This design comes from an exercise in tuning for small area on the open sky130 flow, not from production work.
RTL that was checked went through simulation tests only; none was proved equivalent to the original.
The series may have gaps, and a smaller design here may also do less where the tests do not look.
Only the layout flow was run in runs 2 to 8; the RTL was not checked for function there.
Power figures rest on the tool's default switching activity, not on a simulated workload.

## design/flow/run.sh

```bash
#!/bin/bash
# synth_recipe.tcl (not shown) runs the flow's synth.tcl, then flattens the netlist and writes it again
# the make line also repeats each setting of config.mk as NAME=value (left out here)
make -C /OpenROAD-flow-scripts/flow DESIGN_CONFIG=/design/flow/config.mk WORK_HOME=/design/flow/orfs CLKGATE_MAP_FILE= SYNTH_SCRIPT=/design/flow/synth_recipe.tcl finish
```

## design/flow/config.mk

```make
export PLATFORM = sky130hd
export DESIGN_NAME = top_parking_system_4slot
export DESIGN_NICKNAME = top_parking_system_4slot
export VERILOG_FILES = /design/flow/design.v
export SDC_FILE = /design/flow/constraint.sdc
export NUM_CORES = 4
export LEC_CHECK = 0
export CAP_MARGIN = 20
export CORE_MARGIN = 2
export CORE_UTILIZATION = 40
export PLACE_DENSITY = 0.6
export SLEW_MARGIN = 20
```

## design/flow/constraint.sdc

```tcl
create_clock -name core_clock -period 4.0 [get_ports {clk}]
set_input_delay 0.8000 -clock core_clock [delete_from_list [all_inputs] [get_ports {clk}]]
set_output_delay 0.8000 -clock core_clock [all_outputs]
set_load 0.01 [all_outputs]
```

## design/flow/design.v

```verilog
module fsm_parking(
input  wire       clk,
input  wire       rst,
input  wire       entry_pulse,
input  wire       exit_pulse_in,
input  wire       payment_received,     
input  wire       slot_available,
input  wire [3:0] occupancy,
output reg        alloc_req,
output reg        free_req,
output reg        entry_gate,
output reg        exit_gate,
output reg        full_led,
output reg        fee_ready          
);
localparam S_IDLE          = 3'd0;
localparam S_ALLOC         = 3'd1;
localparam S_GATEOPEN      = 3'd2;
localparam S_EXIT_REQUEST  = 3'd3;
localparam S_WAIT_PAYMENT  = 3'd4;
localparam S_EXITOPEN      = 3'd5;
reg [2:0] state, next;
always @(posedge clk or posedge rst)
    if (rst) state <= S_IDLE;
    else     state <= next;
always @(*) begin
    alloc_req=0; free_req=0; entry_gate=0; exit_gate=0;
    fee_ready=0;
    full_led = ~slot_available;
    next = state;
    case(state)
        S_IDLE:
            if(entry_pulse && slot_available)
                next = S_ALLOC;
            else if(exit_pulse_in && occupancy!=0)
                next = S_EXIT_REQUEST;
        S_ALLOC: begin
            alloc_req = 1;
            next = S_GATEOPEN;
        end
        S_GATEOPEN: begin
            entry_gate = 1;
            next = S_IDLE;
        end
        S_EXIT_REQUEST: begin
            fee_ready = 1;
            next = S_WAIT_PAYMENT;
        end
        S_WAIT_PAYMENT: begin
            fee_ready = 1;
            if(payment_received) begin
                free_req = 1;
                next = S_EXITOPEN;
            end
        end
        S_EXITOPEN: begin
            exit_gate = 1;
            next = S_IDLE;
        end
    endcase
end
endmodule
module slot_manager_4slot(
input  wire       clk,
input  wire       rst,
input  wire       alloc_req,
input  wire       free_req,
input  wire [1:0] exit_car_select,
output reg        slot_available,
output reg [1:0]  allocated_slot,
output reg [3:0]  occupancy,
output reg [2:0]  free_count,
output reg [1:0]  exit_slot
);
integer i;
reg found;
always @(posedge clk or posedge rst) begin
    if (rst) begin
        occupancy      <= 0;
        free_count     <= 4;
        slot_available <= 1;
        allocated_slot <= 0;
        exit_slot      <= 0;
    end else begin
        found = 0;
        if (free_req) begin
            if (occupancy[exit_car_select]) begin
                occupancy[exit_car_select] <= 0;
                exit_slot <= exit_car_select;
                free_count <= free_count + 1;
            end else begin
                for (i=0;i<4;i=i+1)
                    if (occupancy[i] && !found) begin
                        occupancy[i] <= 0;
                        exit_slot <= i;
                        free_count <= free_count + 1;
                        found = 1;
                    end
            end
        end
        found = 0;
        if (alloc_req && free_count > 0) begin
            for (i=0;i<4;i=i+1)
                if (!occupancy[i] && !found) begin
                    occupancy[i] <= 1;
                    allocated_slot <= i;
                    free_count <= free_count - 1;
                    found = 1;
                end
        end
        slot_available <= (free_count > 0);
    end
end
endmodule
module time_billing_4slot(
input  wire        clk,
input  wire        rst,
input  wire [3:0]  occupancy,
input  wire        exit_pulse,
input  wire [1:0]  exit_slot,
output reg [15:0]  elapsed0,
output reg [15:0]  elapsed1,
output reg [15:0]  elapsed2,
output reg [15:0]  elapsed3,
output reg [31:0]  fee
);
parameter RATE = 10;
reg run0, run1, run2, run3;
always @(posedge clk or posedge rst) begin
    if (rst) begin
        run0<=0; run1<=0; run2<=0; run3<=0;
        elapsed0<=0; elapsed1<=0; elapsed2<=0; elapsed3<=0;
        fee <= 0;
    end else begin
        if (exit_pulse) begin
            case(exit_slot)
                0: fee <= elapsed0 * RATE;
                1: fee <= elapsed1 * RATE;
                2: fee <= elapsed2 * RATE;
                3: fee <= elapsed3 * RATE;
            endcase
        end
        if (occupancy[0]) begin if(!run0) elapsed0<=0; run0<=1; end else run0<=0;
        if (occupancy[1]) begin if(!run1) elapsed1<=0; run1<=1; end else run1<=0;
        if (occupancy[2]) begin if(!run2) elapsed2<=0; run2<=1; end else run2<=0;
        if (occupancy[3]) begin if(!run3) elapsed3<=0; run3<=1; end else run3<=0;
        if (run0) elapsed0 <= elapsed0 + 1;
        if (run1) elapsed1 <= elapsed1 + 1;
        if (run2) elapsed2 <= elapsed2 + 1;
        if (run3) elapsed3 <= elapsed3 + 1;
    end
end
endmodule
module top_parking_system_4slot(
    input  wire        clk,
    input  wire        rst,
    input  wire        entry_pulse,
    input  wire        exit_pulse_for_system,
    input  wire        payment_received,     
    input  wire [1:0]  exit_car_select,
    output wire        entry_gate,
    output wire        exit_gate,
    output wire        full_led,
    output wire        fee_ready,            
    output wire [3:0]  occupancy,
    output wire [2:0]  free_count,
    output wire [15:0] e0,
    output wire [15:0] e1,
    output wire [15:0] e2,
    output wire [15:0] e3,
    output wire [31:0] fee
);
wire alloc_req, free_req;
wire slot_available;
wire [1:0] allocated_slot;
wire [1:0] exit_slot;
reg exit_event_for_billing;
always @(posedge clk or posedge rst) begin
    if (rst)
        exit_event_for_billing <= 0;
    else
        exit_event_for_billing <= payment_received; 
end
fsm_parking FSM(
    .clk(clk),
    .rst(rst),
    .entry_pulse(entry_pulse),
    .exit_pulse_in(exit_pulse_for_system),
    .payment_received(payment_received), 
    .slot_available(slot_available),
    .occupancy(occupancy),
    .alloc_req(alloc_req),
    .free_req(free_req),
    .entry_gate(entry_gate),
    .exit_gate(exit_gate),
    .full_led(full_led),
    .fee_ready(fee_ready)             
);
slot_manager_4slot SM(
    .clk(clk),
    .rst(rst),
    .alloc_req(alloc_req),
    .free_req(free_req),
    .slot_available(slot_available),
    .allocated_slot(allocated_slot),
    .occupancy(occupancy),
    .free_count(free_count),
    .exit_slot(exit_slot),
    .exit_car_select(exit_car_select)
);
time_billing_4slot TM(
    .clk(clk),
    .rst(rst),
    .occupancy(occupancy),
    .exit_pulse(exit_event_for_billing),
    .exit_slot(exit_slot),
    .elapsed0(e0),
    .elapsed1(e1),
    .elapsed2(e2),
    .elapsed3(e3),
    .fee(fee)
);
endmodule
```

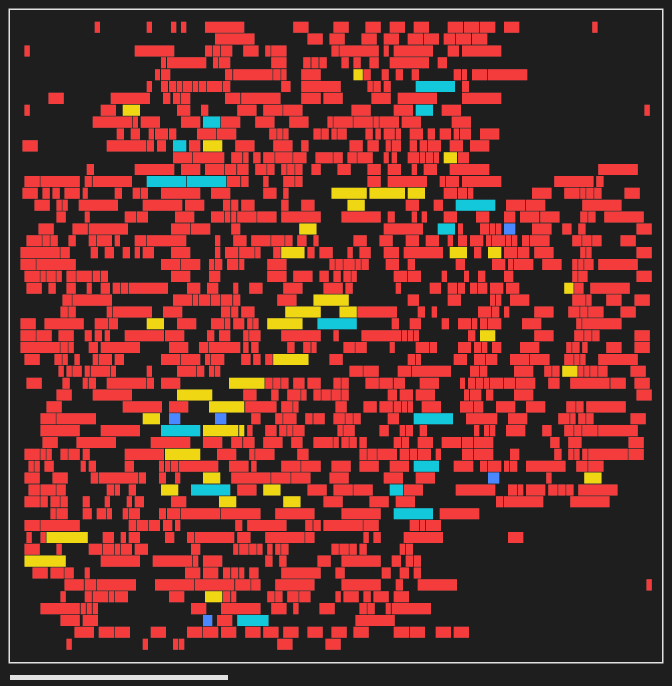
(run_1/drive_strength.png)
Bar = 50 um.
colour	size	cells
yellow	drive 2	37
blue	drive 3 to 4	5
cyan	drive 6 and up	16
red	drive 1 or less	973

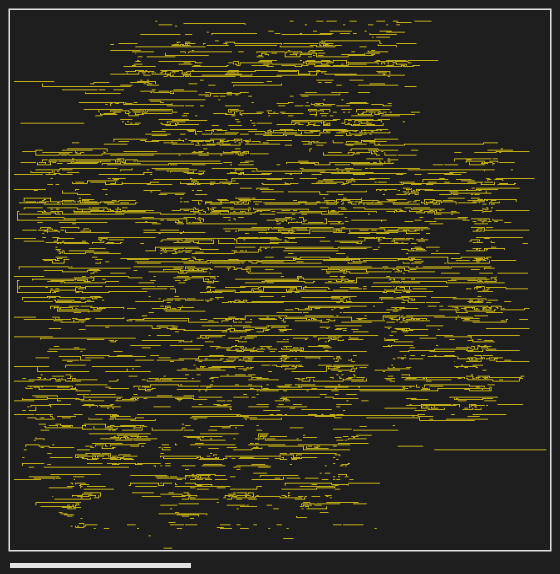
(run_1/met1.png)
Bar = 50 um.
share of all routed wire	49%
main direction	horizontal
nets with wire on the layer	1041
wire length on this layer	10500 um

==> results.sh, run 1 <==
export IMPL_synth_area_per_cell_um2=9.014
export IMPL_status="no timing/DRC/antenna violations"
export IMPL_holdPathStages=1
export IMPL_ctsResizeCount=0
export IMPL_grt_util_met3_pct=3.323
export IMPL_wl_met3_um=730
export IMPL_whs_ns=0.5084
export IMPL_power_mw=4.844
export IMPL_fillers=2041
export IMPL_grt_max_degree=45
export IMPL_crit_cells=9
export IMPL_power_switching_mw=2.026
export IMPL_hold_start="SM.free_count[2]"
export IMPL_tap_cells=275
export IMPL_wl_per_cell_um=16.33
export IMPL_routed_wl_mm=21.33
export IMPL_power_group_top="combinational logic"
export IMPL_grt_busiest_layer="met2"
export IMPL_path_class="reg2reg"
export IMPL_worstPathRequired_ns=4.25
export IMPL_reg2reg_depth=9
export IMPL_slew_headroom_pct=42.45
export IMPL_p_sw_share_pct=41.82
export IMPL_area_growth_pct=18.15
export IMPL_holdBufCountCts=0
export IMPL_use_met1_pct=27.82
export IMPL_hold_viol_final=0
export IMPL_nNonClkInverters=28
export IMPL_dpl_cell_area_um2=9701
export IMPL_route_met2_wl_mm=9.792
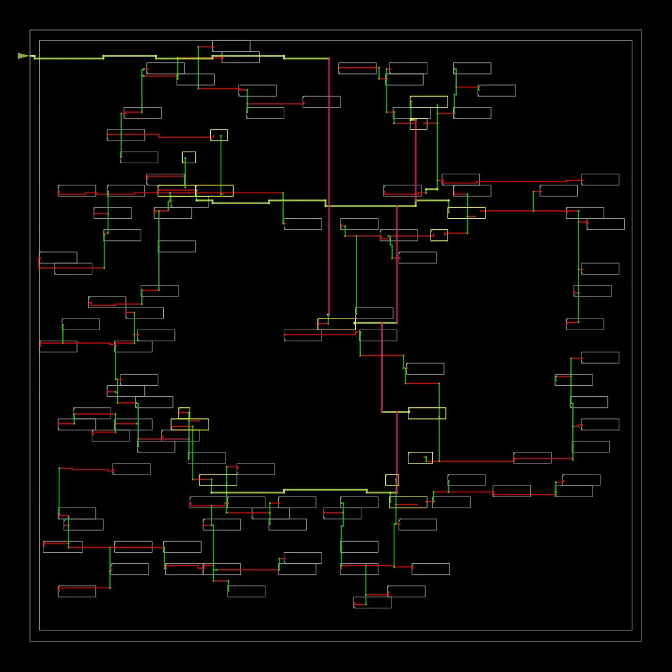
(run_1/final_clocks.png)
Clock Power: 920 uW
FF+latch count: 101
Num CTS Buffers: 9
Clock buffer cells: 9
clock sinks: 101

==> run_1/met3.png <==
Bar = 50 um.
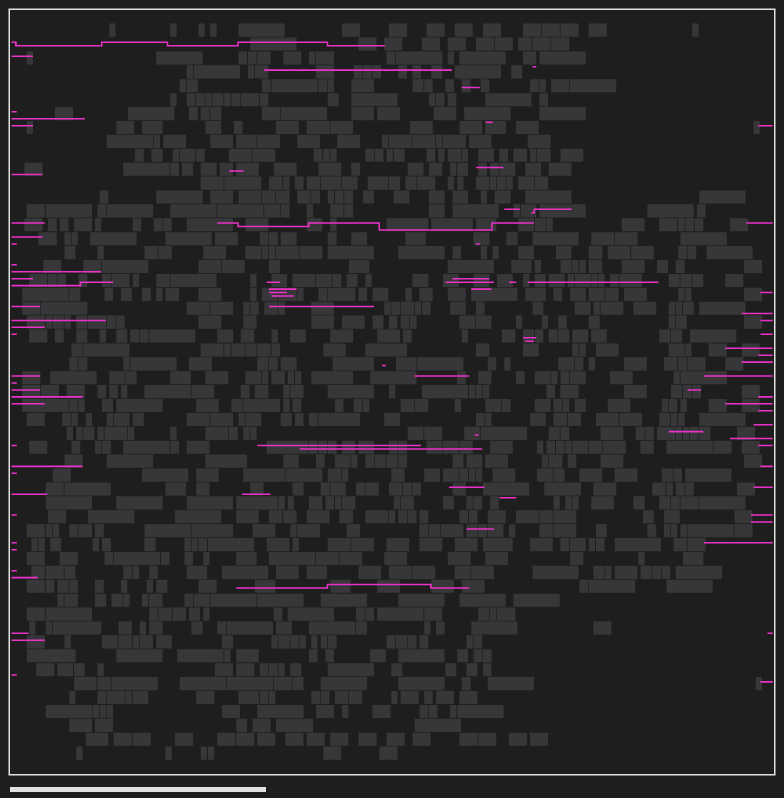

==> run 1 -> run 2 <==
==> design/flow/design.v (replaced) <==
module top_parking_system_4slot(
    input  wire        clk,
    input  wire        rst,
    input  wire        entry_pulse,
    input  wire        exit_pulse_for_system,
    input  wire        payment_received,
    input  wire [1:0]  exit_car_select,
    output wire        entry_gate,
    output wire        exit_gate,
    output wire        full_led,
    output wire        fee_ready,
    output wire [3:0]  occupancy,
    output wire [2:0]  free_count,
    output wire [15:0] e0,
    output wire [15:0] e1,
    output wire [15:0] e2,
    output wire [15:0] e3,
    output wire [31:0] fee
);
reg        st_f, st_x, st_y;
reg [3:0]  occ;
reg        slot_available;
reg [1:0]  exit_slot;
reg        bill;
reg [3:0]  run;
reg [15:0] t0, t1, t2, t3;
reg [15:0] fee_t;             
wire idle     = ~st_f & ~st_x & ~st_y;
wire alloc    = ~st_f & ~st_x &  st_y;
wire free     =  st_f & st_y & payment_received;
wire go_alloc = entry_pulse & slot_available;
wire go_exit  = ~go_alloc & exit_pulse_for_system & (|occ);
assign entry_gate = st_x & ~st_y;
assign exit_gate  = st_x &  st_y;
assign fee_ready  = st_f;
assign full_led   = ~slot_available;
assign occupancy  = occ;
assign free_count = 3'd4 - ({2'd0, occ[0]} + {2'd0, occ[1]} + {2'd0, occ[2]} + {2'd0, occ[3]});
wire [3:0] lo_empty = {occ[0] & occ[1] & occ[2] & ~occ[3],
                       occ[0] & occ[1] & ~occ[2],
                       occ[0] & ~occ[1],
                       ~occ[0]};
wire sel_occ = occ[exit_car_select];
wire [1:0] free_idx = sel_occ  ? exit_car_select :
                      occ[0]   ? 2'd0 :
                      occ[1]   ? 2'd1 :
                      occ[2]   ? 2'd2 : 2'd3;
wire [3:0] free_oh = 4'b0001 << free_idx;
always @(posedge clk or posedge rst) begin
    if (rst) begin
        st_f <= 1'b0; st_x <= 1'b0; st_y <= 1'b0;
        occ <= 4'b0;
        slot_available <= 1'b1;
        exit_slot <= 2'd0;
        bill <= 1'b0;
        run <= 4'b0;
    end else begin
        st_f <= (idle & go_exit) | (st_f & ~(st_y & payment_received));
        st_x <= alloc | free;
        st_y <= (idle & go_alloc) | st_f;
        occ <= (occ & ~(free ? free_oh : 4'b0)) | (alloc ? lo_empty : 4'b0);
        if (free) exit_slot <= free_idx;
        slot_available <= ~(&occ);
        bill <= payment_received;
        run <= occ;
    end
end
wire [3:0] clr = occ & ~run;
wire [16:0] c0, c1, c2, c3;
assign c0[0] = run[0];
assign c1[0] = run[1];
assign c2[0] = run[2];
assign c3[0] = run[3];
genvar k;
generate for (k = 0; k < 16; k = k + 1) begin : tb
    assign c0[k+1] = c0[k] & t0[k];
    assign c1[k+1] = c1[k] & t1[k];
    assign c2[k+1] = c2[k] & t2[k];
    assign c3[k+1] = c3[k] & t3[k];
    always @(posedge clk or posedge rst) begin
        if (rst) begin
            t0[k] <= 1'b0; t1[k] <= 1'b0; t2[k] <= 1'b0; t3[k] <= 1'b0;
        end else begin
            t0[k] <= ~clr[0] & (t0[k] ^ c0[k]);
            t1[k] <= ~clr[1] & (t1[k] ^ c1[k]);
            t2[k] <= ~clr[2] & (t2[k] ^ c2[k]);
            t3[k] <= ~clr[3] & (t3[k] ^ c3[k]);
        end
    end
end endgenerate
wire [3:0] ld = {4{bill}} & (4'b0001 << exit_slot);
always @(posedge clk or posedge rst) begin
    if (rst) fee_t <= 16'd0;
    else fee_t <= ({16{ld[0]}} & t0) | ({16{ld[1]}} & t1) |
                  ({16{ld[2]}} & t2) | ({16{ld[3]}} & t3) |
                  ({16{~bill}} & fee_t);
end
assign e0 = t0;
assign e1 = t1;
assign e2 = t2;
assign e3 = t3;
assign fee = {12'd0, fee_t, 3'd0} + {14'd0, fee_t, 1'b0};
endmodule
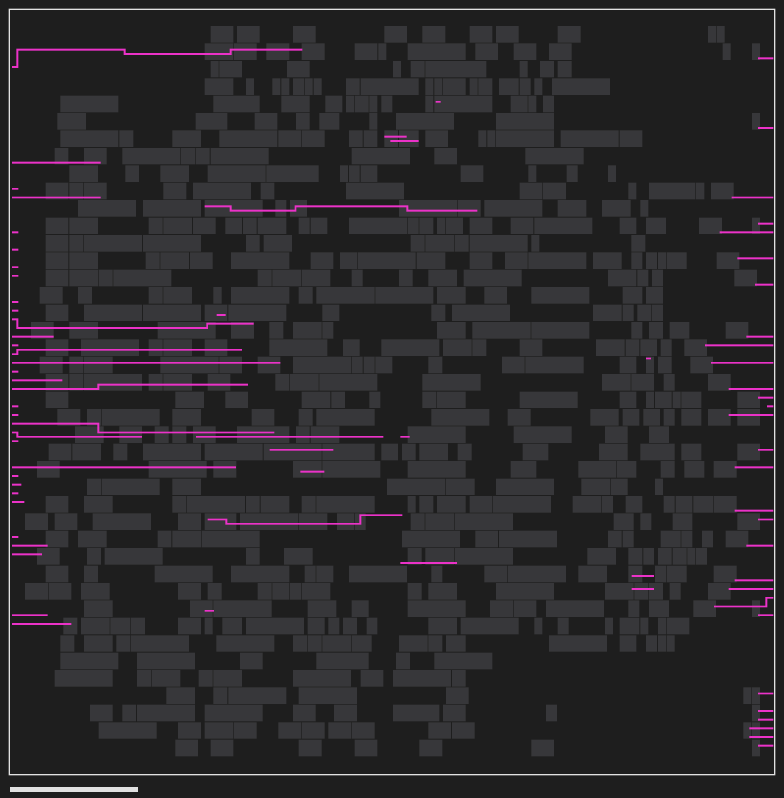
(run_2/met3.png)
Bar = 20 um.
wire length on this layer	652 um
share of all routed wire	5.7%
main direction	horizontal

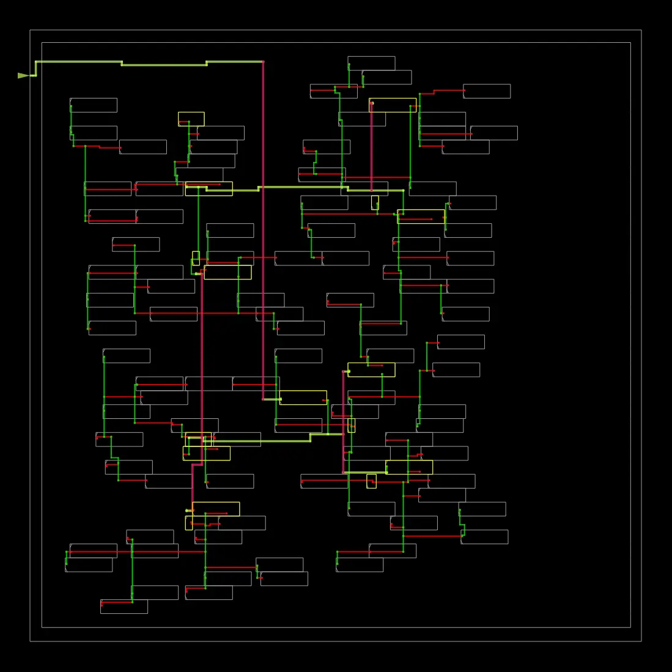
(run_2/final_clocks.png)
clock sinks: 95
Clock Skews: 0.006320 ns

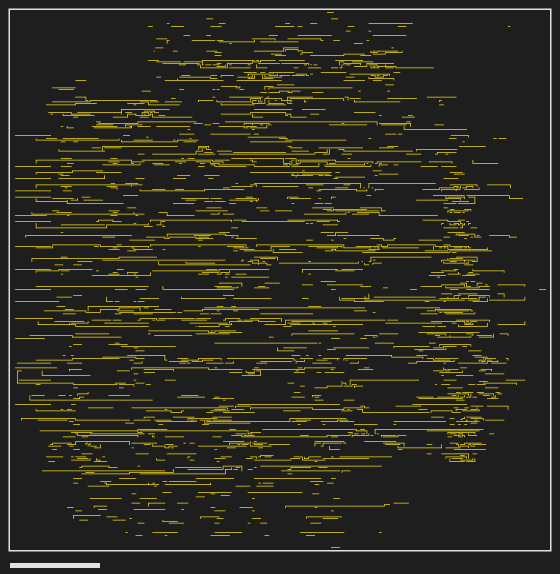
(run_2/met1.png)
Bar = 20 um.
nets with wire on the layer	572
longest straight run	35.4 um

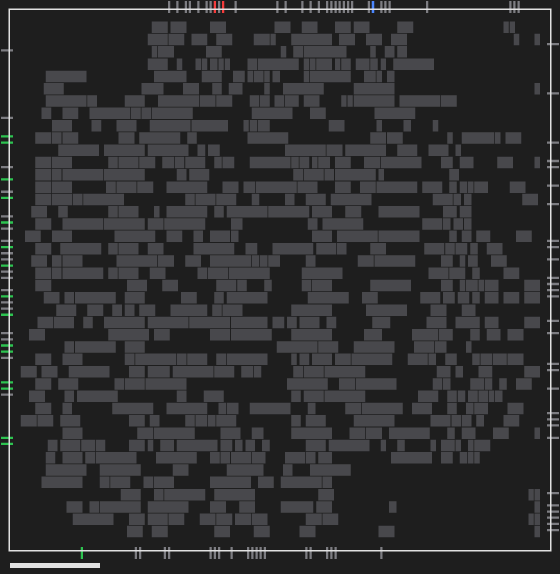
(run_2/pins.png)
Bar = 20 um. Pins as bars across the die edge, other pins in grey.
colour	port	pins	direction	edge
red	`exit_car_select`	2	input	top
blue	`exit_gate`	1	output	top
green	`e2`	16	output	15 left, 1 bottom

==> run 2 against run 1 <==
Against the previous run:
- area after synthesis shrank 37%
- via count shrank 49%
- critical path type is now reg2out
- wire length decreased by 46%
- synthesized cell count decreased by 50%
- combinational power down 9.1%
- first-iteration DRC count down 14%
==> results.sh, run 2 <==
export IMPL_power_mw=4.283
export IMPL_routed_wl_mm=11.43
export IMPL_status="no timing/DRC/antenna violations"
export IMPL_slew_headroom_pct=38.28
export IMPL_place_inst=726
export IMPL_pre_cts_slack_ns=0.3997
export IMPL_wl_met3_um=651
export IMPL_area_growth_pct=26.28
export IMPL_reg2reg_depth=17
export IMPL_dpl_cell_area_um2=6455
export IMPL_wl_per_cell_um=15.41
export IMPL_nNonClkInverters=14
export IMPL_tap_cells=176
export IMPL_whs_ns=0.5415
export IMPL_dp_hpwl_mm=8.672
export IMPL_power_switching_mw=1.546
export IMPL_clkbuf_count=15
export IMPL_netlist_area_um2=5328
export IMPL_cp_data_arrival_time_ns=2.95
export IMPL_worstPathRequired_ns=3.20
export IMPL_clock_power_uw=792
export IMPL_route_met2_wl_mm=4.950
export IMPL_grt_use_met2_pct=24.89
export IMPL_p_sw_share_pct=36.10
export IMPL_n_sequential_cell=95
export IMPL_p_seq_mw=1.50
export IMPL_fillers=1211
export IMPL_cts_buffers_inserted=9
export IMPL_power_group_top="combinational logic"
export IMPL_hold_start="t0[0]"
export IMPL_ctsResizeCount=0
export IMPL_synth_area_per_cell_um2=11.46
==> run_2/drive_strength.png <==
Bar = 20 um.
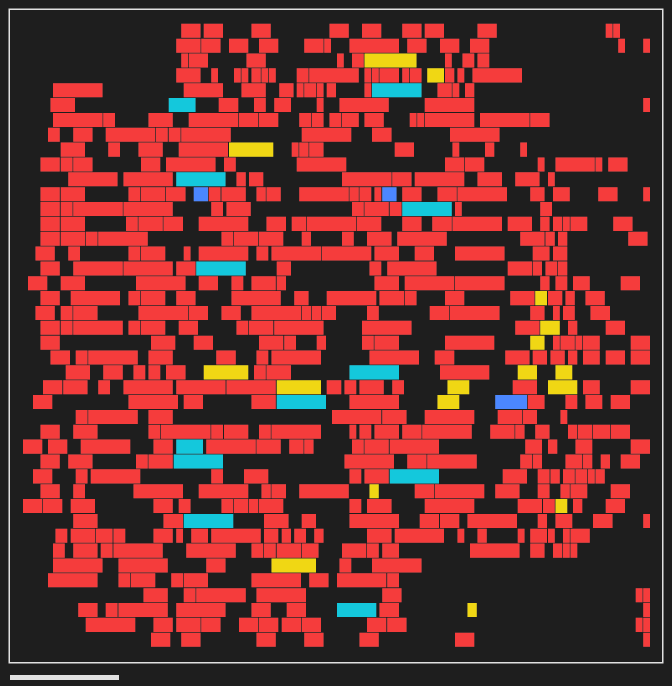

==> run 2 -> run 3 <==
--- a/design/flow/config.mk
+++ b/design/flow/config.mk
@@ -9,4 +9,5 @@
 export CORE_MARGIN = 2
-export CORE_UTILIZATION = 40
-export PLACE_DENSITY = 0.6
+export CORE_UTILIZATION = 65
+export CTS_BUF_LIST = sky130_fd_sc_hd__clkbuf_8
+export PLACE_DENSITY = 0.75
 export SLEW_MARGIN = 20
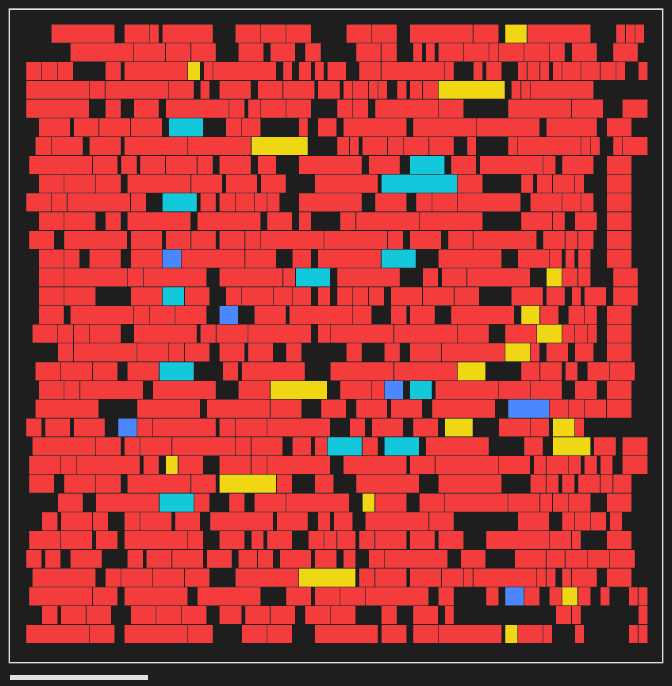
(run_3/drive_strength.png)
Bar = 20 um.
colour	size	cells
red	drive 1 or less	530
blue	drive 3 to 4	6
yellow	drive 2	19
cyan	drive 6 and up	12

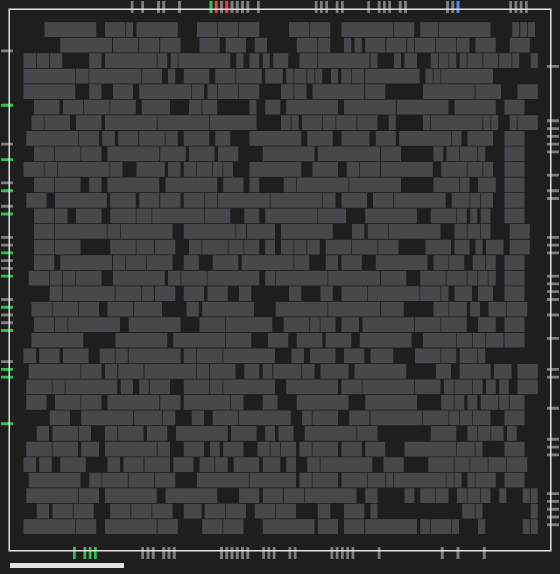
(run_3/pins.png)
Bar = 20 um. Pins as bars across the die edge, other pins in grey.
colour	port	pins	direction	edge
red	`exit_car_select`	2	input	top
blue	`exit_gate`	1	output	top
green	`e2`	16	output	11 left, 4 bottom, 1 top
all pins by edge	32 top, 30 bottom, 29 right, 23 left

==> run 3 against run 2 <==
Against the previous run:
- critical path depth unchanged
- core utilization up 30 points
- clock skew increased by 0.0062 ns
- fmax fell by 1.6%
- via count rose by 1.6%
- clock power down 21%
- sequential cell count unchanged
- combinational power barely moved
- critical path type unchanged
- largest power group unchanged
- highest routed layer unchanged
==> results.sh, run 3 <==
export IMPL_status="no timing/DRC/antenna violations"
export IMPL_dpl_cell_area_um2=6361
export IMPL_cts_buffers_inserted=9
export IMPL_holdPathStages=1
export IMPL_netlist_area_um2=5328
export IMPL_area_growth_pct=23.04
export IMPL_holdBufCountCts=0
export IMPL_fillers=511
export IMPL_grt_busiest_layer="met2"
export IMPL_hold_viol_final=0
export IMPL_cpLargestDelayFamily="compound AO/OA/AOI/OAI gates"
export IMPL_use_met1_pct=36.53
export IMPL_synth_area_per_cell_um2=11.46
export IMPL_place_inst=656
export IMPL_power_group_top="combinational logic"
export IMPL_path_class="reg2out"
export IMPL_power_switching_mw=1.551
export IMPL_dp_hpwl_mm=8.383
export IMPL_route_met2_wl_mm=5.277
export IMPL_whs_ns=0.5451
export IMPL_power_mw=4.128
export IMPL_grt_util_met3_pct=5.427
export IMPL_pre_cts_slack_ns=0.3997
export IMPL_p_seq_mw=1.53
export IMPL_grt_max_degree=37
export IMPL_hold_start="t0[12]"
export IMPL_p_sw_share_pct=37.56
export IMPL_worstPathRequired_ns=3.20
export IMPL_final_area_um2=6555
export IMPL_nNonClkInverters=14
export IMPL_routed_wl_mm=10.89
export IMPL_tap_cells=105
export IMPL_cts_num_sinks=95
export IMPL_clkbuf_count=9
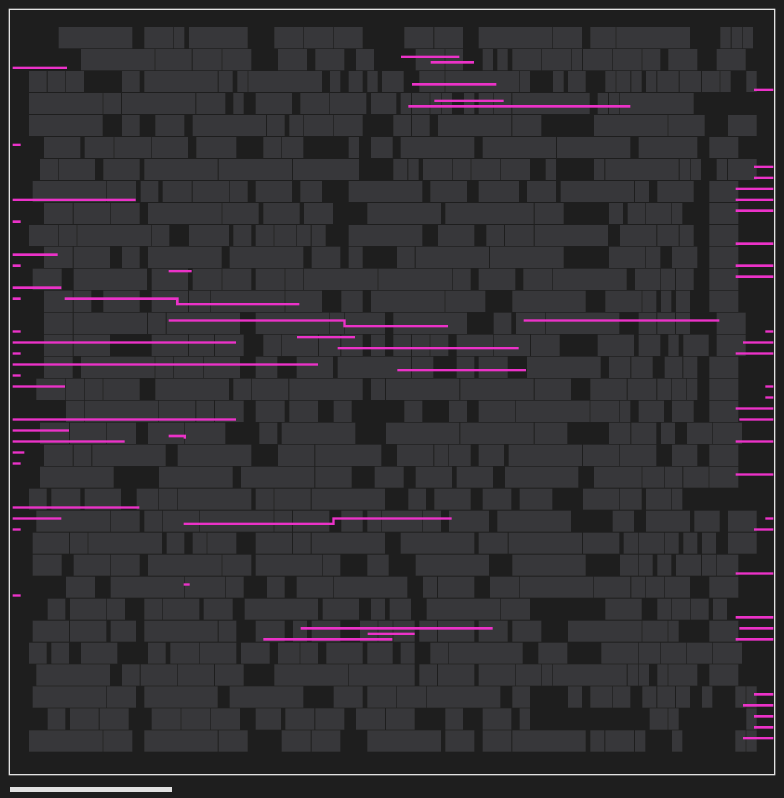
(run_3/met3.png)
Bar = 20 um.
share of all routed wire	5.0%
wire length on this layer	546 um
longest straight run	37.5 um

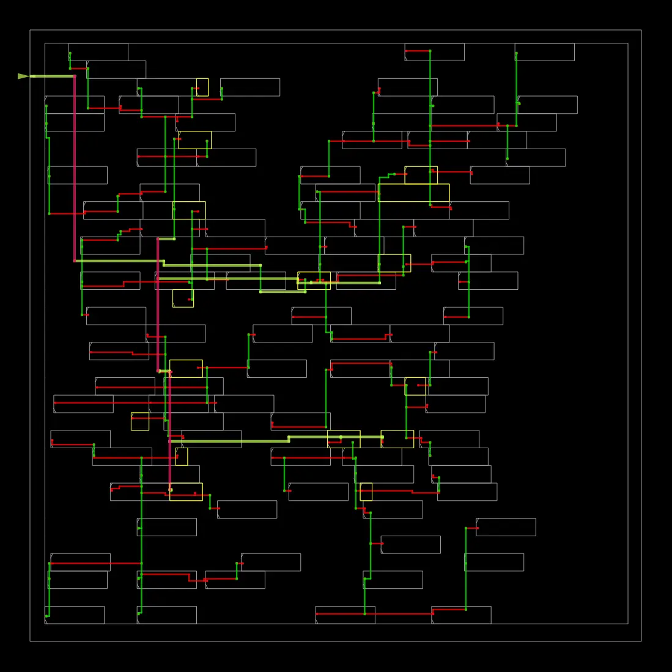
(run_3/final_clocks.png)
FF+latch count: 95
Clock Power: 624 uW
clock latency on the worst-skew pair: 0.36 ns
Clock Skews: 0.01253 ns

==> run_3/met1.png <==
Bar = 20 um.
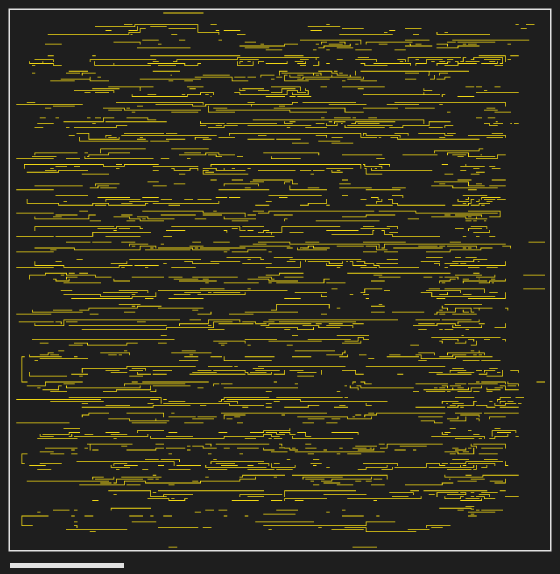

==> run 3 -> run 4 <==
==> design/flow/flow/run.sh (new file) <==
#!/bin/bash
# Standard layout, with the port buffers made of the smallest buffer cell.
set -euo pipefail
export BUFFER_PORTS_ARGS="-buffer_cell sky130_fd_sc_hd__buf_1"
bash standard.sh > standard.log 2>&1
==> design/flow/standard.sh (new file) <==
#!/bin/bash
# synth_recipe.tcl (not shown) runs the flow's synth.tcl, then flattens the netlist and writes it again
# the make line also repeats each setting of config.mk as NAME=value (left out here)
make -C /OpenROAD-flow-scripts/flow DESIGN_CONFIG=/design/flow/config.mk WORK_HOME=/design/flow/orfs CLKGATE_MAP_FILE= SYNTH_SCRIPT=/design/flow/synth_recipe.tcl "${@:-finish}"
removed: design/flow/run.sh
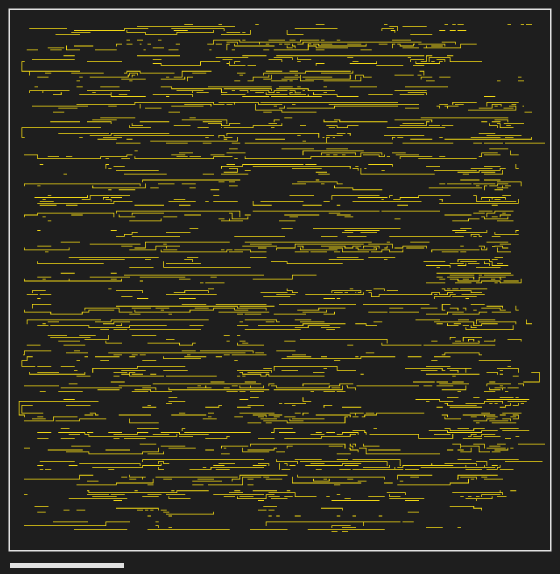
(run_4/met1.png)
Bar = 20 um.
share of all routed wire	46%
longest straight run	25.8 um
main direction	horizontal

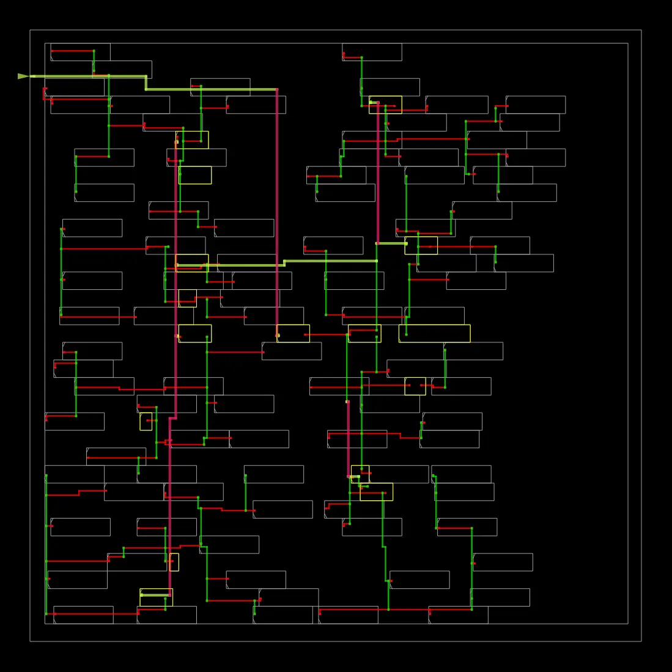
(run_4/final_clocks.png)
Clock Skews: 0.01753 ns
Clock Power: 632 uW
clock latency on the worst-skew pair: 0.37 ns
Clock buffer cells: 10

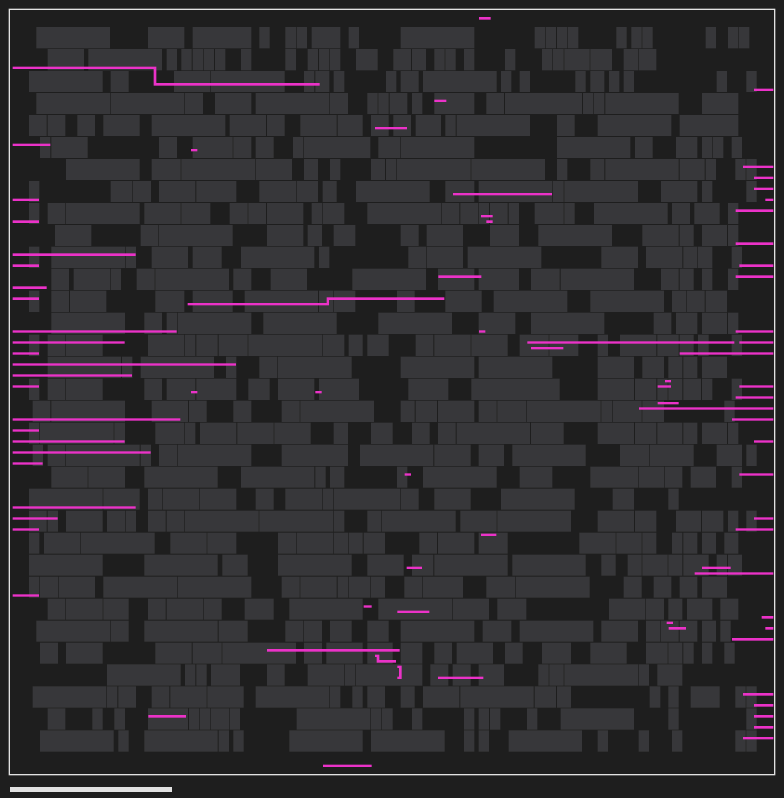
(run_4/met3.png)
Bar = 20 um.
longest straight run	27.4 um
nets with wire on the layer	70
main direction	horizontal
share of all routed wire	4.6%

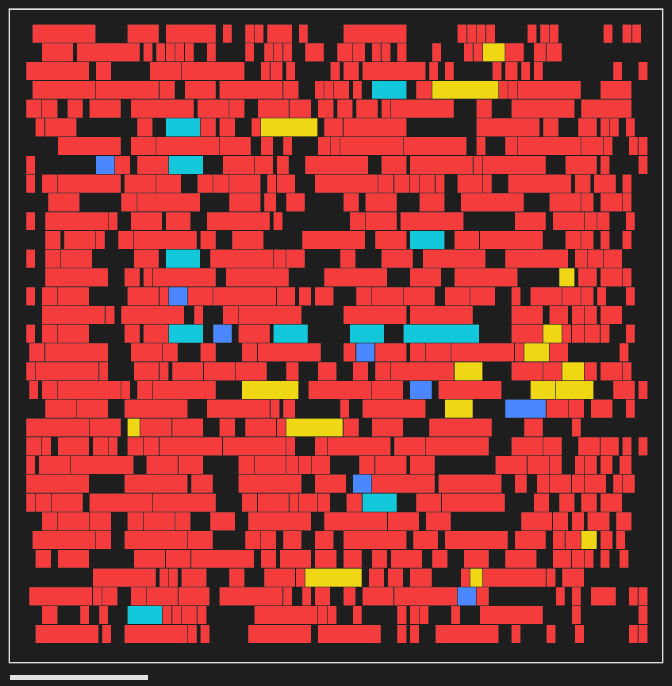
(run_4/drive_strength.png)
Bar = 20 um.
colour	size	cells
red	drive 1 or less	531
blue	drive 3 to 4	8
cyan	drive 6 and up	11
yellow	drive 2	17

==> run 4 against run 3 <==
Against the previous run:
- core utilization fell by 7.7 points
- cell count stayed put
- largest power group unchanged
- die area stayed put
- global-route usage is 0.64 points lower
- synthesized cell count unchanged
- first-iteration DRC count fell by 22%
- hold slack got worse by 0.014 ns
- critical endpoint is now t3[15]
- clock-buffer cell count up 1
- via count is 0.58% higher
==> results.sh, run 4 <==
export IMPL_cp_data_arrival_time_ns=3.88
export IMPL_grt_util_met3_pct=4.469
export IMPL_peakVddDrop_mv=0.4446
export IMPL_power_internal_mw=2.194
export IMPL_pre_cts_slack_ns=0.3628
export IMPL_ctsResizeCount=0
export IMPL_n_sequential_cell=95
export IMPL_critPathMaxFanout=3
export IMPL_routed_wl_mm=10.81
export IMPL_finish_utilization_pct=73.35
export IMPL_synth_area_per_cell_um2=11.46
export IMPL_p_sw_share_pct=41.20
export IMPL_cpLargestDelayFamily="adder cells"
export IMPL_nNonClkInverters=14
export IMPL_route_detailed_drc=0
export IMPL_grt_max_degree=47
export IMPL_initial_utilization_pct=65.83
export IMPL_whs_ns=0.5312
export IMPL_io_pins=114
export IMPL_finalSetupViolCount=0
export IMPL_holdBufCountCts=0
export IMPL_power_mw=3.732
export IMPL_fin_nets=648
export IMPL_dpl_cell_area_um2=5736
export IMPL_reg2reg_depth=17
export IMPL_netlist_area_um2=5328
export IMPL_status="no timing/DRC/antenna violations"
export IMPL_p_seq_mw=1.53
export IMPL_route_met2_wl_mm=5.102
export IMPL_grt_busiest_layer="met2"
export IMPL_fillers=628
export IMPL_area_growth_pct=11.41
export IMPL_slew_headroom_pct=36.68
export IMPL_tap_cells=105
export IMPL_wl_per_cell_um=16.09
export IMPL_grt_use_met2_pct=39.40
export IMPL_worstPathRequired_ns=4.27
export IMPL_cts_num_sinks=95
export IMPL_power_group_top="combinational logic"
export IMPL_cts_buffers_inserted=9
==> run_4/pins.png <==
Bar = 20 um. Pins as bars across the die edge, other pins in grey.
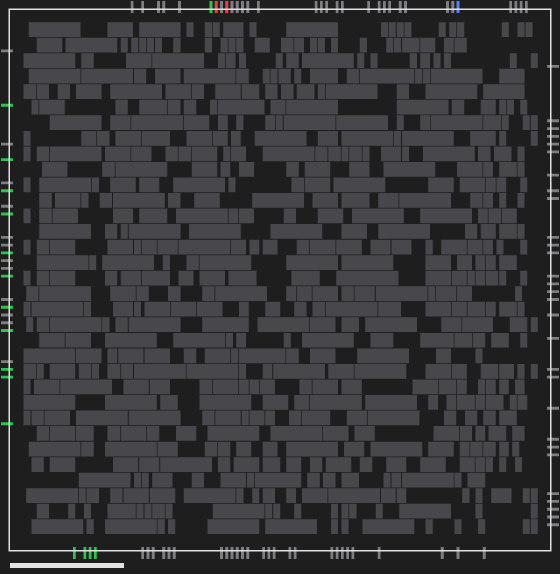

==> run 4 -> run 5 <==
--- a/design/flow/design.v
+++ b/design/flow/design.v
@@ -26,3 +26,5 @@
 reg [15:0] t0, t1, t2, t3;
-reg [15:0] fee_t;             
+reg [9:0]  y_lo;
+reg        y_c10;
+reg [15:8] t_hi;
 wire idle     = ~st_f & ~st_x & ~st_y;
@@ -91,8 +93,27 @@
 wire [3:0] ld = {4{bill}} & (4'b0001 << exit_slot);
+wire [15:0] t_sel = ({16{ld[0]}} & t0) | ({16{ld[1]}} & t1) |
+                    ({16{ld[2]}} & t2) | ({16{ld[3]}} & t3);
+wire [10:2] cl;
+wire [9:2]  sl;
+assign cl[2] = 1'b0;
+generate for (k = 2; k < 10; k = k + 1) begin : lo_add
+    assign sl[k]   = t_sel[k] ^ t_sel[k-2] ^ cl[k];
+    assign cl[k+1] = (t_sel[k] & t_sel[k-2]) | (cl[k] & (t_sel[k] ^ t_sel[k-2]));
+end endgenerate
 always @(posedge clk or posedge rst) begin
-    if (rst) fee_t <= 16'd0;
-    else fee_t <= ({16{ld[0]}} & t0) | ({16{ld[1]}} & t1) |
-                  ({16{ld[2]}} & t2) | ({16{ld[3]}} & t3) |
-                  ({16{~bill}} & fee_t);
+    if (rst) begin
+        y_lo <= 10'd0; y_c10 <= 1'b0; t_hi <= 8'd0;
+    end else if (bill) begin
+        y_lo <= {sl, t_sel[1:0]}; y_c10 <= cl[10]; t_hi <= t_sel[15:8];
+    end
 end
+wire [17:10] ah = {2'b00, t_hi[15:10]};
+wire [17:10] bh = t_hi[15:8];
+wire [18:10] ch;
+wire [17:10] sh;
+assign ch[10] = y_c10;
+generate for (k = 10; k < 18; k = k + 1) begin : hi_add
+    assign sh[k]   = ah[k] ^ bh[k] ^ ch[k];
+    assign ch[k+1] = (ah[k] & bh[k]) | (ch[k] & (ah[k] ^ bh[k]));
+end endgenerate
 assign e0 = t0;
@@ -101,3 +122,3 @@
 assign e3 = t3;
-assign fee = {12'd0, fee_t, 3'd0} + {14'd0, fee_t, 1'b0};
+assign fee = {12'd0, ch[18], sh, y_lo, 1'b0};
 endmodule
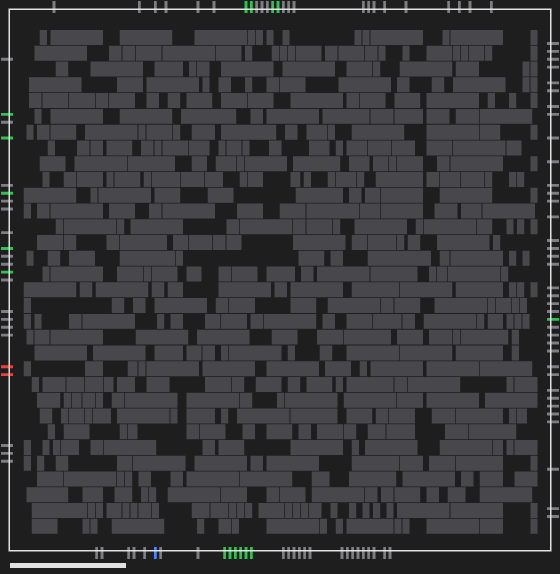
(run_5/pins.png)
Bar = 20 um. Pins as bars across the die edge, other pins in grey.
colour	port	pins	direction	edge
blue	`exit_gate`	1	output	bottom
green	`e2`	16	output	6 bottom, 5 left, 4 top, 1 right
red	`exit_car_select`	2	input	left
all pins by edge	37 right, 29 bottom, 25 top, 23 left

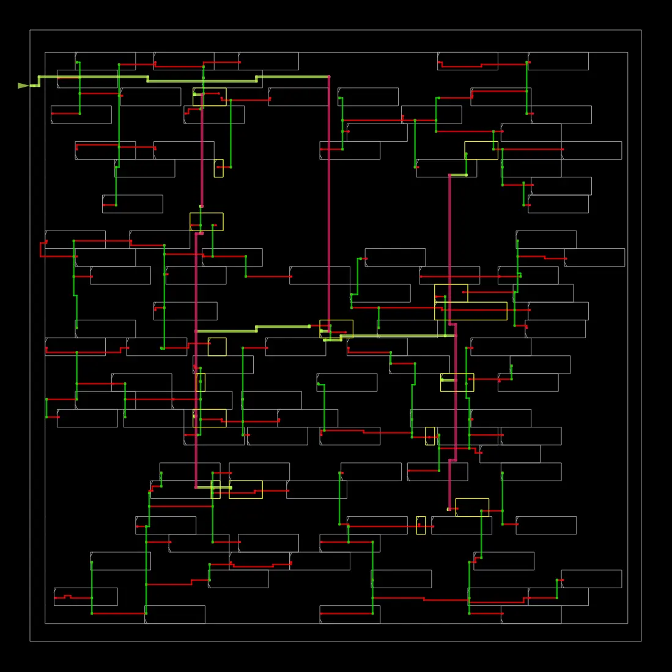
(run_5/final_clocks.png)
clock sinks: 98
clock latency on the worst-skew pair: 0.36 ns

==> run 5 against run 4 <==
Against the previous run:
- the layout now fails its checks (negative setup slack)
- die area down 2.9%
- clock skew shrank 0.0099 ns
- first-iteration DRC count shrank 29%
- sequential cell count grew 3
- hold slack got worse by 0.016 ns
- combinational power fell by 27%
==> results.sh, run 5 <==
export IMPL_clock_power_uw=601
export IMPL_tap_cells=102
export IMPL_finish_utilization_pct=76.47
export IMPL_power_mw=3.150
export IMPL_status="failed layout checks"
export IMPL_setup_slack_ns=-0.1449
export IMPL_clkbuf_count=9
export IMPL_wl_met3_um=536
export IMPL_holdPathStages=1
export IMPL_grt_max_degree=82
export IMPL_n_sequential_cell=98
export IMPL_grt_util_met3_pct=4.512
export IMPL_netlist_area_um2=5166
export IMPL_slew_headroom_pct=51.59
export IMPL_grt_use_met2_pct=40.46
export IMPL_place_inst=587
export IMPL_wl_per_cell_um=16.90
export IMPL_nNonClkInverters=20
export IMPL_route_met2_wl_mm=4.984
export IMPL_cpLargestDelayFamily="adder cells"
export IMPL_dpl_cell_area_um2=5629
export IMPL_violations="negative setup slack"
export IMPL_power_internal_mw=2.016
export IMPL_pre_cts_slack_ns=-0.1100
export IMPL_finalSetupViolCount=2
export IMPL_grt_busiest_layer="met2"
export IMPL_routed_wl_mm=10.24
export IMPL_hold_start="y_lo[2]"
export IMPL_ctsResizeCount=24
export IMPL_route_detailed_drc=0
export IMPL_synth_area_per_cell_um2=13.25
export IMPL_initial_utilization_pct=66.86
export IMPL_fin_skew_ns=0.007592
export IMPL_holdBufCountCts=0
export IMPL_path_class="reg2out"
export IMPL_fillers=529
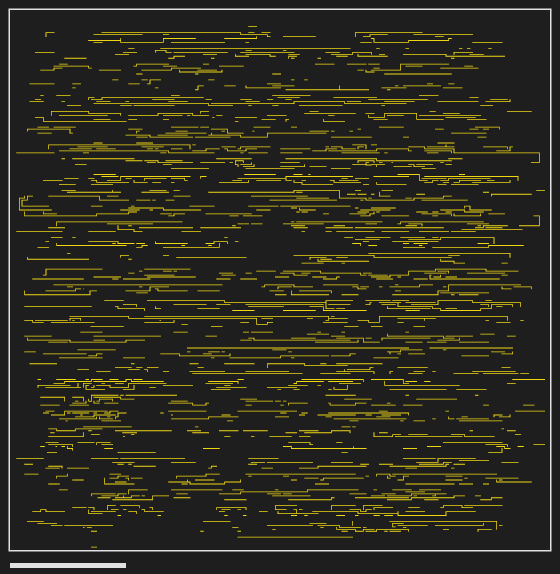
(run_5/met1.png)
Bar = 20 um.
longest straight run	38.2 um
nets with wire on the layer	487
main direction	horizontal

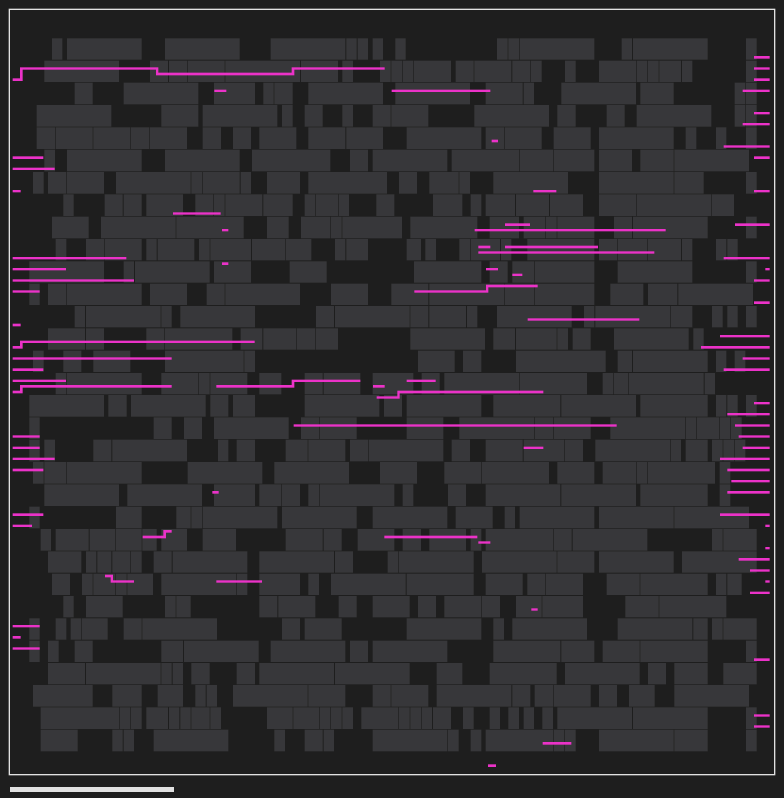
(run_5/met3.png)
Bar = 20 um.
longest straight run	39.1 um
share of all routed wire	5.2%
wire length on this layer	536 um
nets with wire on the layer	78
main direction	horizontal

==> run_5/drive_strength.png <==
Bar = 20 um.
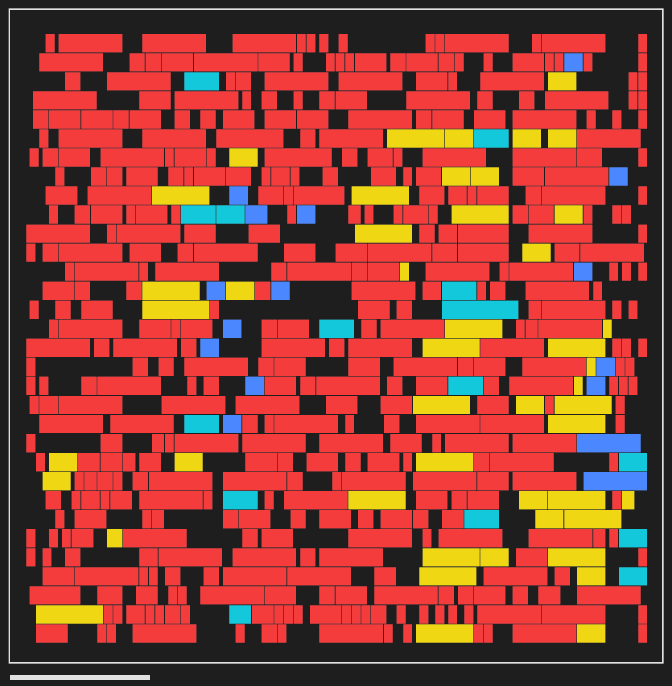

==> run 5 -> run 6 <==
--- a/design/flow/design.v
+++ b/design/flow/design.v
@@ -22,3 +22,3 @@
 reg        slot_available;
-reg [1:0]  exit_slot;
+reg [3:0]  exit_oh;             
 reg        bill;
@@ -26,5 +26,5 @@
 reg [15:0] t0, t1, t2, t3;
-reg [9:0]  y_lo;
-reg        y_c10;
-reg [15:8] t_hi;
+reg [10:0] y_lo;
+reg        y_c11;
+reg [15:9] t_hi;
 wire idle     = ~st_f & ~st_x & ~st_y;
@@ -55,3 +55,3 @@
         slot_available <= 1'b1;
-        exit_slot <= 2'd0;
+        exit_oh <= 4'b0001;
         bill <= 1'b0;
@@ -63,3 +63,3 @@
         occ <= (occ & ~(free ? free_oh : 4'b0)) | (alloc ? lo_empty : 4'b0);
-        if (free) exit_slot <= free_idx;
+        if (free) exit_oh <= free_oh;
         slot_available <= ~(&occ);
@@ -92,9 +92,9 @@
 end endgenerate
-wire [3:0] ld = {4{bill}} & (4'b0001 << exit_slot);
+wire [3:0] ld = {4{bill}} & exit_oh;
 wire [15:0] t_sel = ({16{ld[0]}} & t0) | ({16{ld[1]}} & t1) |
                     ({16{ld[2]}} & t2) | ({16{ld[3]}} & t3);
-wire [10:2] cl;
-wire [9:2]  sl;
+wire [11:2] cl;
+wire [10:2] sl;
 assign cl[2] = 1'b0;
-generate for (k = 2; k < 10; k = k + 1) begin : lo_add
+generate for (k = 2; k < 11; k = k + 1) begin : lo_add
     assign sl[k]   = t_sel[k] ^ t_sel[k-2] ^ cl[k];
@@ -104,13 +104,13 @@
     if (rst) begin
-        y_lo <= 10'd0; y_c10 <= 1'b0; t_hi <= 8'd0;
+        y_lo <= 11'd0; y_c11 <= 1'b0; t_hi <= 7'd0;
     end else if (bill) begin
-        y_lo <= {sl, t_sel[1:0]}; y_c10 <= cl[10]; t_hi <= t_sel[15:8];
+        y_lo <= {sl, t_sel[1:0]}; y_c11 <= cl[11]; t_hi <= t_sel[15:9];
     end
 end
-wire [17:10] ah = {2'b00, t_hi[15:10]};
-wire [17:10] bh = t_hi[15:8];
-wire [18:10] ch;
-wire [17:10] sh;
-assign ch[10] = y_c10;
-generate for (k = 10; k < 18; k = k + 1) begin : hi_add
+wire [17:11] ah = {2'b00, t_hi[15:11]};
+wire [17:11] bh = t_hi[15:9];
+wire [18:11] ch;
+wire [17:11] sh;
+assign ch[11] = y_c11;
+generate for (k = 11; k < 18; k = k + 1) begin : hi_add
     assign sh[k]   = ah[k] ^ bh[k] ^ ch[k];
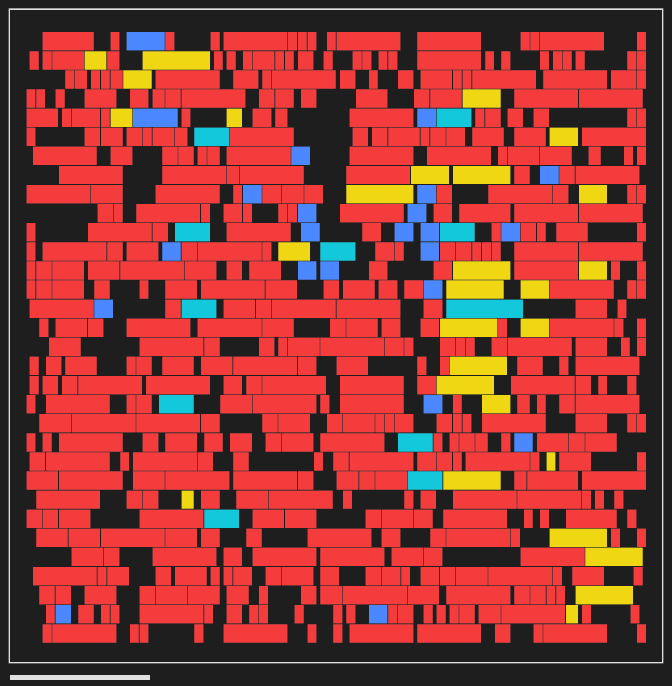
(run_6/drive_strength.png)
Bar = 20 um.
colour	size	cells
cyan	drive 6 and up	11
red	drive 1 or less	478
yellow	drive 2	28
blue	drive 3 to 4	23

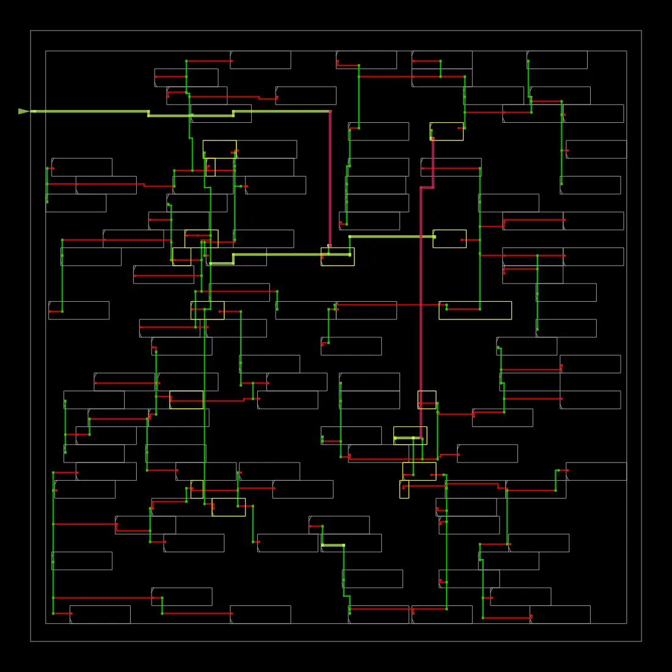
(run_6/final_clocks.png)
FF+latch count: 100
Clock Skews: 0.01252 ns
clock sinks: 100

==> run 6 against run 5 <==
Against the previous run:
- still fails the layout checks on negative setup slack
- cell area down 0.51%
- critical path depth up 6
- via count up 6.7%
- combinational power about the same
- area after synthesis down 0.65%
- wire length up 4.9%
- sequential share of layout area up 1.1 points
- sequential cell count up 2
- global-route usage up 0.11 points
- clock-buffer cell count up 1
- register-to-register slack worse by 0.16 ns
- critical path type is now reg2reg
- largest power group unchanged
- highest routed layer unchanged
==> results.sh, run 6 <==
export IMPL_p_sw_share_pct=37.10
export IMPL_p_seq_mw=1.45
export IMPL_routed_wl_mm=10.74
export IMPL_wl_met3_um=610
export IMPL_wl_per_cell_um=16.72
export IMPL_peakVddDrop_mv=0.4683
export IMPL_grt_use_met2_pct=38.95
export IMPL_worstPathRequired_ns=4.24
export IMPL_initial_utilization_pct=66.76
export IMPL_place_inst=623
export IMPL_critPathMaxFanout=2
export IMPL_reg2reg_depth=17
export IMPL_clk_latency_ns=0.36
export IMPL_cts_buffers_inserted=9
export IMPL_setup_slack_ns=-0.08227
export IMPL_fin_nets=622
export IMPL_finish_utilization_pct=76.48
export IMPL_cp_data_arrival_time_ns=4.33
export IMPL_whs_ns=0.4483
export IMPL_fillers=519
export IMPL_holdBufCountCts=0
export IMPL_synth_area_per_cell_um2=12.08
export IMPL_hold_viol_final=0
export IMPL_power_internal_mw=2.022
export IMPL_violations="negative setup slack"
export IMPL_io_pins=114
export IMPL_grt_busiest_layer="met1"
export IMPL_route_detailed_drc=0
export IMPL_finalSetupViolCount=1
export IMPL_pre_cts_slack_ns=-0.1030
export IMPL_grt_util_met3_pct=5.452
export IMPL_path_class="reg2reg"
export IMPL_status="failed layout checks"
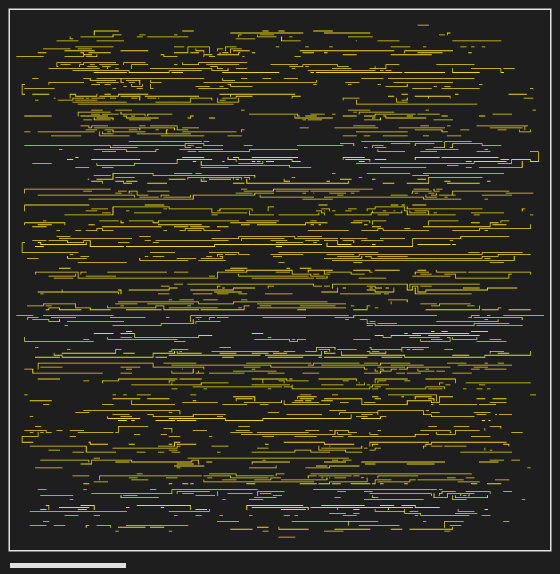
(run_6/met1.png)
Bar = 20 um.
share of all routed wire	48%
wire length on this layer	5130 um

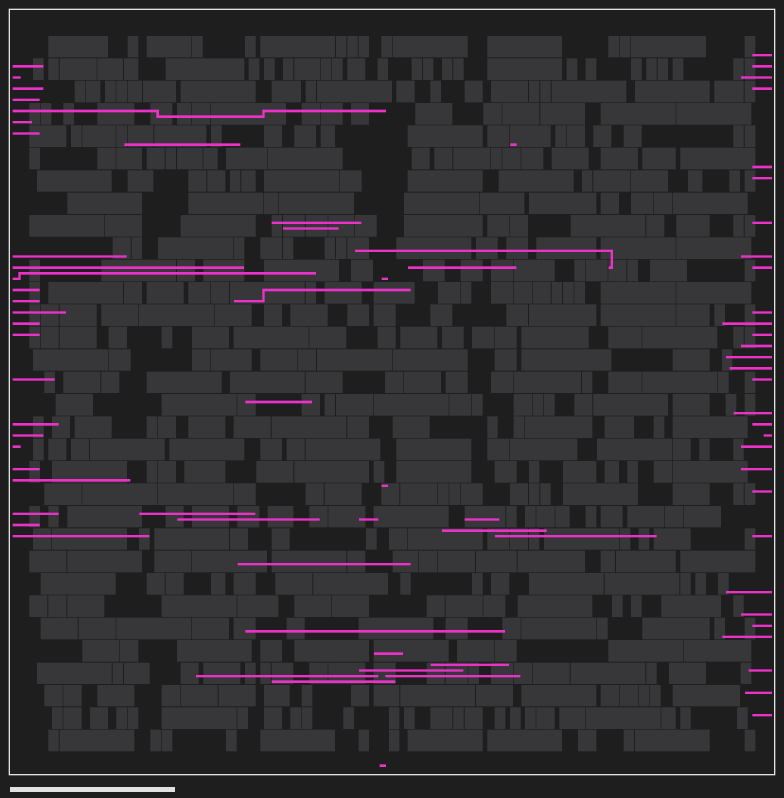
(run_6/met3.png)
Bar = 20 um.
nets with wire on the layer	73
longest straight run	35.9 um
share of all routed wire	5.7%

==> run_6/pins.png <==
Bar = 20 um. Pins as bars across the die edge, other pins in grey.
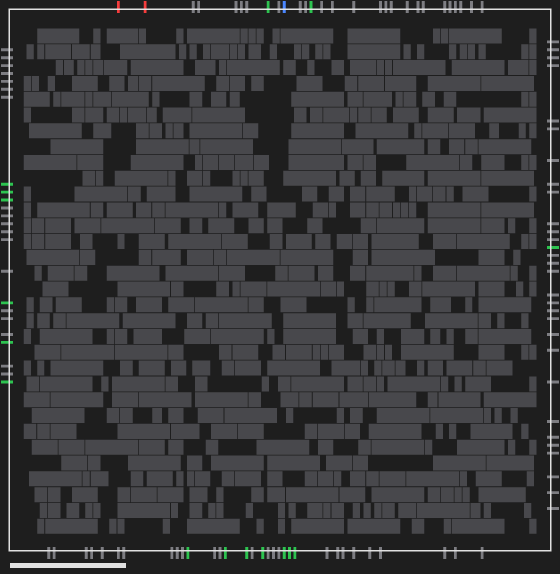

==> run 6 -> run 7 <==
--- a/design/flow/design.v
+++ b/design/flow/design.v
@@ -26,5 +26,2 @@
 reg [15:0] t0, t1, t2, t3;
-reg [10:0] y_lo;
-reg        y_c11;
-reg [15:9] t_hi;
 wire idle     = ~st_f & ~st_x & ~st_y;
@@ -92,2 +89,5 @@
 end endgenerate
+reg [10:0] y_lo;
+reg        y_cm;
+reg [15:9] t_hi;
 wire [3:0] ld = {4{bill}} & exit_oh;
@@ -104,16 +104,10 @@
     if (rst) begin
-        y_lo <= 11'd0; y_c11 <= 1'b0; t_hi <= 7'd0;
-    end else if (bill) begin
-        y_lo <= {sl, t_sel[1:0]}; y_c11 <= cl[11]; t_hi <= t_sel[15:9];
+        y_lo <= 11'd0; y_cm <= 1'b0; t_hi <= 7'd0;
+    end else begin
+        y_lo <= {sl, t_sel[1:0]} | ({11{~bill}} & y_lo);
+        y_cm <= cl[11] | (~bill & y_cm);
+        t_hi <= t_sel[15:9] | ({7{~bill}} & t_hi);
     end
 end
-wire [17:11] ah = {2'b00, t_hi[15:11]};
-wire [17:11] bh = t_hi[15:9];
-wire [18:11] ch;
-wire [17:11] sh;
-assign ch[11] = y_c11;
-generate for (k = 11; k < 18; k = k + 1) begin : hi_add
-    assign sh[k]   = ah[k] ^ bh[k] ^ ch[k];
-    assign ch[k+1] = (ah[k] & bh[k]) | (ch[k] & (ah[k] ^ bh[k]));
-end endgenerate
+wire [18:11] y_hi = {3'b000, t_hi[15:11]} + {1'b0, t_hi[15:9]} + {7'd0, y_cm};
 assign e0 = t0;
@@ -122,3 +116,3 @@
 assign e3 = t3;
-assign fee = {12'd0, ch[18], sh, y_lo, 1'b0};
+assign fee = {12'd0, y_hi, y_lo, 1'b0};
 endmodule
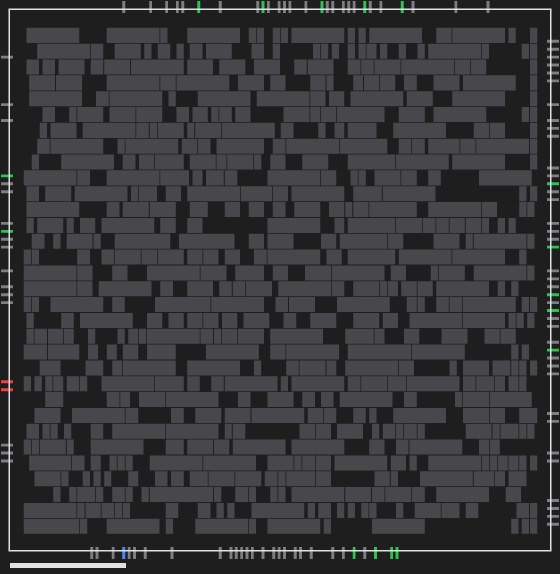
(run_7/pins.png)
Bar = 20 um. Pins as bars across the die edge, other pins in grey.
colour	port	pins	direction	edge
blue	`exit_gate`	1	output	bottom
green	`e2`	16	output	5 right, 5 top, 4 bottom, 2 left
red	`exit_car_select`	2	input	left

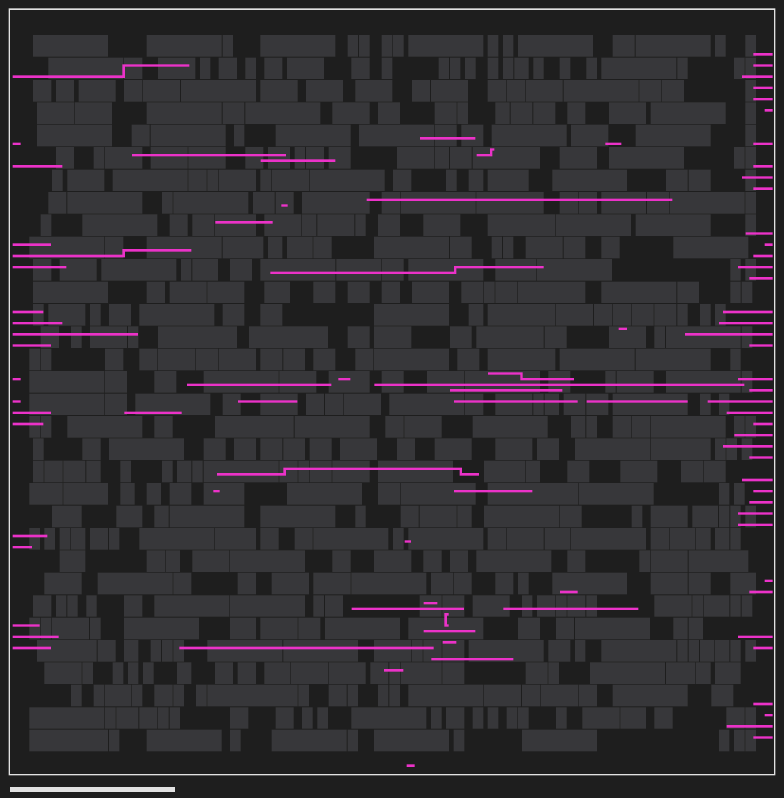
(run_7/met3.png)
Bar = 20 um.
main direction	horizontal
nets with wire on the layer	82
wire length on this layer	617 um
longest straight run	44.6 um

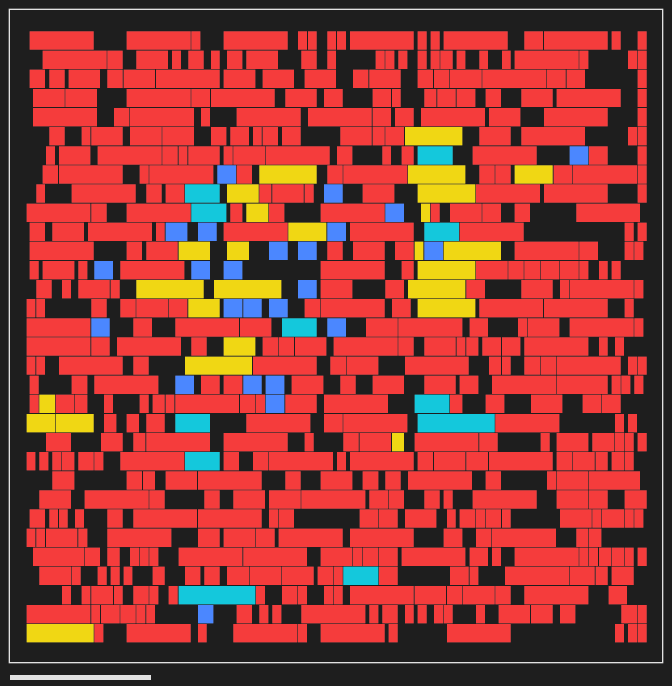
(run_7/drive_strength.png)
Bar = 20 um.
colour	size	cells
yellow	drive 2	26
cyan	drive 6 and up	11
red	drive 1 or less	488
blue	drive 3 to 4	24

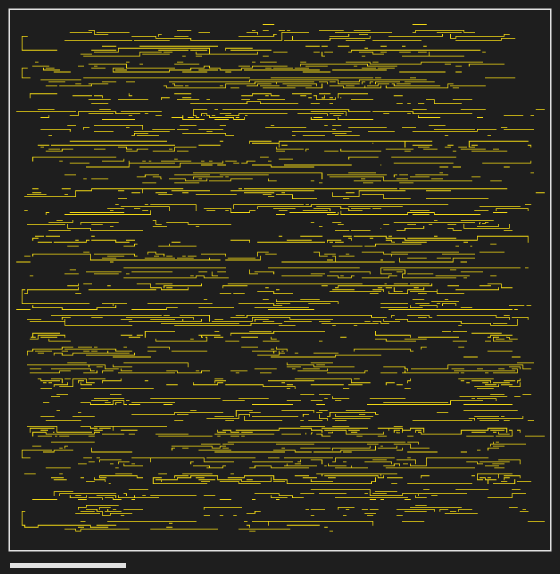
(run_7/met1.png)
Bar = 20 um.
longest straight run	30.4 um
share of all routed wire	45%
main direction	horizontal

==> run 7 against run 6 <==
Against the previous run:
- cell area increased by 0.74%
- sequential cell count unchanged
- via count increased by 3.9%
- combinational power about the same
- cell count grew 1.4%
- still fails the layout checks on negative setup slack
==> results.sh, run 7 <==
export IMPL_cpLargestDelayFamily="adder cells"
export IMPL_clk_latency_ns=0.36
export IMPL_status="failed layout checks"
export IMPL_grt_util_met3_pct=3.580
export IMPL_gp_congestion=0.8728
export IMPL_tap_cells=102
export IMPL_power_group_top="sequential cells"
export IMPL_crit_cells=14
export IMPL_setup_slack_ns=-0.002496
export IMPL_synth_area_per_cell_um2=11.85
export IMPL_whs_ns=0.4882
export IMPL_dpl_cell_area_um2=5673
export IMPL_routed_wl_mm=11.43
export IMPL_grt_use_met2_pct=45.47
export IMPL_p_seq_mw=1.47
export IMPL_synth_cell_types=42
export IMPL_io_pins=114
export IMPL_hold_viol_final=0
export IMPL_finalSetupViolCount=1
export IMPL_hold_start="y_lo[3]"
export IMPL_wl_met3_um=616
export IMPL_cp_endpoint="y_lo[10]"
export IMPL_fin_skew_ns=0.01315
export IMPL_route_met2_wl_mm=5.507
export IMPL_pwr_share_clk_pct=21.4
export IMPL_initial_utilization_pct=66.62
export IMPL_power_internal_mw=2.066
export IMPL_holdBufCountCts=0
export IMPL_cts_num_sinks=100
export IMPL_slew_headroom_pct=42.89
export IMPL_drt_pass1_iter_count=5
export IMPL_fin_nets=630
export IMPL_clkbuf_count=9
export IMPL_reg2reg_depth=14
export IMPL_dp_hpwl_mm=8.419
export IMPL_area_growth_pct=15.66
export IMPL_pre_cts_slack_ns=-0.05892
export IMPL_grt_max_degree=70
export IMPL_wl_per_cell_um=17.55
export IMPL_path_class="reg2reg"
export IMPL_grt_busiest_layer="met2"
export IMPL_p_sw_share_pct=36.95
export IMPL_holdPathStages=1
export IMPL_peakVddDrop_mv=0.4933
export IMPL_n_sequential_cell=100
export IMPL_final_area_um2=5923
export IMPL_power_switching_mw=1.211
export IMPL_synth_xor_area_share_pct=1.197
export IMPL_fillers=543
export IMPL_multi_input_area_share_pct=41.74
export IMPL_use_met1_pct=41.00
export IMPL_finish_utilization_pct=77.05
export IMPL_place_inst=634
export IMPL_route_detailed_drc=0
export IMPL_violations="negative setup slack"
export IMPL_cts_buffers_inserted=9
export IMPL_ctsResizeCount=3
export IMPL_critPathMaxFanout=6
export IMPL_clock_power_uw=700
==> run_7/final_clocks.png <==
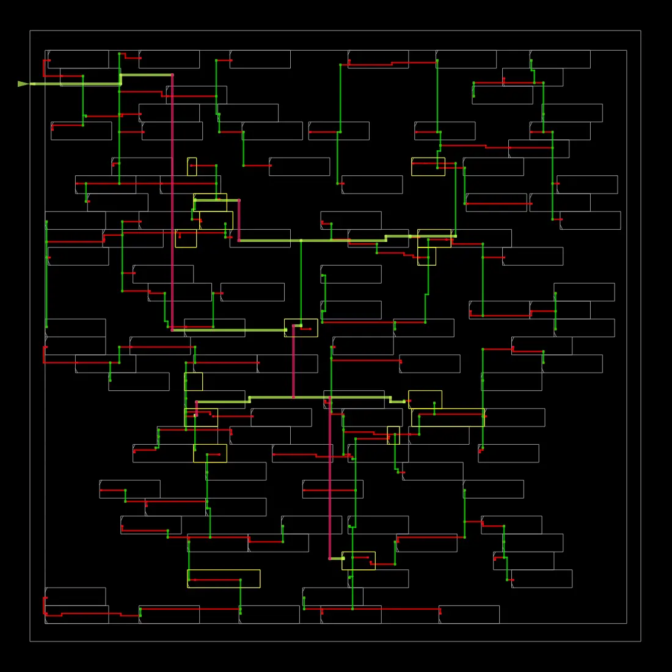

==> run 7 -> run 8 <==
--- a/design/flow/design.v
+++ b/design/flow/design.v
@@ -22,4 +22,4 @@
 reg        slot_available;
-reg [3:0]  exit_oh;             
-reg        bill;
+reg [1:0]  exit_slot;
+reg [3:0]  ld;                  
 reg [3:0]  run;
@@ -47,2 +47,3 @@
 wire [3:0] free_oh = 4'b0001 << free_idx;
+wire [1:0] exit_next = free ? free_idx : exit_slot;
 always @(posedge clk or posedge rst) begin
@@ -52,4 +53,4 @@
         slot_available <= 1'b1;
-        exit_oh <= 4'b0001;
-        bill <= 1'b0;
+        exit_slot <= 2'd0;
+        ld <= 4'b0;
         run <= 4'b0;
@@ -60,5 +61,5 @@
         occ <= (occ & ~(free ? free_oh : 4'b0)) | (alloc ? lo_empty : 4'b0);
-        if (free) exit_oh <= free_oh;
+        exit_slot <= exit_next;
         slot_available <= ~(&occ);
-        bill <= payment_received;
+        ld <= {4{payment_received}} & (4'b0001 << exit_next);
         run <= occ;
@@ -92,3 +93,3 @@
 reg [15:9] t_hi;
-wire [3:0] ld = {4{bill}} & exit_oh;
+wire bill = |ld;
 wire [15:0] t_sel = ({16{ld[0]}} & t0) | ({16{ld[1]}} & t1) |
@@ -111,3 +112,12 @@
 end
-wire [18:11] y_hi = {3'b000, t_hi[15:11]} + {1'b0, t_hi[15:9]} + {7'd0, y_cm};
+wire [17:11] ah = {2'b00, t_hi[15:11]};
+wire [17:11] bh = t_hi[15:9];
+wire [18:11] ch;
+wire [17:11] sh;
+assign ch[11] = y_cm;
+generate for (k = 11; k < 18; k = k + 1) begin : hi_add
+    assign sh[k]   = ah[k] ^ bh[k] ^ ch[k];
+    assign ch[k+1] = (ah[k] & bh[k]) | (ch[k] & (ah[k] ^ bh[k]));
+end endgenerate
+wire [18:11] y_hi = {ch[18], sh};
 assign e0 = t0;
==> design/flow/flow/run.sh (replaced) <==
#!/bin/bash
# Standard layout, with the port buffers made of the smallest buffer cell and
# a clock tree of few large leaf buffers without dummy loads.
set -euo pipefail
export BUFFER_PORTS_ARGS="-buffer_cell sky130_fd_sc_hd__buf_1"
export CTS_ARGS="-sink_clustering_enable -repair_clock_nets -dont_use_dummy_load -buf_list sky130_fd_sc_hd__clkbuf_8"
bash standard.sh > standard.log 2>&1
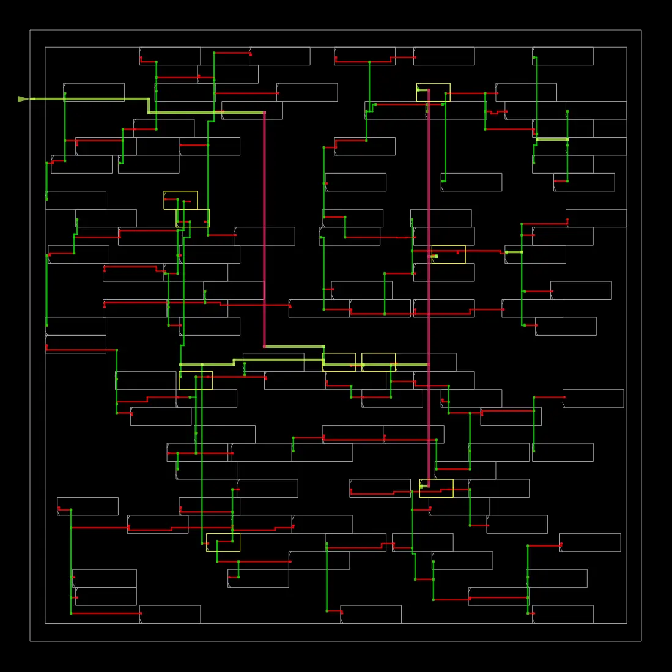
(run_8/final_clocks.png)
clock sinks: 101
FF+latch count: 101
Clock Skews: 0.03068 ns
Clock buffer cells: 9

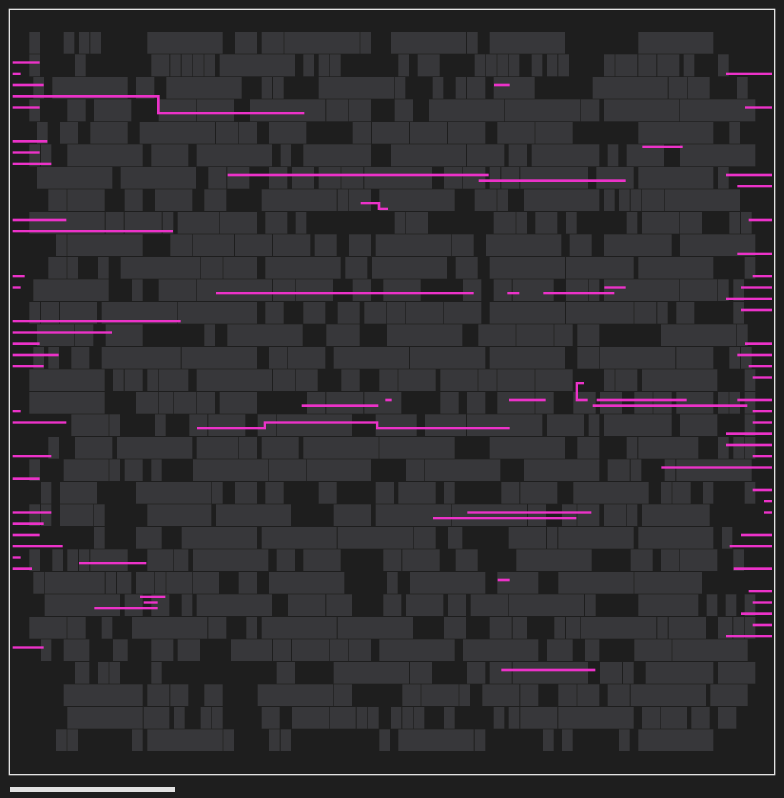
(run_8/met3.png)
Bar = 20 um.
wire length on this layer	530 um
longest straight run	31.3 um

==> run 8 against run 7 <==
Against the previous run:
- cell count fell by 4.1%
- worst setup slack got worse by 0.085 ns
- cell area fell by 1.8%
- sequential cell count rose by 1
- still fails the layout checks on negative setup slack
- first-iteration DRC count fell by 7.5%
- sequential power barely moved
- critical endpoint unchanged
- highest routed layer unchanged
- via count fell by 5.4%
- critical path depth did not move
- largest cell class unchanged
==> results.sh, run 8 <==
export IMPL_fin_nets=611
export IMPL_pre_cts_slack_ns=-0.07486
export IMPL_status="failed layout checks"
export IMPL_power_mw=3.304
export IMPL_ctsResizeCount=7
export IMPL_io_pins=114
export IMPL_violations="negative setup slack"
export IMPL_grt_max_degree=53
export IMPL_route_detailed_drc=0
export IMPL_clk_latency_ns=0.36
export IMPL_multi_input_area_share_pct=41.48
export IMPL_power_switching_mw=1.271
export IMPL_setup_slack_ns=-0.08728
export IMPL_p_sw_share_pct=38.46
export IMPL_wl_met3_um=529
export IMPL_use_met1_pct=35.78
export IMPL_dp_hpwl_mm=7.874
export IMPL_path_class="reg2reg"
export IMPL_p_seq_mw=1.50
export IMPL_finalSetupViolCount=2
export IMPL_whs_ns=0.4840
export IMPL_dpl_cell_area_um2=5612
export IMPL_grt_busiest_layer="met2"
export IMPL_clock_power_uw=511
export IMPL_nNonClkInverters=18
export IMPL_holdPathStages=1
export IMPL_netlist_area_um2=5076
export IMPL_synth_xor_area_share_pct=0.6902
export IMPL_initial_utilization_pct=66.38
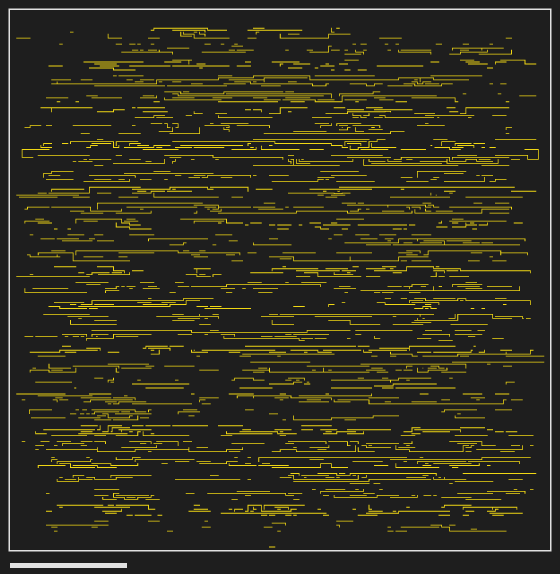
(run_8/met1.png)
Bar = 20 um.
share of all routed wire	44%
nets with wire on the layer	524

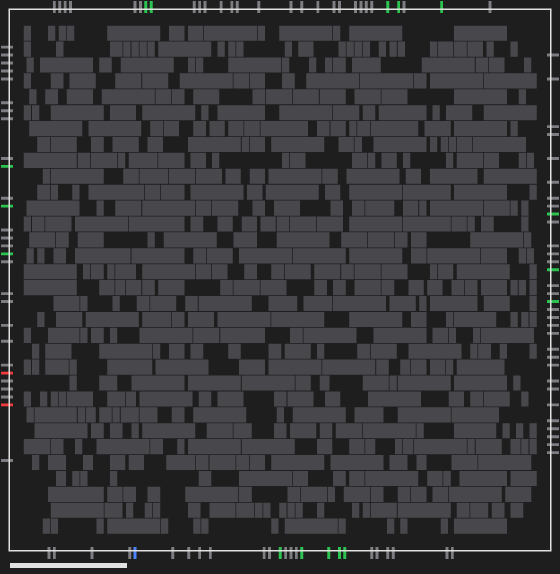
(run_8/pins.png)
Bar = 20 um. Pins as bars across the die edge, other pins in grey.
colour	port	pins	direction	edge
red	`exit_car_select`	2	input	left
blue	`exit_gate`	1	output	bottom
green	`e2`	16	output	5 bottom, 5 top, 3 left, 3 right
all pins by edge	32 right, 29 top, 28 left, 25 bottom

==> run_8/drive_strength.png <==
Bar = 20 um.
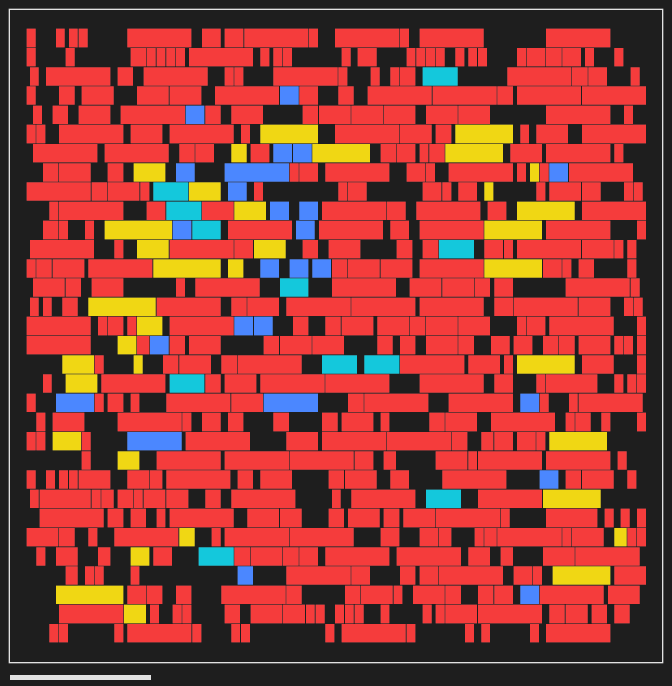

==> run 8 -> run 9 <==
--- a/design/flow/design.v
+++ b/design/flow/design.v
@@ -99,3 +99,3 @@
 assign cl[2] = 1'b0;
-generate for (k = 2; k < 11; k = k + 1) begin : lo_add
+generate for (k = 2; k < 9; k = k + 1) begin : lo_add
     assign sl[k]   = t_sel[k] ^ t_sel[k-2] ^ cl[k];
@@ -103,2 +103,12 @@
 end endgenerate
+wire ca0 = t_sel[9] & t_sel[7];      
+wire ca1 = t_sel[9] | t_sel[7];      
+wire pb  = t_sel[10] ^ t_sel[8];
+wire sb0 = pb ^ ca0;
+wire sb1 = pb ^ ca1;
+wire cb0 = (t_sel[10] & t_sel[8]) | (ca0 & pb);
+wire cb1 = (t_sel[10] & t_sel[8]) | (ca1 & pb);
+assign sl[9] = t_sel[9] ^ t_sel[7] ^ cl[9];
+assign sl[10] = cl[9] ? sb1 : sb0;
+assign cl[11]   = cl[9] ? cb1 : cb0;
 always @(posedge clk or posedge rst) begin
--- a/design/flow/flow/run.sh
+++ b/design/flow/flow/run.sh
@@ -6,2 +6,3 @@
 export CTS_ARGS="-sink_clustering_enable -repair_clock_nets -dont_use_dummy_load -buf_list sky130_fd_sc_hd__clkbuf_8"
+export SKIP_REPAIR_TIE_FANOUT=1
 bash standard.sh > standard.log 2>&1
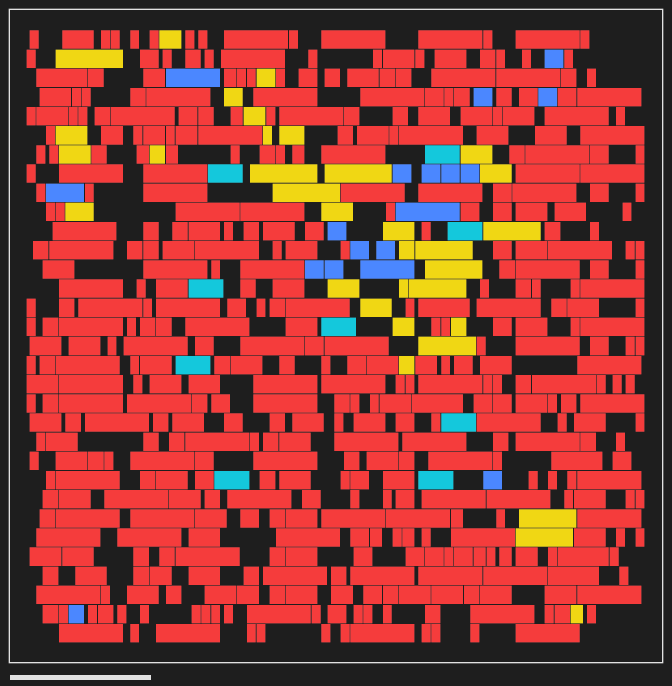
(run_9/drive_strength.png)
Bar = 20 um.
colour	size	cells
blue	drive 3 to 4	18
cyan	drive 6 and up	9
yellow	drive 2	33
red	drive 1 or less	448

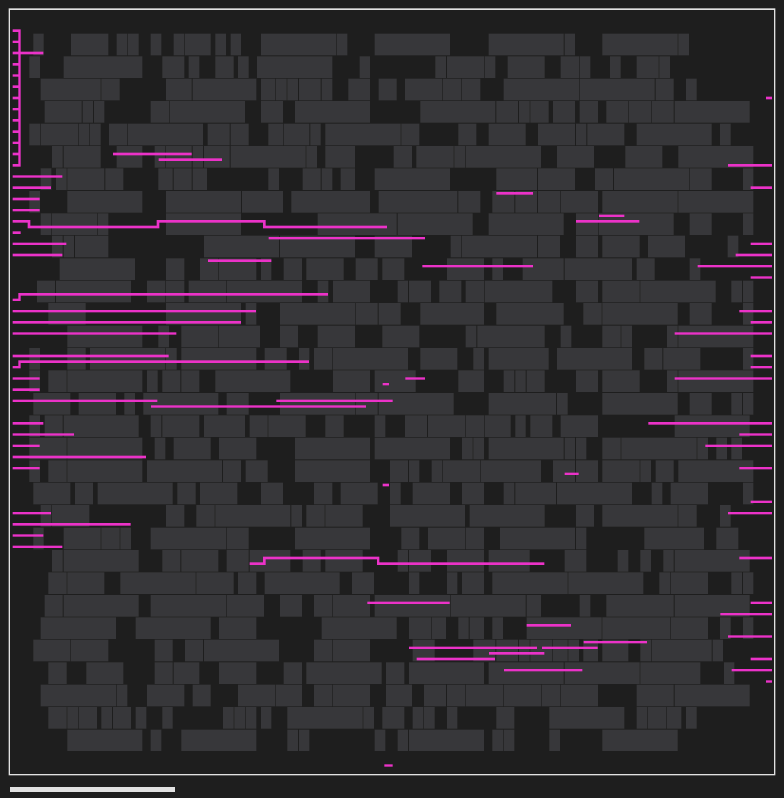
(run_9/met3.png)
Bar = 20 um.
main direction	horizontal
nets with wire on the layer	68

==> run 9 against run 8 <==
Against the previous run:
- the run now finishes clean
- register-to-register slack improved by 0.21 ns
- clock-buffer cell count did not move
- first-iteration DRC count down 15%
- critical path type is now reg2out
==> results.sh, run 9 <==
export IMPL_status="no timing/DRC/antenna violations"
export IMPL_setup_slack_ns=0.09737
export IMPL_hold_start="y_lo[8]"
export IMPL_peakVddDrop_mv=0.3686
export IMPL_grt_util_met3_pct=6.753
export IMPL_reg2reg_depth=15
export IMPL_wl_per_cell_um=17.14
export IMPL_nNonClkInverters=19
export IMPL_whs_ns=0.4739
export IMPL_route_met2_wl_mm=4.733
export IMPL_cp_data_arrival_time_ns=3.10
export IMPL_power_group_top="sequential cells"
export IMPL_fillers=560
export IMPL_worstPathRequired_ns=3.20
export IMPL_clkbuf_count=9
export IMPL_netlist_area_um2=5102
export IMPL_wl_met3_um=696
export IMPL_power_internal_mw=1.987
export IMPL_dpl_cell_area_um2=5537
export IMPL_finish_utilization_pct=74.84
export IMPL_cts_buffers_inserted=9
export IMPL_routed_wl_mm=10.45
export IMPL_io_pins=114
export IMPL_multi_input_area_share_pct=41.78
export IMPL_pre_cts_slack_ns=0.09862
export IMPL_finalSetupViolCount=0
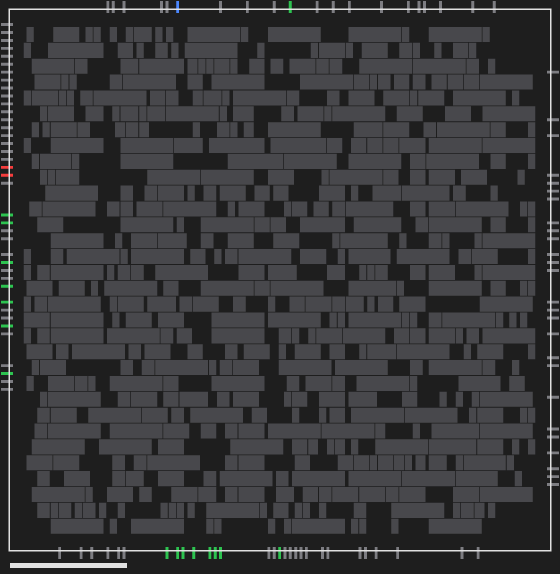
(run_9/pins.png)
Bar = 20 um. Pins as bars across the die edge, other pins in grey.
colour	port	pins	direction	edge
blue	`exit_gate`	1	output	top
green	`e2`	16	output	8 bottom, 7 left, 1 top
red	`exit_car_select`	2	input	left

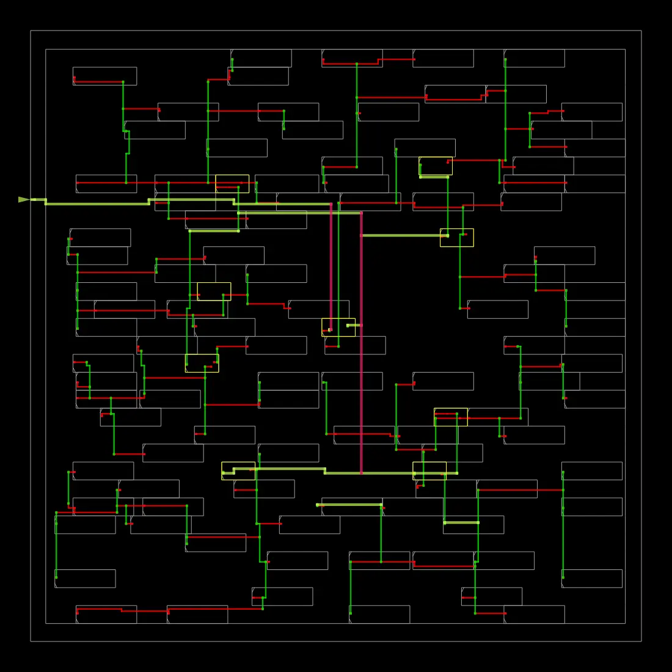
(run_9/final_clocks.png)
Clock Skews: 0.01957 ns
Clock Power: 508 uW

==> run_9/met1.png <==
Bar = 20 um.
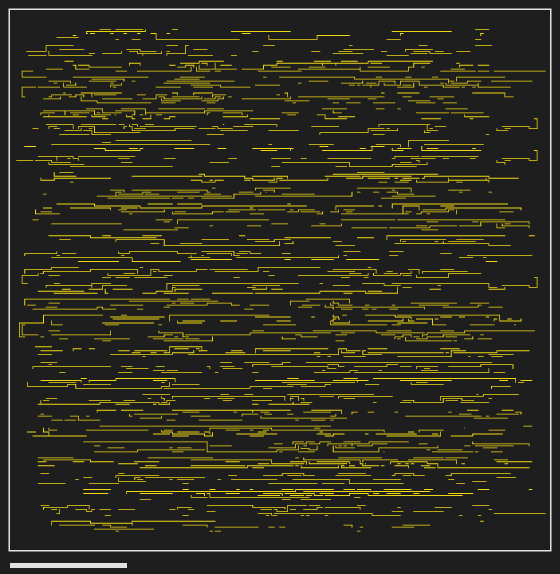

==> run 9 -> run 10 <==
--- a/design/flow/flow/run.sh
+++ b/design/flow/flow/run.sh
@@ -6,3 +6,2 @@
 export CTS_ARGS="-sink_clustering_enable -repair_clock_nets -dont_use_dummy_load -buf_list sky130_fd_sc_hd__clkbuf_8"
-export SKIP_REPAIR_TIE_FANOUT=1
 bash standard.sh > standard.log 2>&1
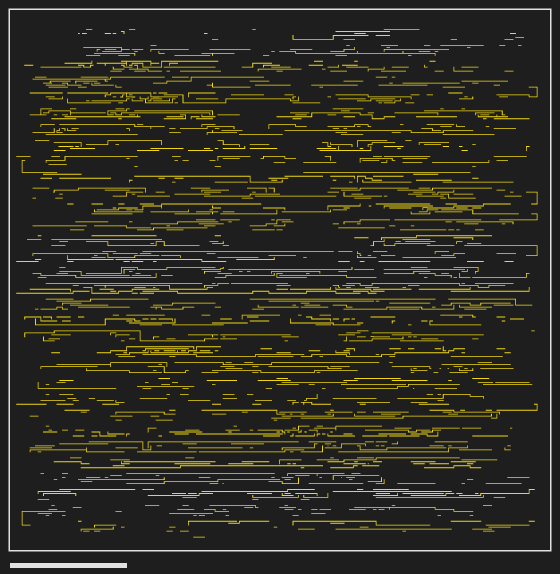
(run_10/met1.png)
Bar = 20 um.
longest straight run	32.7 um
main direction	horizontal

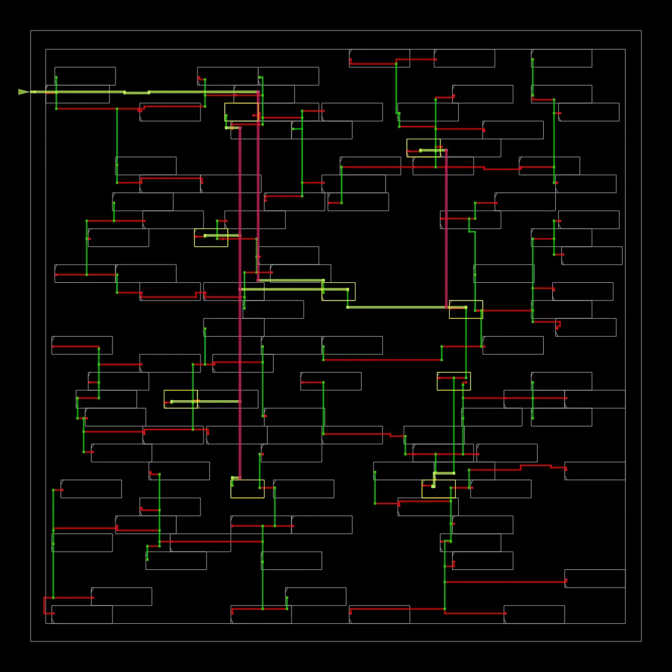
(run_10/final_clocks.png)
Clock Power: 506 uW
Clock Skews: 0.02326 ns

==> run 10 against run 9 <==
Against the previous run:
- first-iteration DRC count decreased by 20%
- sequential share of layout area fell by 0.37 points
- wire length fell by 0.47%
- core utilization up 0.56 points
- critical endpoint is now y_lo[10]
==> results.sh, run 10 <==
export IMPL_grt_use_met2_pct=40.75
export IMPL_clk_latency_ns=0.36
export IMPL_drt_pass1_iter_count=4
export IMPL_ctsResizeCount=1
export IMPL_whs_ns=0.4738
export IMPL_power_internal_mw=1.992
export IMPL_finalSetupViolCount=0
export IMPL_hold_viol_final=0
export IMPL_cpLargestDelayFamily="adder cells"
export IMPL_critPathMaxFanout=5
export IMPL_fillers=557
export IMPL_netlist_area_um2=5102
export IMPL_routed_wl_mm=10.40
export IMPL_synth_most_common_cell="dfrtp_1"
export IMPL_synth_xor_area_share_pct=0.8583
export IMPL_wl_per_cell_um=16.70
export IMPL_power_mw=3.245
export IMPL_dp_hpwl_mm=8.143
export IMPL_grt_util_met3_pct=5.207
export IMPL_finish_utilization_pct=75.39
export IMPL_cp_data_arrival_time_ns=4.11
export IMPL_status="no timing/DRC/antenna violations"
export IMPL_pwr_share_clk_pct=15.6
export IMPL_synth_cell_types=43
export IMPL_worstPathRequired_ns=4.24
export IMPL_holdPathStages=2
export IMPL_io_pins=114
export IMPL_final_area_um2=5766
export IMPL_wl_met3_um=595
export IMPL_setup_slack_ns=0.1217
export IMPL_multi_input_area_share_pct=42.12
export IMPL_grt_busiest_layer="met2"
export IMPL_cts_num_sinks=101
export IMPL_grt_max_degree=65
export IMPL_p_seq_mw=1.50
export IMPL_synth_top_family_by_area="adder cells"
export IMPL_clkbuf_count=9
export IMPL_core_um2=7647
export IMPL_place_inst=610
export IMPL_slew_headroom_pct=30.07
export IMPL_dpl_cell_area_um2=5589
export IMPL_crit_cells=15
export IMPL_peakVddDrop_mv=0.4113
export IMPL_use_met1_pct=38.29
export IMPL_area_growth_pct=13.00
export IMPL_reg2reg_depth=15
export IMPL_holdBufCountCts=0
export IMPL_tap_cells=102
export IMPL_n_sequential_cell=101
export IMPL_power_switching_mw=1.253
export IMPL_power_group_top="sequential cells"
export IMPL_synth_area_per_cell_um2=12.32
export IMPL_cts_buffers_inserted=9
export IMPL_nNonClkInverters=19
export IMPL_cp_endpoint="y_lo[10]"
export IMPL_route_met2_wl_mm=4.866
export IMPL_gp_congestion=0.8699
export IMPL_synth_async_reset_ratio_pct=100.0
export IMPL_route_detailed_drc=0
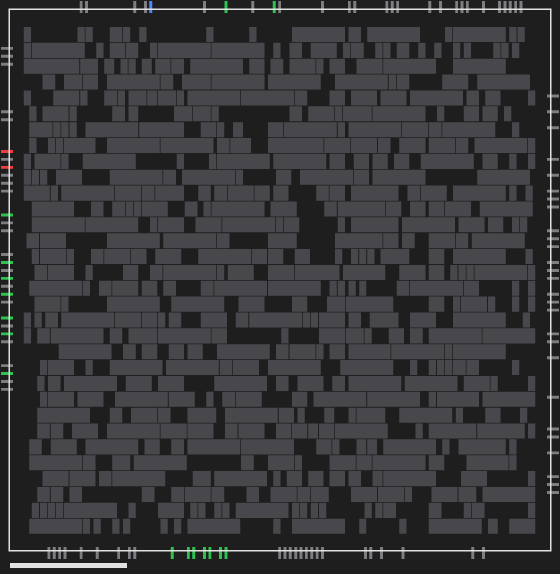
(run_10/pins.png)
Bar = 20 um. Pins as bars across the die edge, other pins in grey.
colour	port	pins	direction	edge
blue	`exit_gate`	1	output	top
red	`exit_car_select`	2	input	left
green	`e2`	16	output	7 left, 7 bottom, 2 top

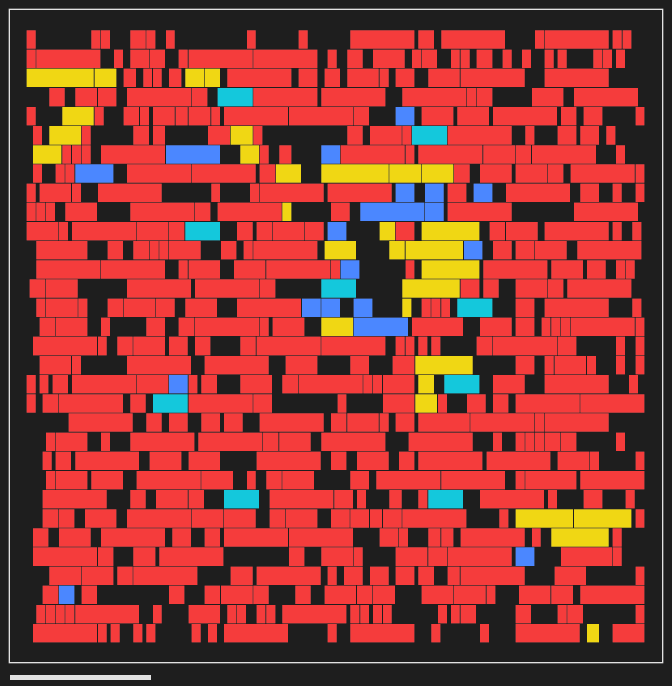
(run_10/drive_strength.png)
Bar = 20 um.
colour	size	cells
red	drive 1 or less	463
blue	drive 3 to 4	19
yellow	drive 2	30
cyan	drive 6 and up	9

==> run_10/met3.png <==
Bar = 20 um.
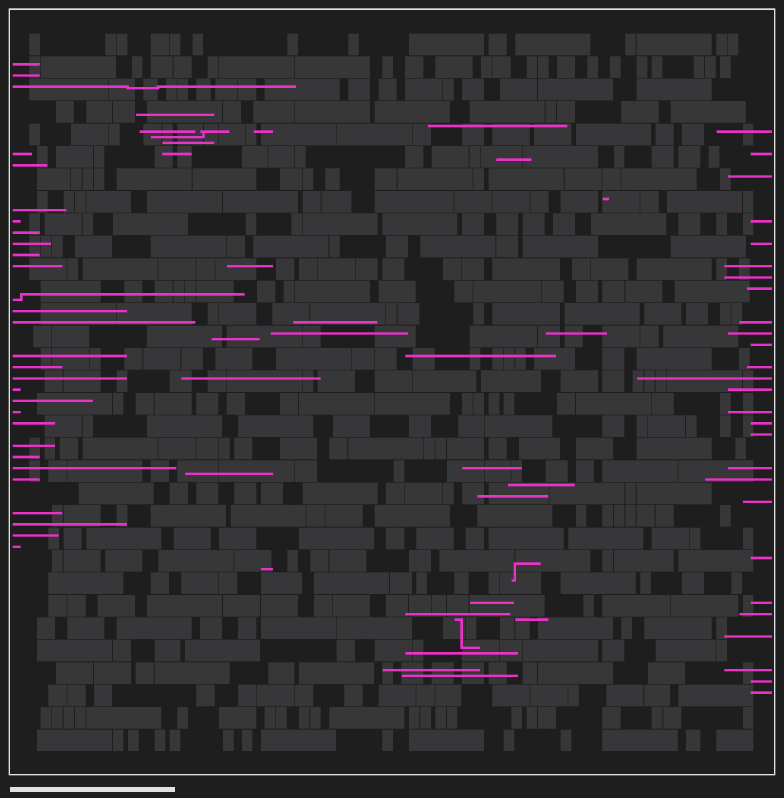

==> run 10 -> run 11 <==
--- a/design/flow/flow/run.sh
+++ b/design/flow/flow/run.sh
@@ -6,2 +6,3 @@
 export CTS_ARGS="-sink_clustering_enable -repair_clock_nets -dont_use_dummy_load -buf_list sky130_fd_sc_hd__clkbuf_8"
+export SKIP_REPAIR_TIE_FANOUT=1
 bash standard.sh > standard.log 2>&1
--- a/design/flow/config.mk
+++ b/design/flow/config.mk
@@ -9,5 +9,5 @@
 export CORE_MARGIN = 2
-export CORE_UTILIZATION = 65
+export CORE_UTILIZATION = 80
 export CTS_BUF_LIST = sky130_fd_sc_hd__clkbuf_8
-export PLACE_DENSITY = 0.75
+export PLACE_DENSITY = 0.88
 export SLEW_MARGIN = 20
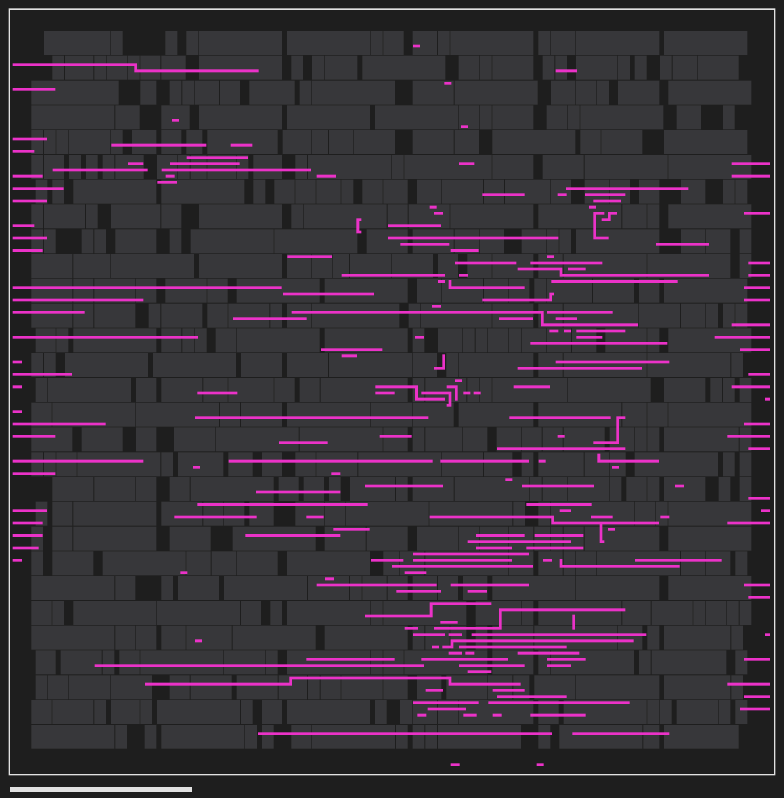
(run_11/met3.png)
Bar = 20 um.
wire length on this layer	1270 um
share of all routed wire	9.6%

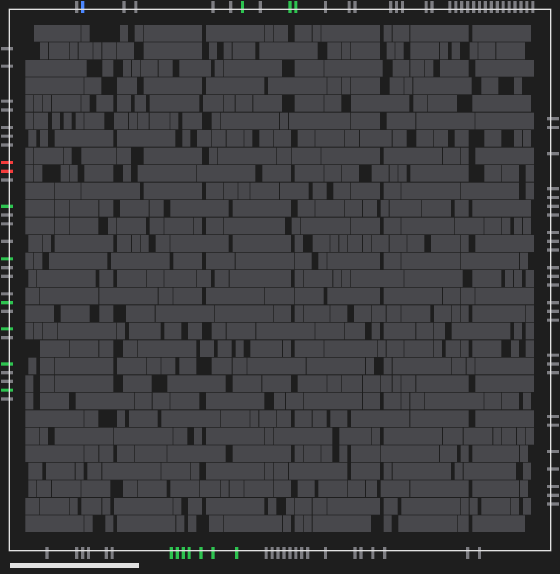
(run_11/pins.png)
Bar = 20 um. Pins as bars across the die edge, other pins in grey.
colour	port	pins	direction	edge
blue	`exit_gate`	1	output	top
red	`exit_car_select`	2	input	left
green	`e2`	16	output	7 bottom, 6 left, 3 top

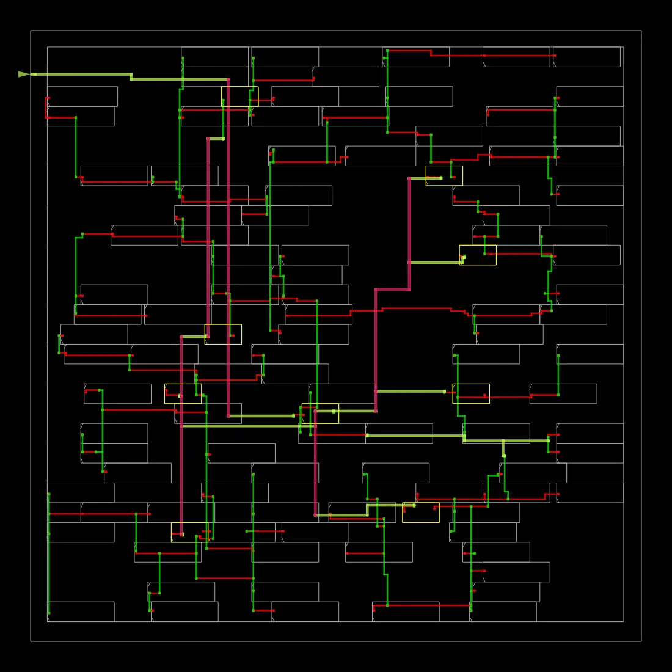
(run_11/final_clocks.png)
Clock Skews: 0.02440 ns
Clock Power: 522 uW
clock latency on the worst-skew pair: 0.38 ns

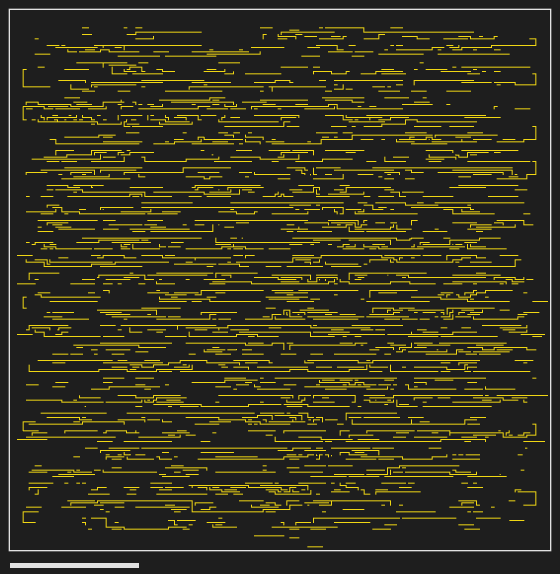
(run_11/met1.png)
Bar = 20 um.
nets with wire on the layer	537
main direction	horizontal

==> run 11 against run 10 <==
Against the previous run:
- the layout now fails its checks (negative setup slack)
- power grew 5.9%
- wire length grew 27%
- die area shrank 18%
- clock power grew 3%
- worst setup slack lost 0.18 ns
- combinational power grew 13%
- critical path depth is the same
- clock skew grew 0.0011 ns
- critical endpoint unchanged
- largest cell class unchanged
==> results.sh, run 11 <==
export IMPL_status="failed layout checks"
export IMPL_violations="negative setup slack"
export IMPL_setup_slack_ns=-0.05527
export IMPL_initial_utilization_pct=81.76
export IMPL_pre_cts_slack_ns=0.04882
export IMPL_io_pins=114
export IMPL_whs_ns=0.4772
export IMPL_cts_buffers_inserted=9
export IMPL_finalSetupViolCount=1
export IMPL_cp_data_arrival_time_ns=4.32
export IMPL_slew_headroom_pct=31.45
export IMPL_synth_most_common_cell="dfrtp_1"
export IMPL_worstPathRequired_ns=4.27
export IMPL_path_class="reg2reg"
export IMPL_route_detailed_drc=0
export IMPL_pwr_share_clk_pct=15.2
export IMPL_grt_use_met2_pct=62.69
export IMPL_grt_busiest_layer="met2"
export IMPL_p_sw_share_pct=39.98
export IMPL_tap_cells=77
export IMPL_holdBufCountCts=0
export IMPL_hold_viol_final=0
export IMPL_wl_per_cell_um=22.21
export IMPL_wl_met3_mm=1.273
export IMPL_cts_num_sinks=101
export IMPL_synth_area_per_cell_um2=12.32
export IMPL_dp_hpwl_mm=8.482
export IMPL_cpLargestDelayFamily="adder cells"
export IMPL_power_mw=3.437
==> run_11/drive_strength.png <==
Bar = 20 um.
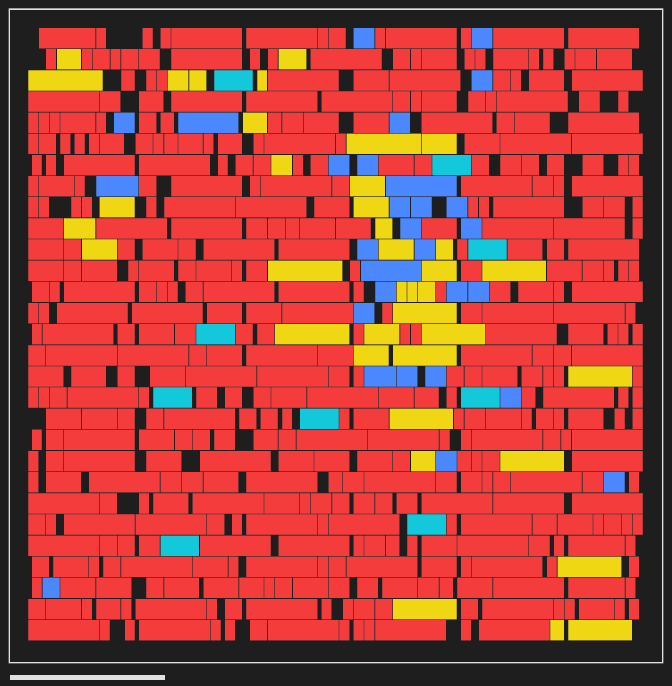

==> run 11 -> run 12 <==
--- a/design/flow/flow/run.sh
+++ b/design/flow/flow/run.sh
@@ -1,4 +1,4 @@
 #!/bin/bash
-# Standard layout, with the port buffers made of the smallest buffer cell and
-# a clock tree of few large leaf buffers without dummy loads.
+# Standard layout, with the port buffers made of the smallest buffer cell, a
+# clock tree without dummy loads, and one tie cell for all constant outputs.
 set -euo pipefail
--- a/design/flow/config.mk
+++ b/design/flow/config.mk
@@ -9,5 +9,6 @@
 export CORE_MARGIN = 2
-export CORE_UTILIZATION = 80
+export CORE_UTILIZATION = 65
 export CTS_BUF_LIST = sky130_fd_sc_hd__clkbuf_8
-export PLACE_DENSITY = 0.88
+export GPL_TIMING_DRIVEN = 0
+export PLACE_DENSITY = 0.75
 export SLEW_MARGIN = 20
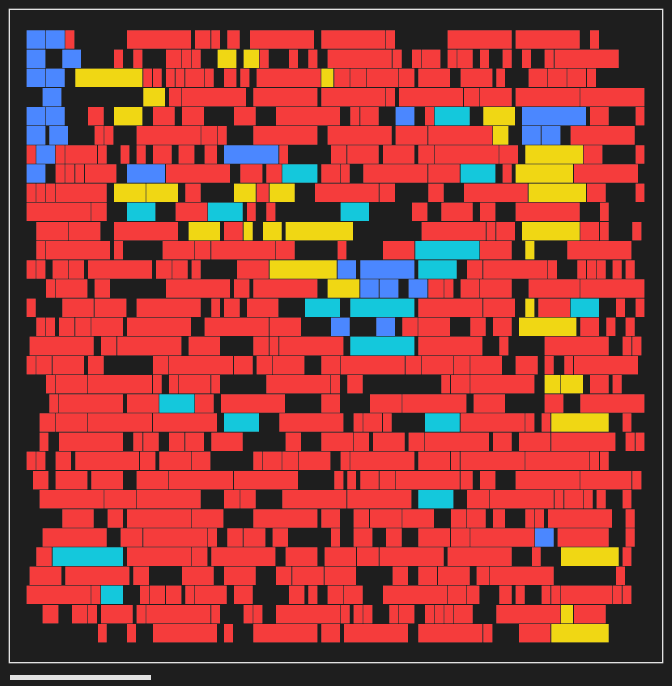
(run_12/drive_strength.png)
Bar = 20 um.
colour	size	cells
yellow	drive 2	31
blue	drive 3 to 4	27
cyan	drive 6 and up	18
red	drive 1 or less	455

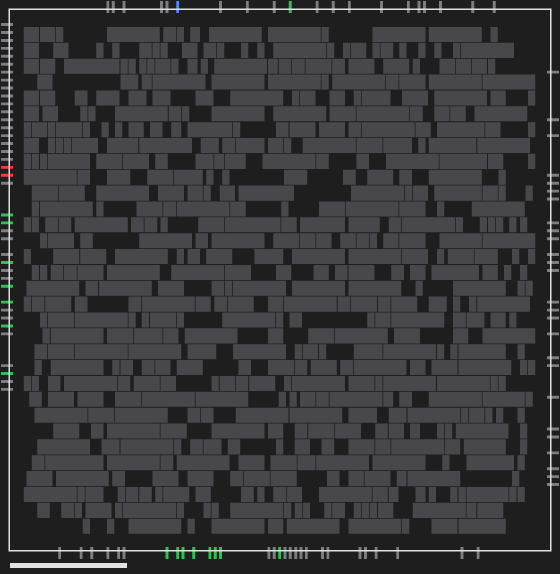
(run_12/pins.png)
Bar = 20 um. Pins as bars across the die edge, other pins in grey.
colour	port	pins	direction	edge
green	`e2`	16	output	8 bottom, 7 left, 1 top
red	`exit_car_select`	2	input	left
blue	`exit_gate`	1	output	top
all pins by edge	39 left, 29 bottom, 26 right, 20 top

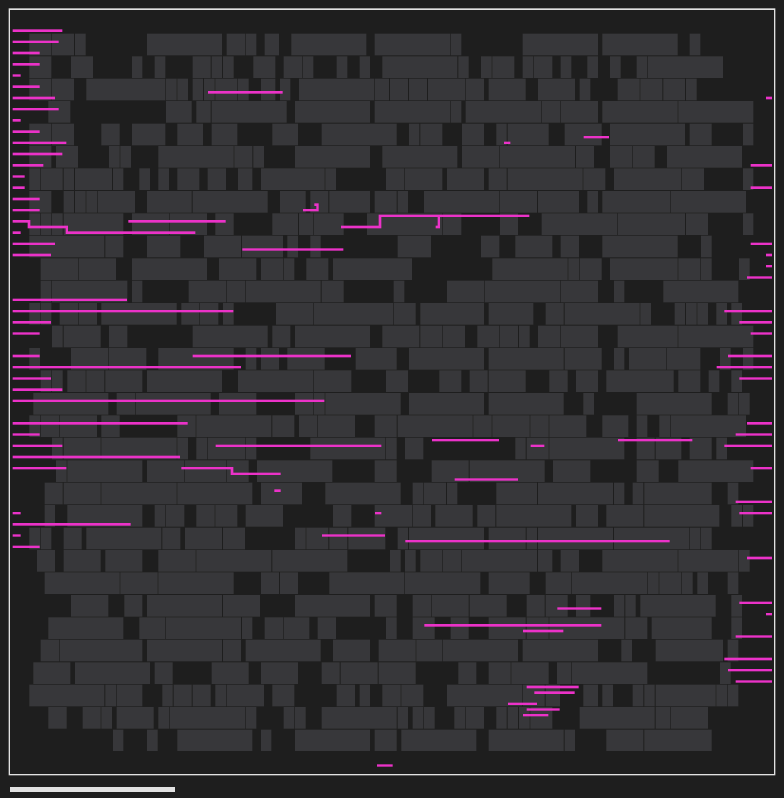
(run_12/met3.png)
Bar = 20 um.
main direction	horizontal
nets with wire on the layer	83
share of all routed wire	5.8%

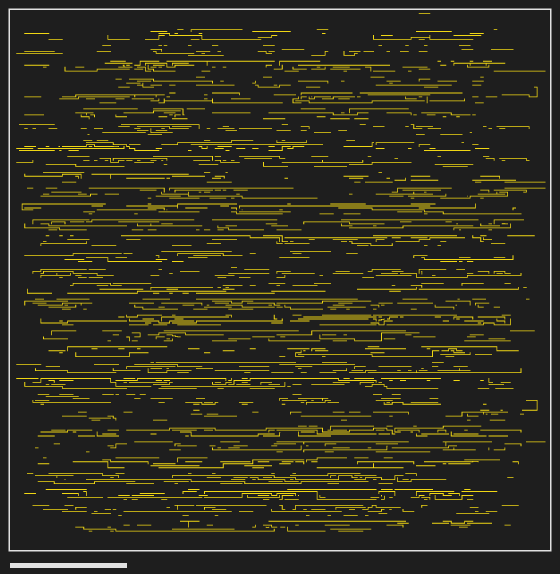
(run_12/met1.png)
Bar = 20 um.
share of all routed wire	45%
main direction	horizontal
nets with wire on the layer	536
longest straight run	32.7 um

==> run 12 against run 11 <==
Against the previous run:
- still fails the layout checks on negative setup slack
- largest cell class unchanged
- critical endpoint unchanged
- non-clock buffer count up 13
- register-to-register slack gained 0.03 ns
- sequential power down 3%
==> results.sh, run 12 <==
export IMPL_status="failed layout checks"
export IMPL_violations="negative setup slack"
export IMPL_clkbuf_count=9
export IMPL_synth_async_reset_ratio_pct=100.0
export IMPL_grt_max_degree=62
export IMPL_hold_start="occ[0]"
export IMPL_path_class="reg2reg"
export IMPL_crit_cells=16
export IMPL_ctsResizeCount=6
export IMPL_cp_data_arrival_time_ns=4.26
export IMPL_netlist_area_um2=5102
export IMPL_initial_utilization_pct=66.72
export IMPL_whs_ns=0.3756
export IMPL_setup_slack_ns=-0.02420
export IMPL_worstPathRequired_ns=4.24
export IMPL_routed_wl_mm=10.54
export IMPL_n_sequential_cell=101
export IMPL_cts_num_sinks=101
export IMPL_fin_nets=621
export IMPL_critPathMaxFanout=4
export IMPL_tap_cells=102
export IMPL_power_internal_mw=2.045
export IMPL_synth_area_per_cell_um2=12.32
export IMPL_clock_power_uw=502
export IMPL_p_seq_mw=1.48
export IMPL_synth_xor_area_share_pct=0.8583
export IMPL_dp_hpwl_mm=8.223
export IMPL_holdBufCountCts=0
export IMPL_power_group_top="sequential cells"
export IMPL_wl_per_cell_um=16.65
export IMPL_area_growth_pct=16.72
export IMPL_pre_cts_slack_ns=-0.1571
export IMPL_synth_top_family_by_area="adder cells"
export IMPL_finalSetupViolCount=1

-- what the ideal ports hide --
No port has a modelled driver above. Below, the same layouts with a new extraction and two added sets of constraints.
Step 1 assumes that a clkbuf_16 drives the clock port and a buf_2 every other input.
Step 2 also shifts input and output timing later by t, the mid clock arrival at the registers, as if the neighbouring blocks saw the same clock.
a / b / c = ideal ports / drivers / drivers and shift; a / b = the first two.
run	shift t [ns]	setup slack, ns	hold slack, ns
run 1	0.410	0.826 / 0.826 / 0.826	0.508 / 0.508 / 0.508
run 2	0.380	0.249 / 0.205 / 0.401	0.542 / 0.542 / 0.542
run 3	0.380	0.188 / 0.157 / 0.342	0.545 / 0.545 / 0.545
run 4	0.391	0.393 / 0.393 / 0.393	0.531 / 0.520 / 0.552
run 5	0.390	-0.145 / -0.179 / 0.084	0.515 / 0.515 / 0.515
run 6	0.381	-0.082 / -0.082 / -0.082	0.448 / 0.441 / 0.514
run 7	0.389	-0.002 / -0.002 / -0.002	0.488 / 0.488 / 0.488
run 8	0.382	-0.087 / -0.087 / -0.087	0.484 / 0.484 / 0.484
run 9	0.378	0.097 / 0.068 / 0.119	0.474 / 0.474 / 0.474
run 10	0.383	0.122 / 0.122 / 0.122	0.474 / 0.474 / 0.474
run 11	0.396	-0.055 / -0.055 / -0.055	0.477 / 0.477 / 0.477
run 12	0.370	-0.024 / -0.024 / -0.024	0.376 / 0.376 / 0.376
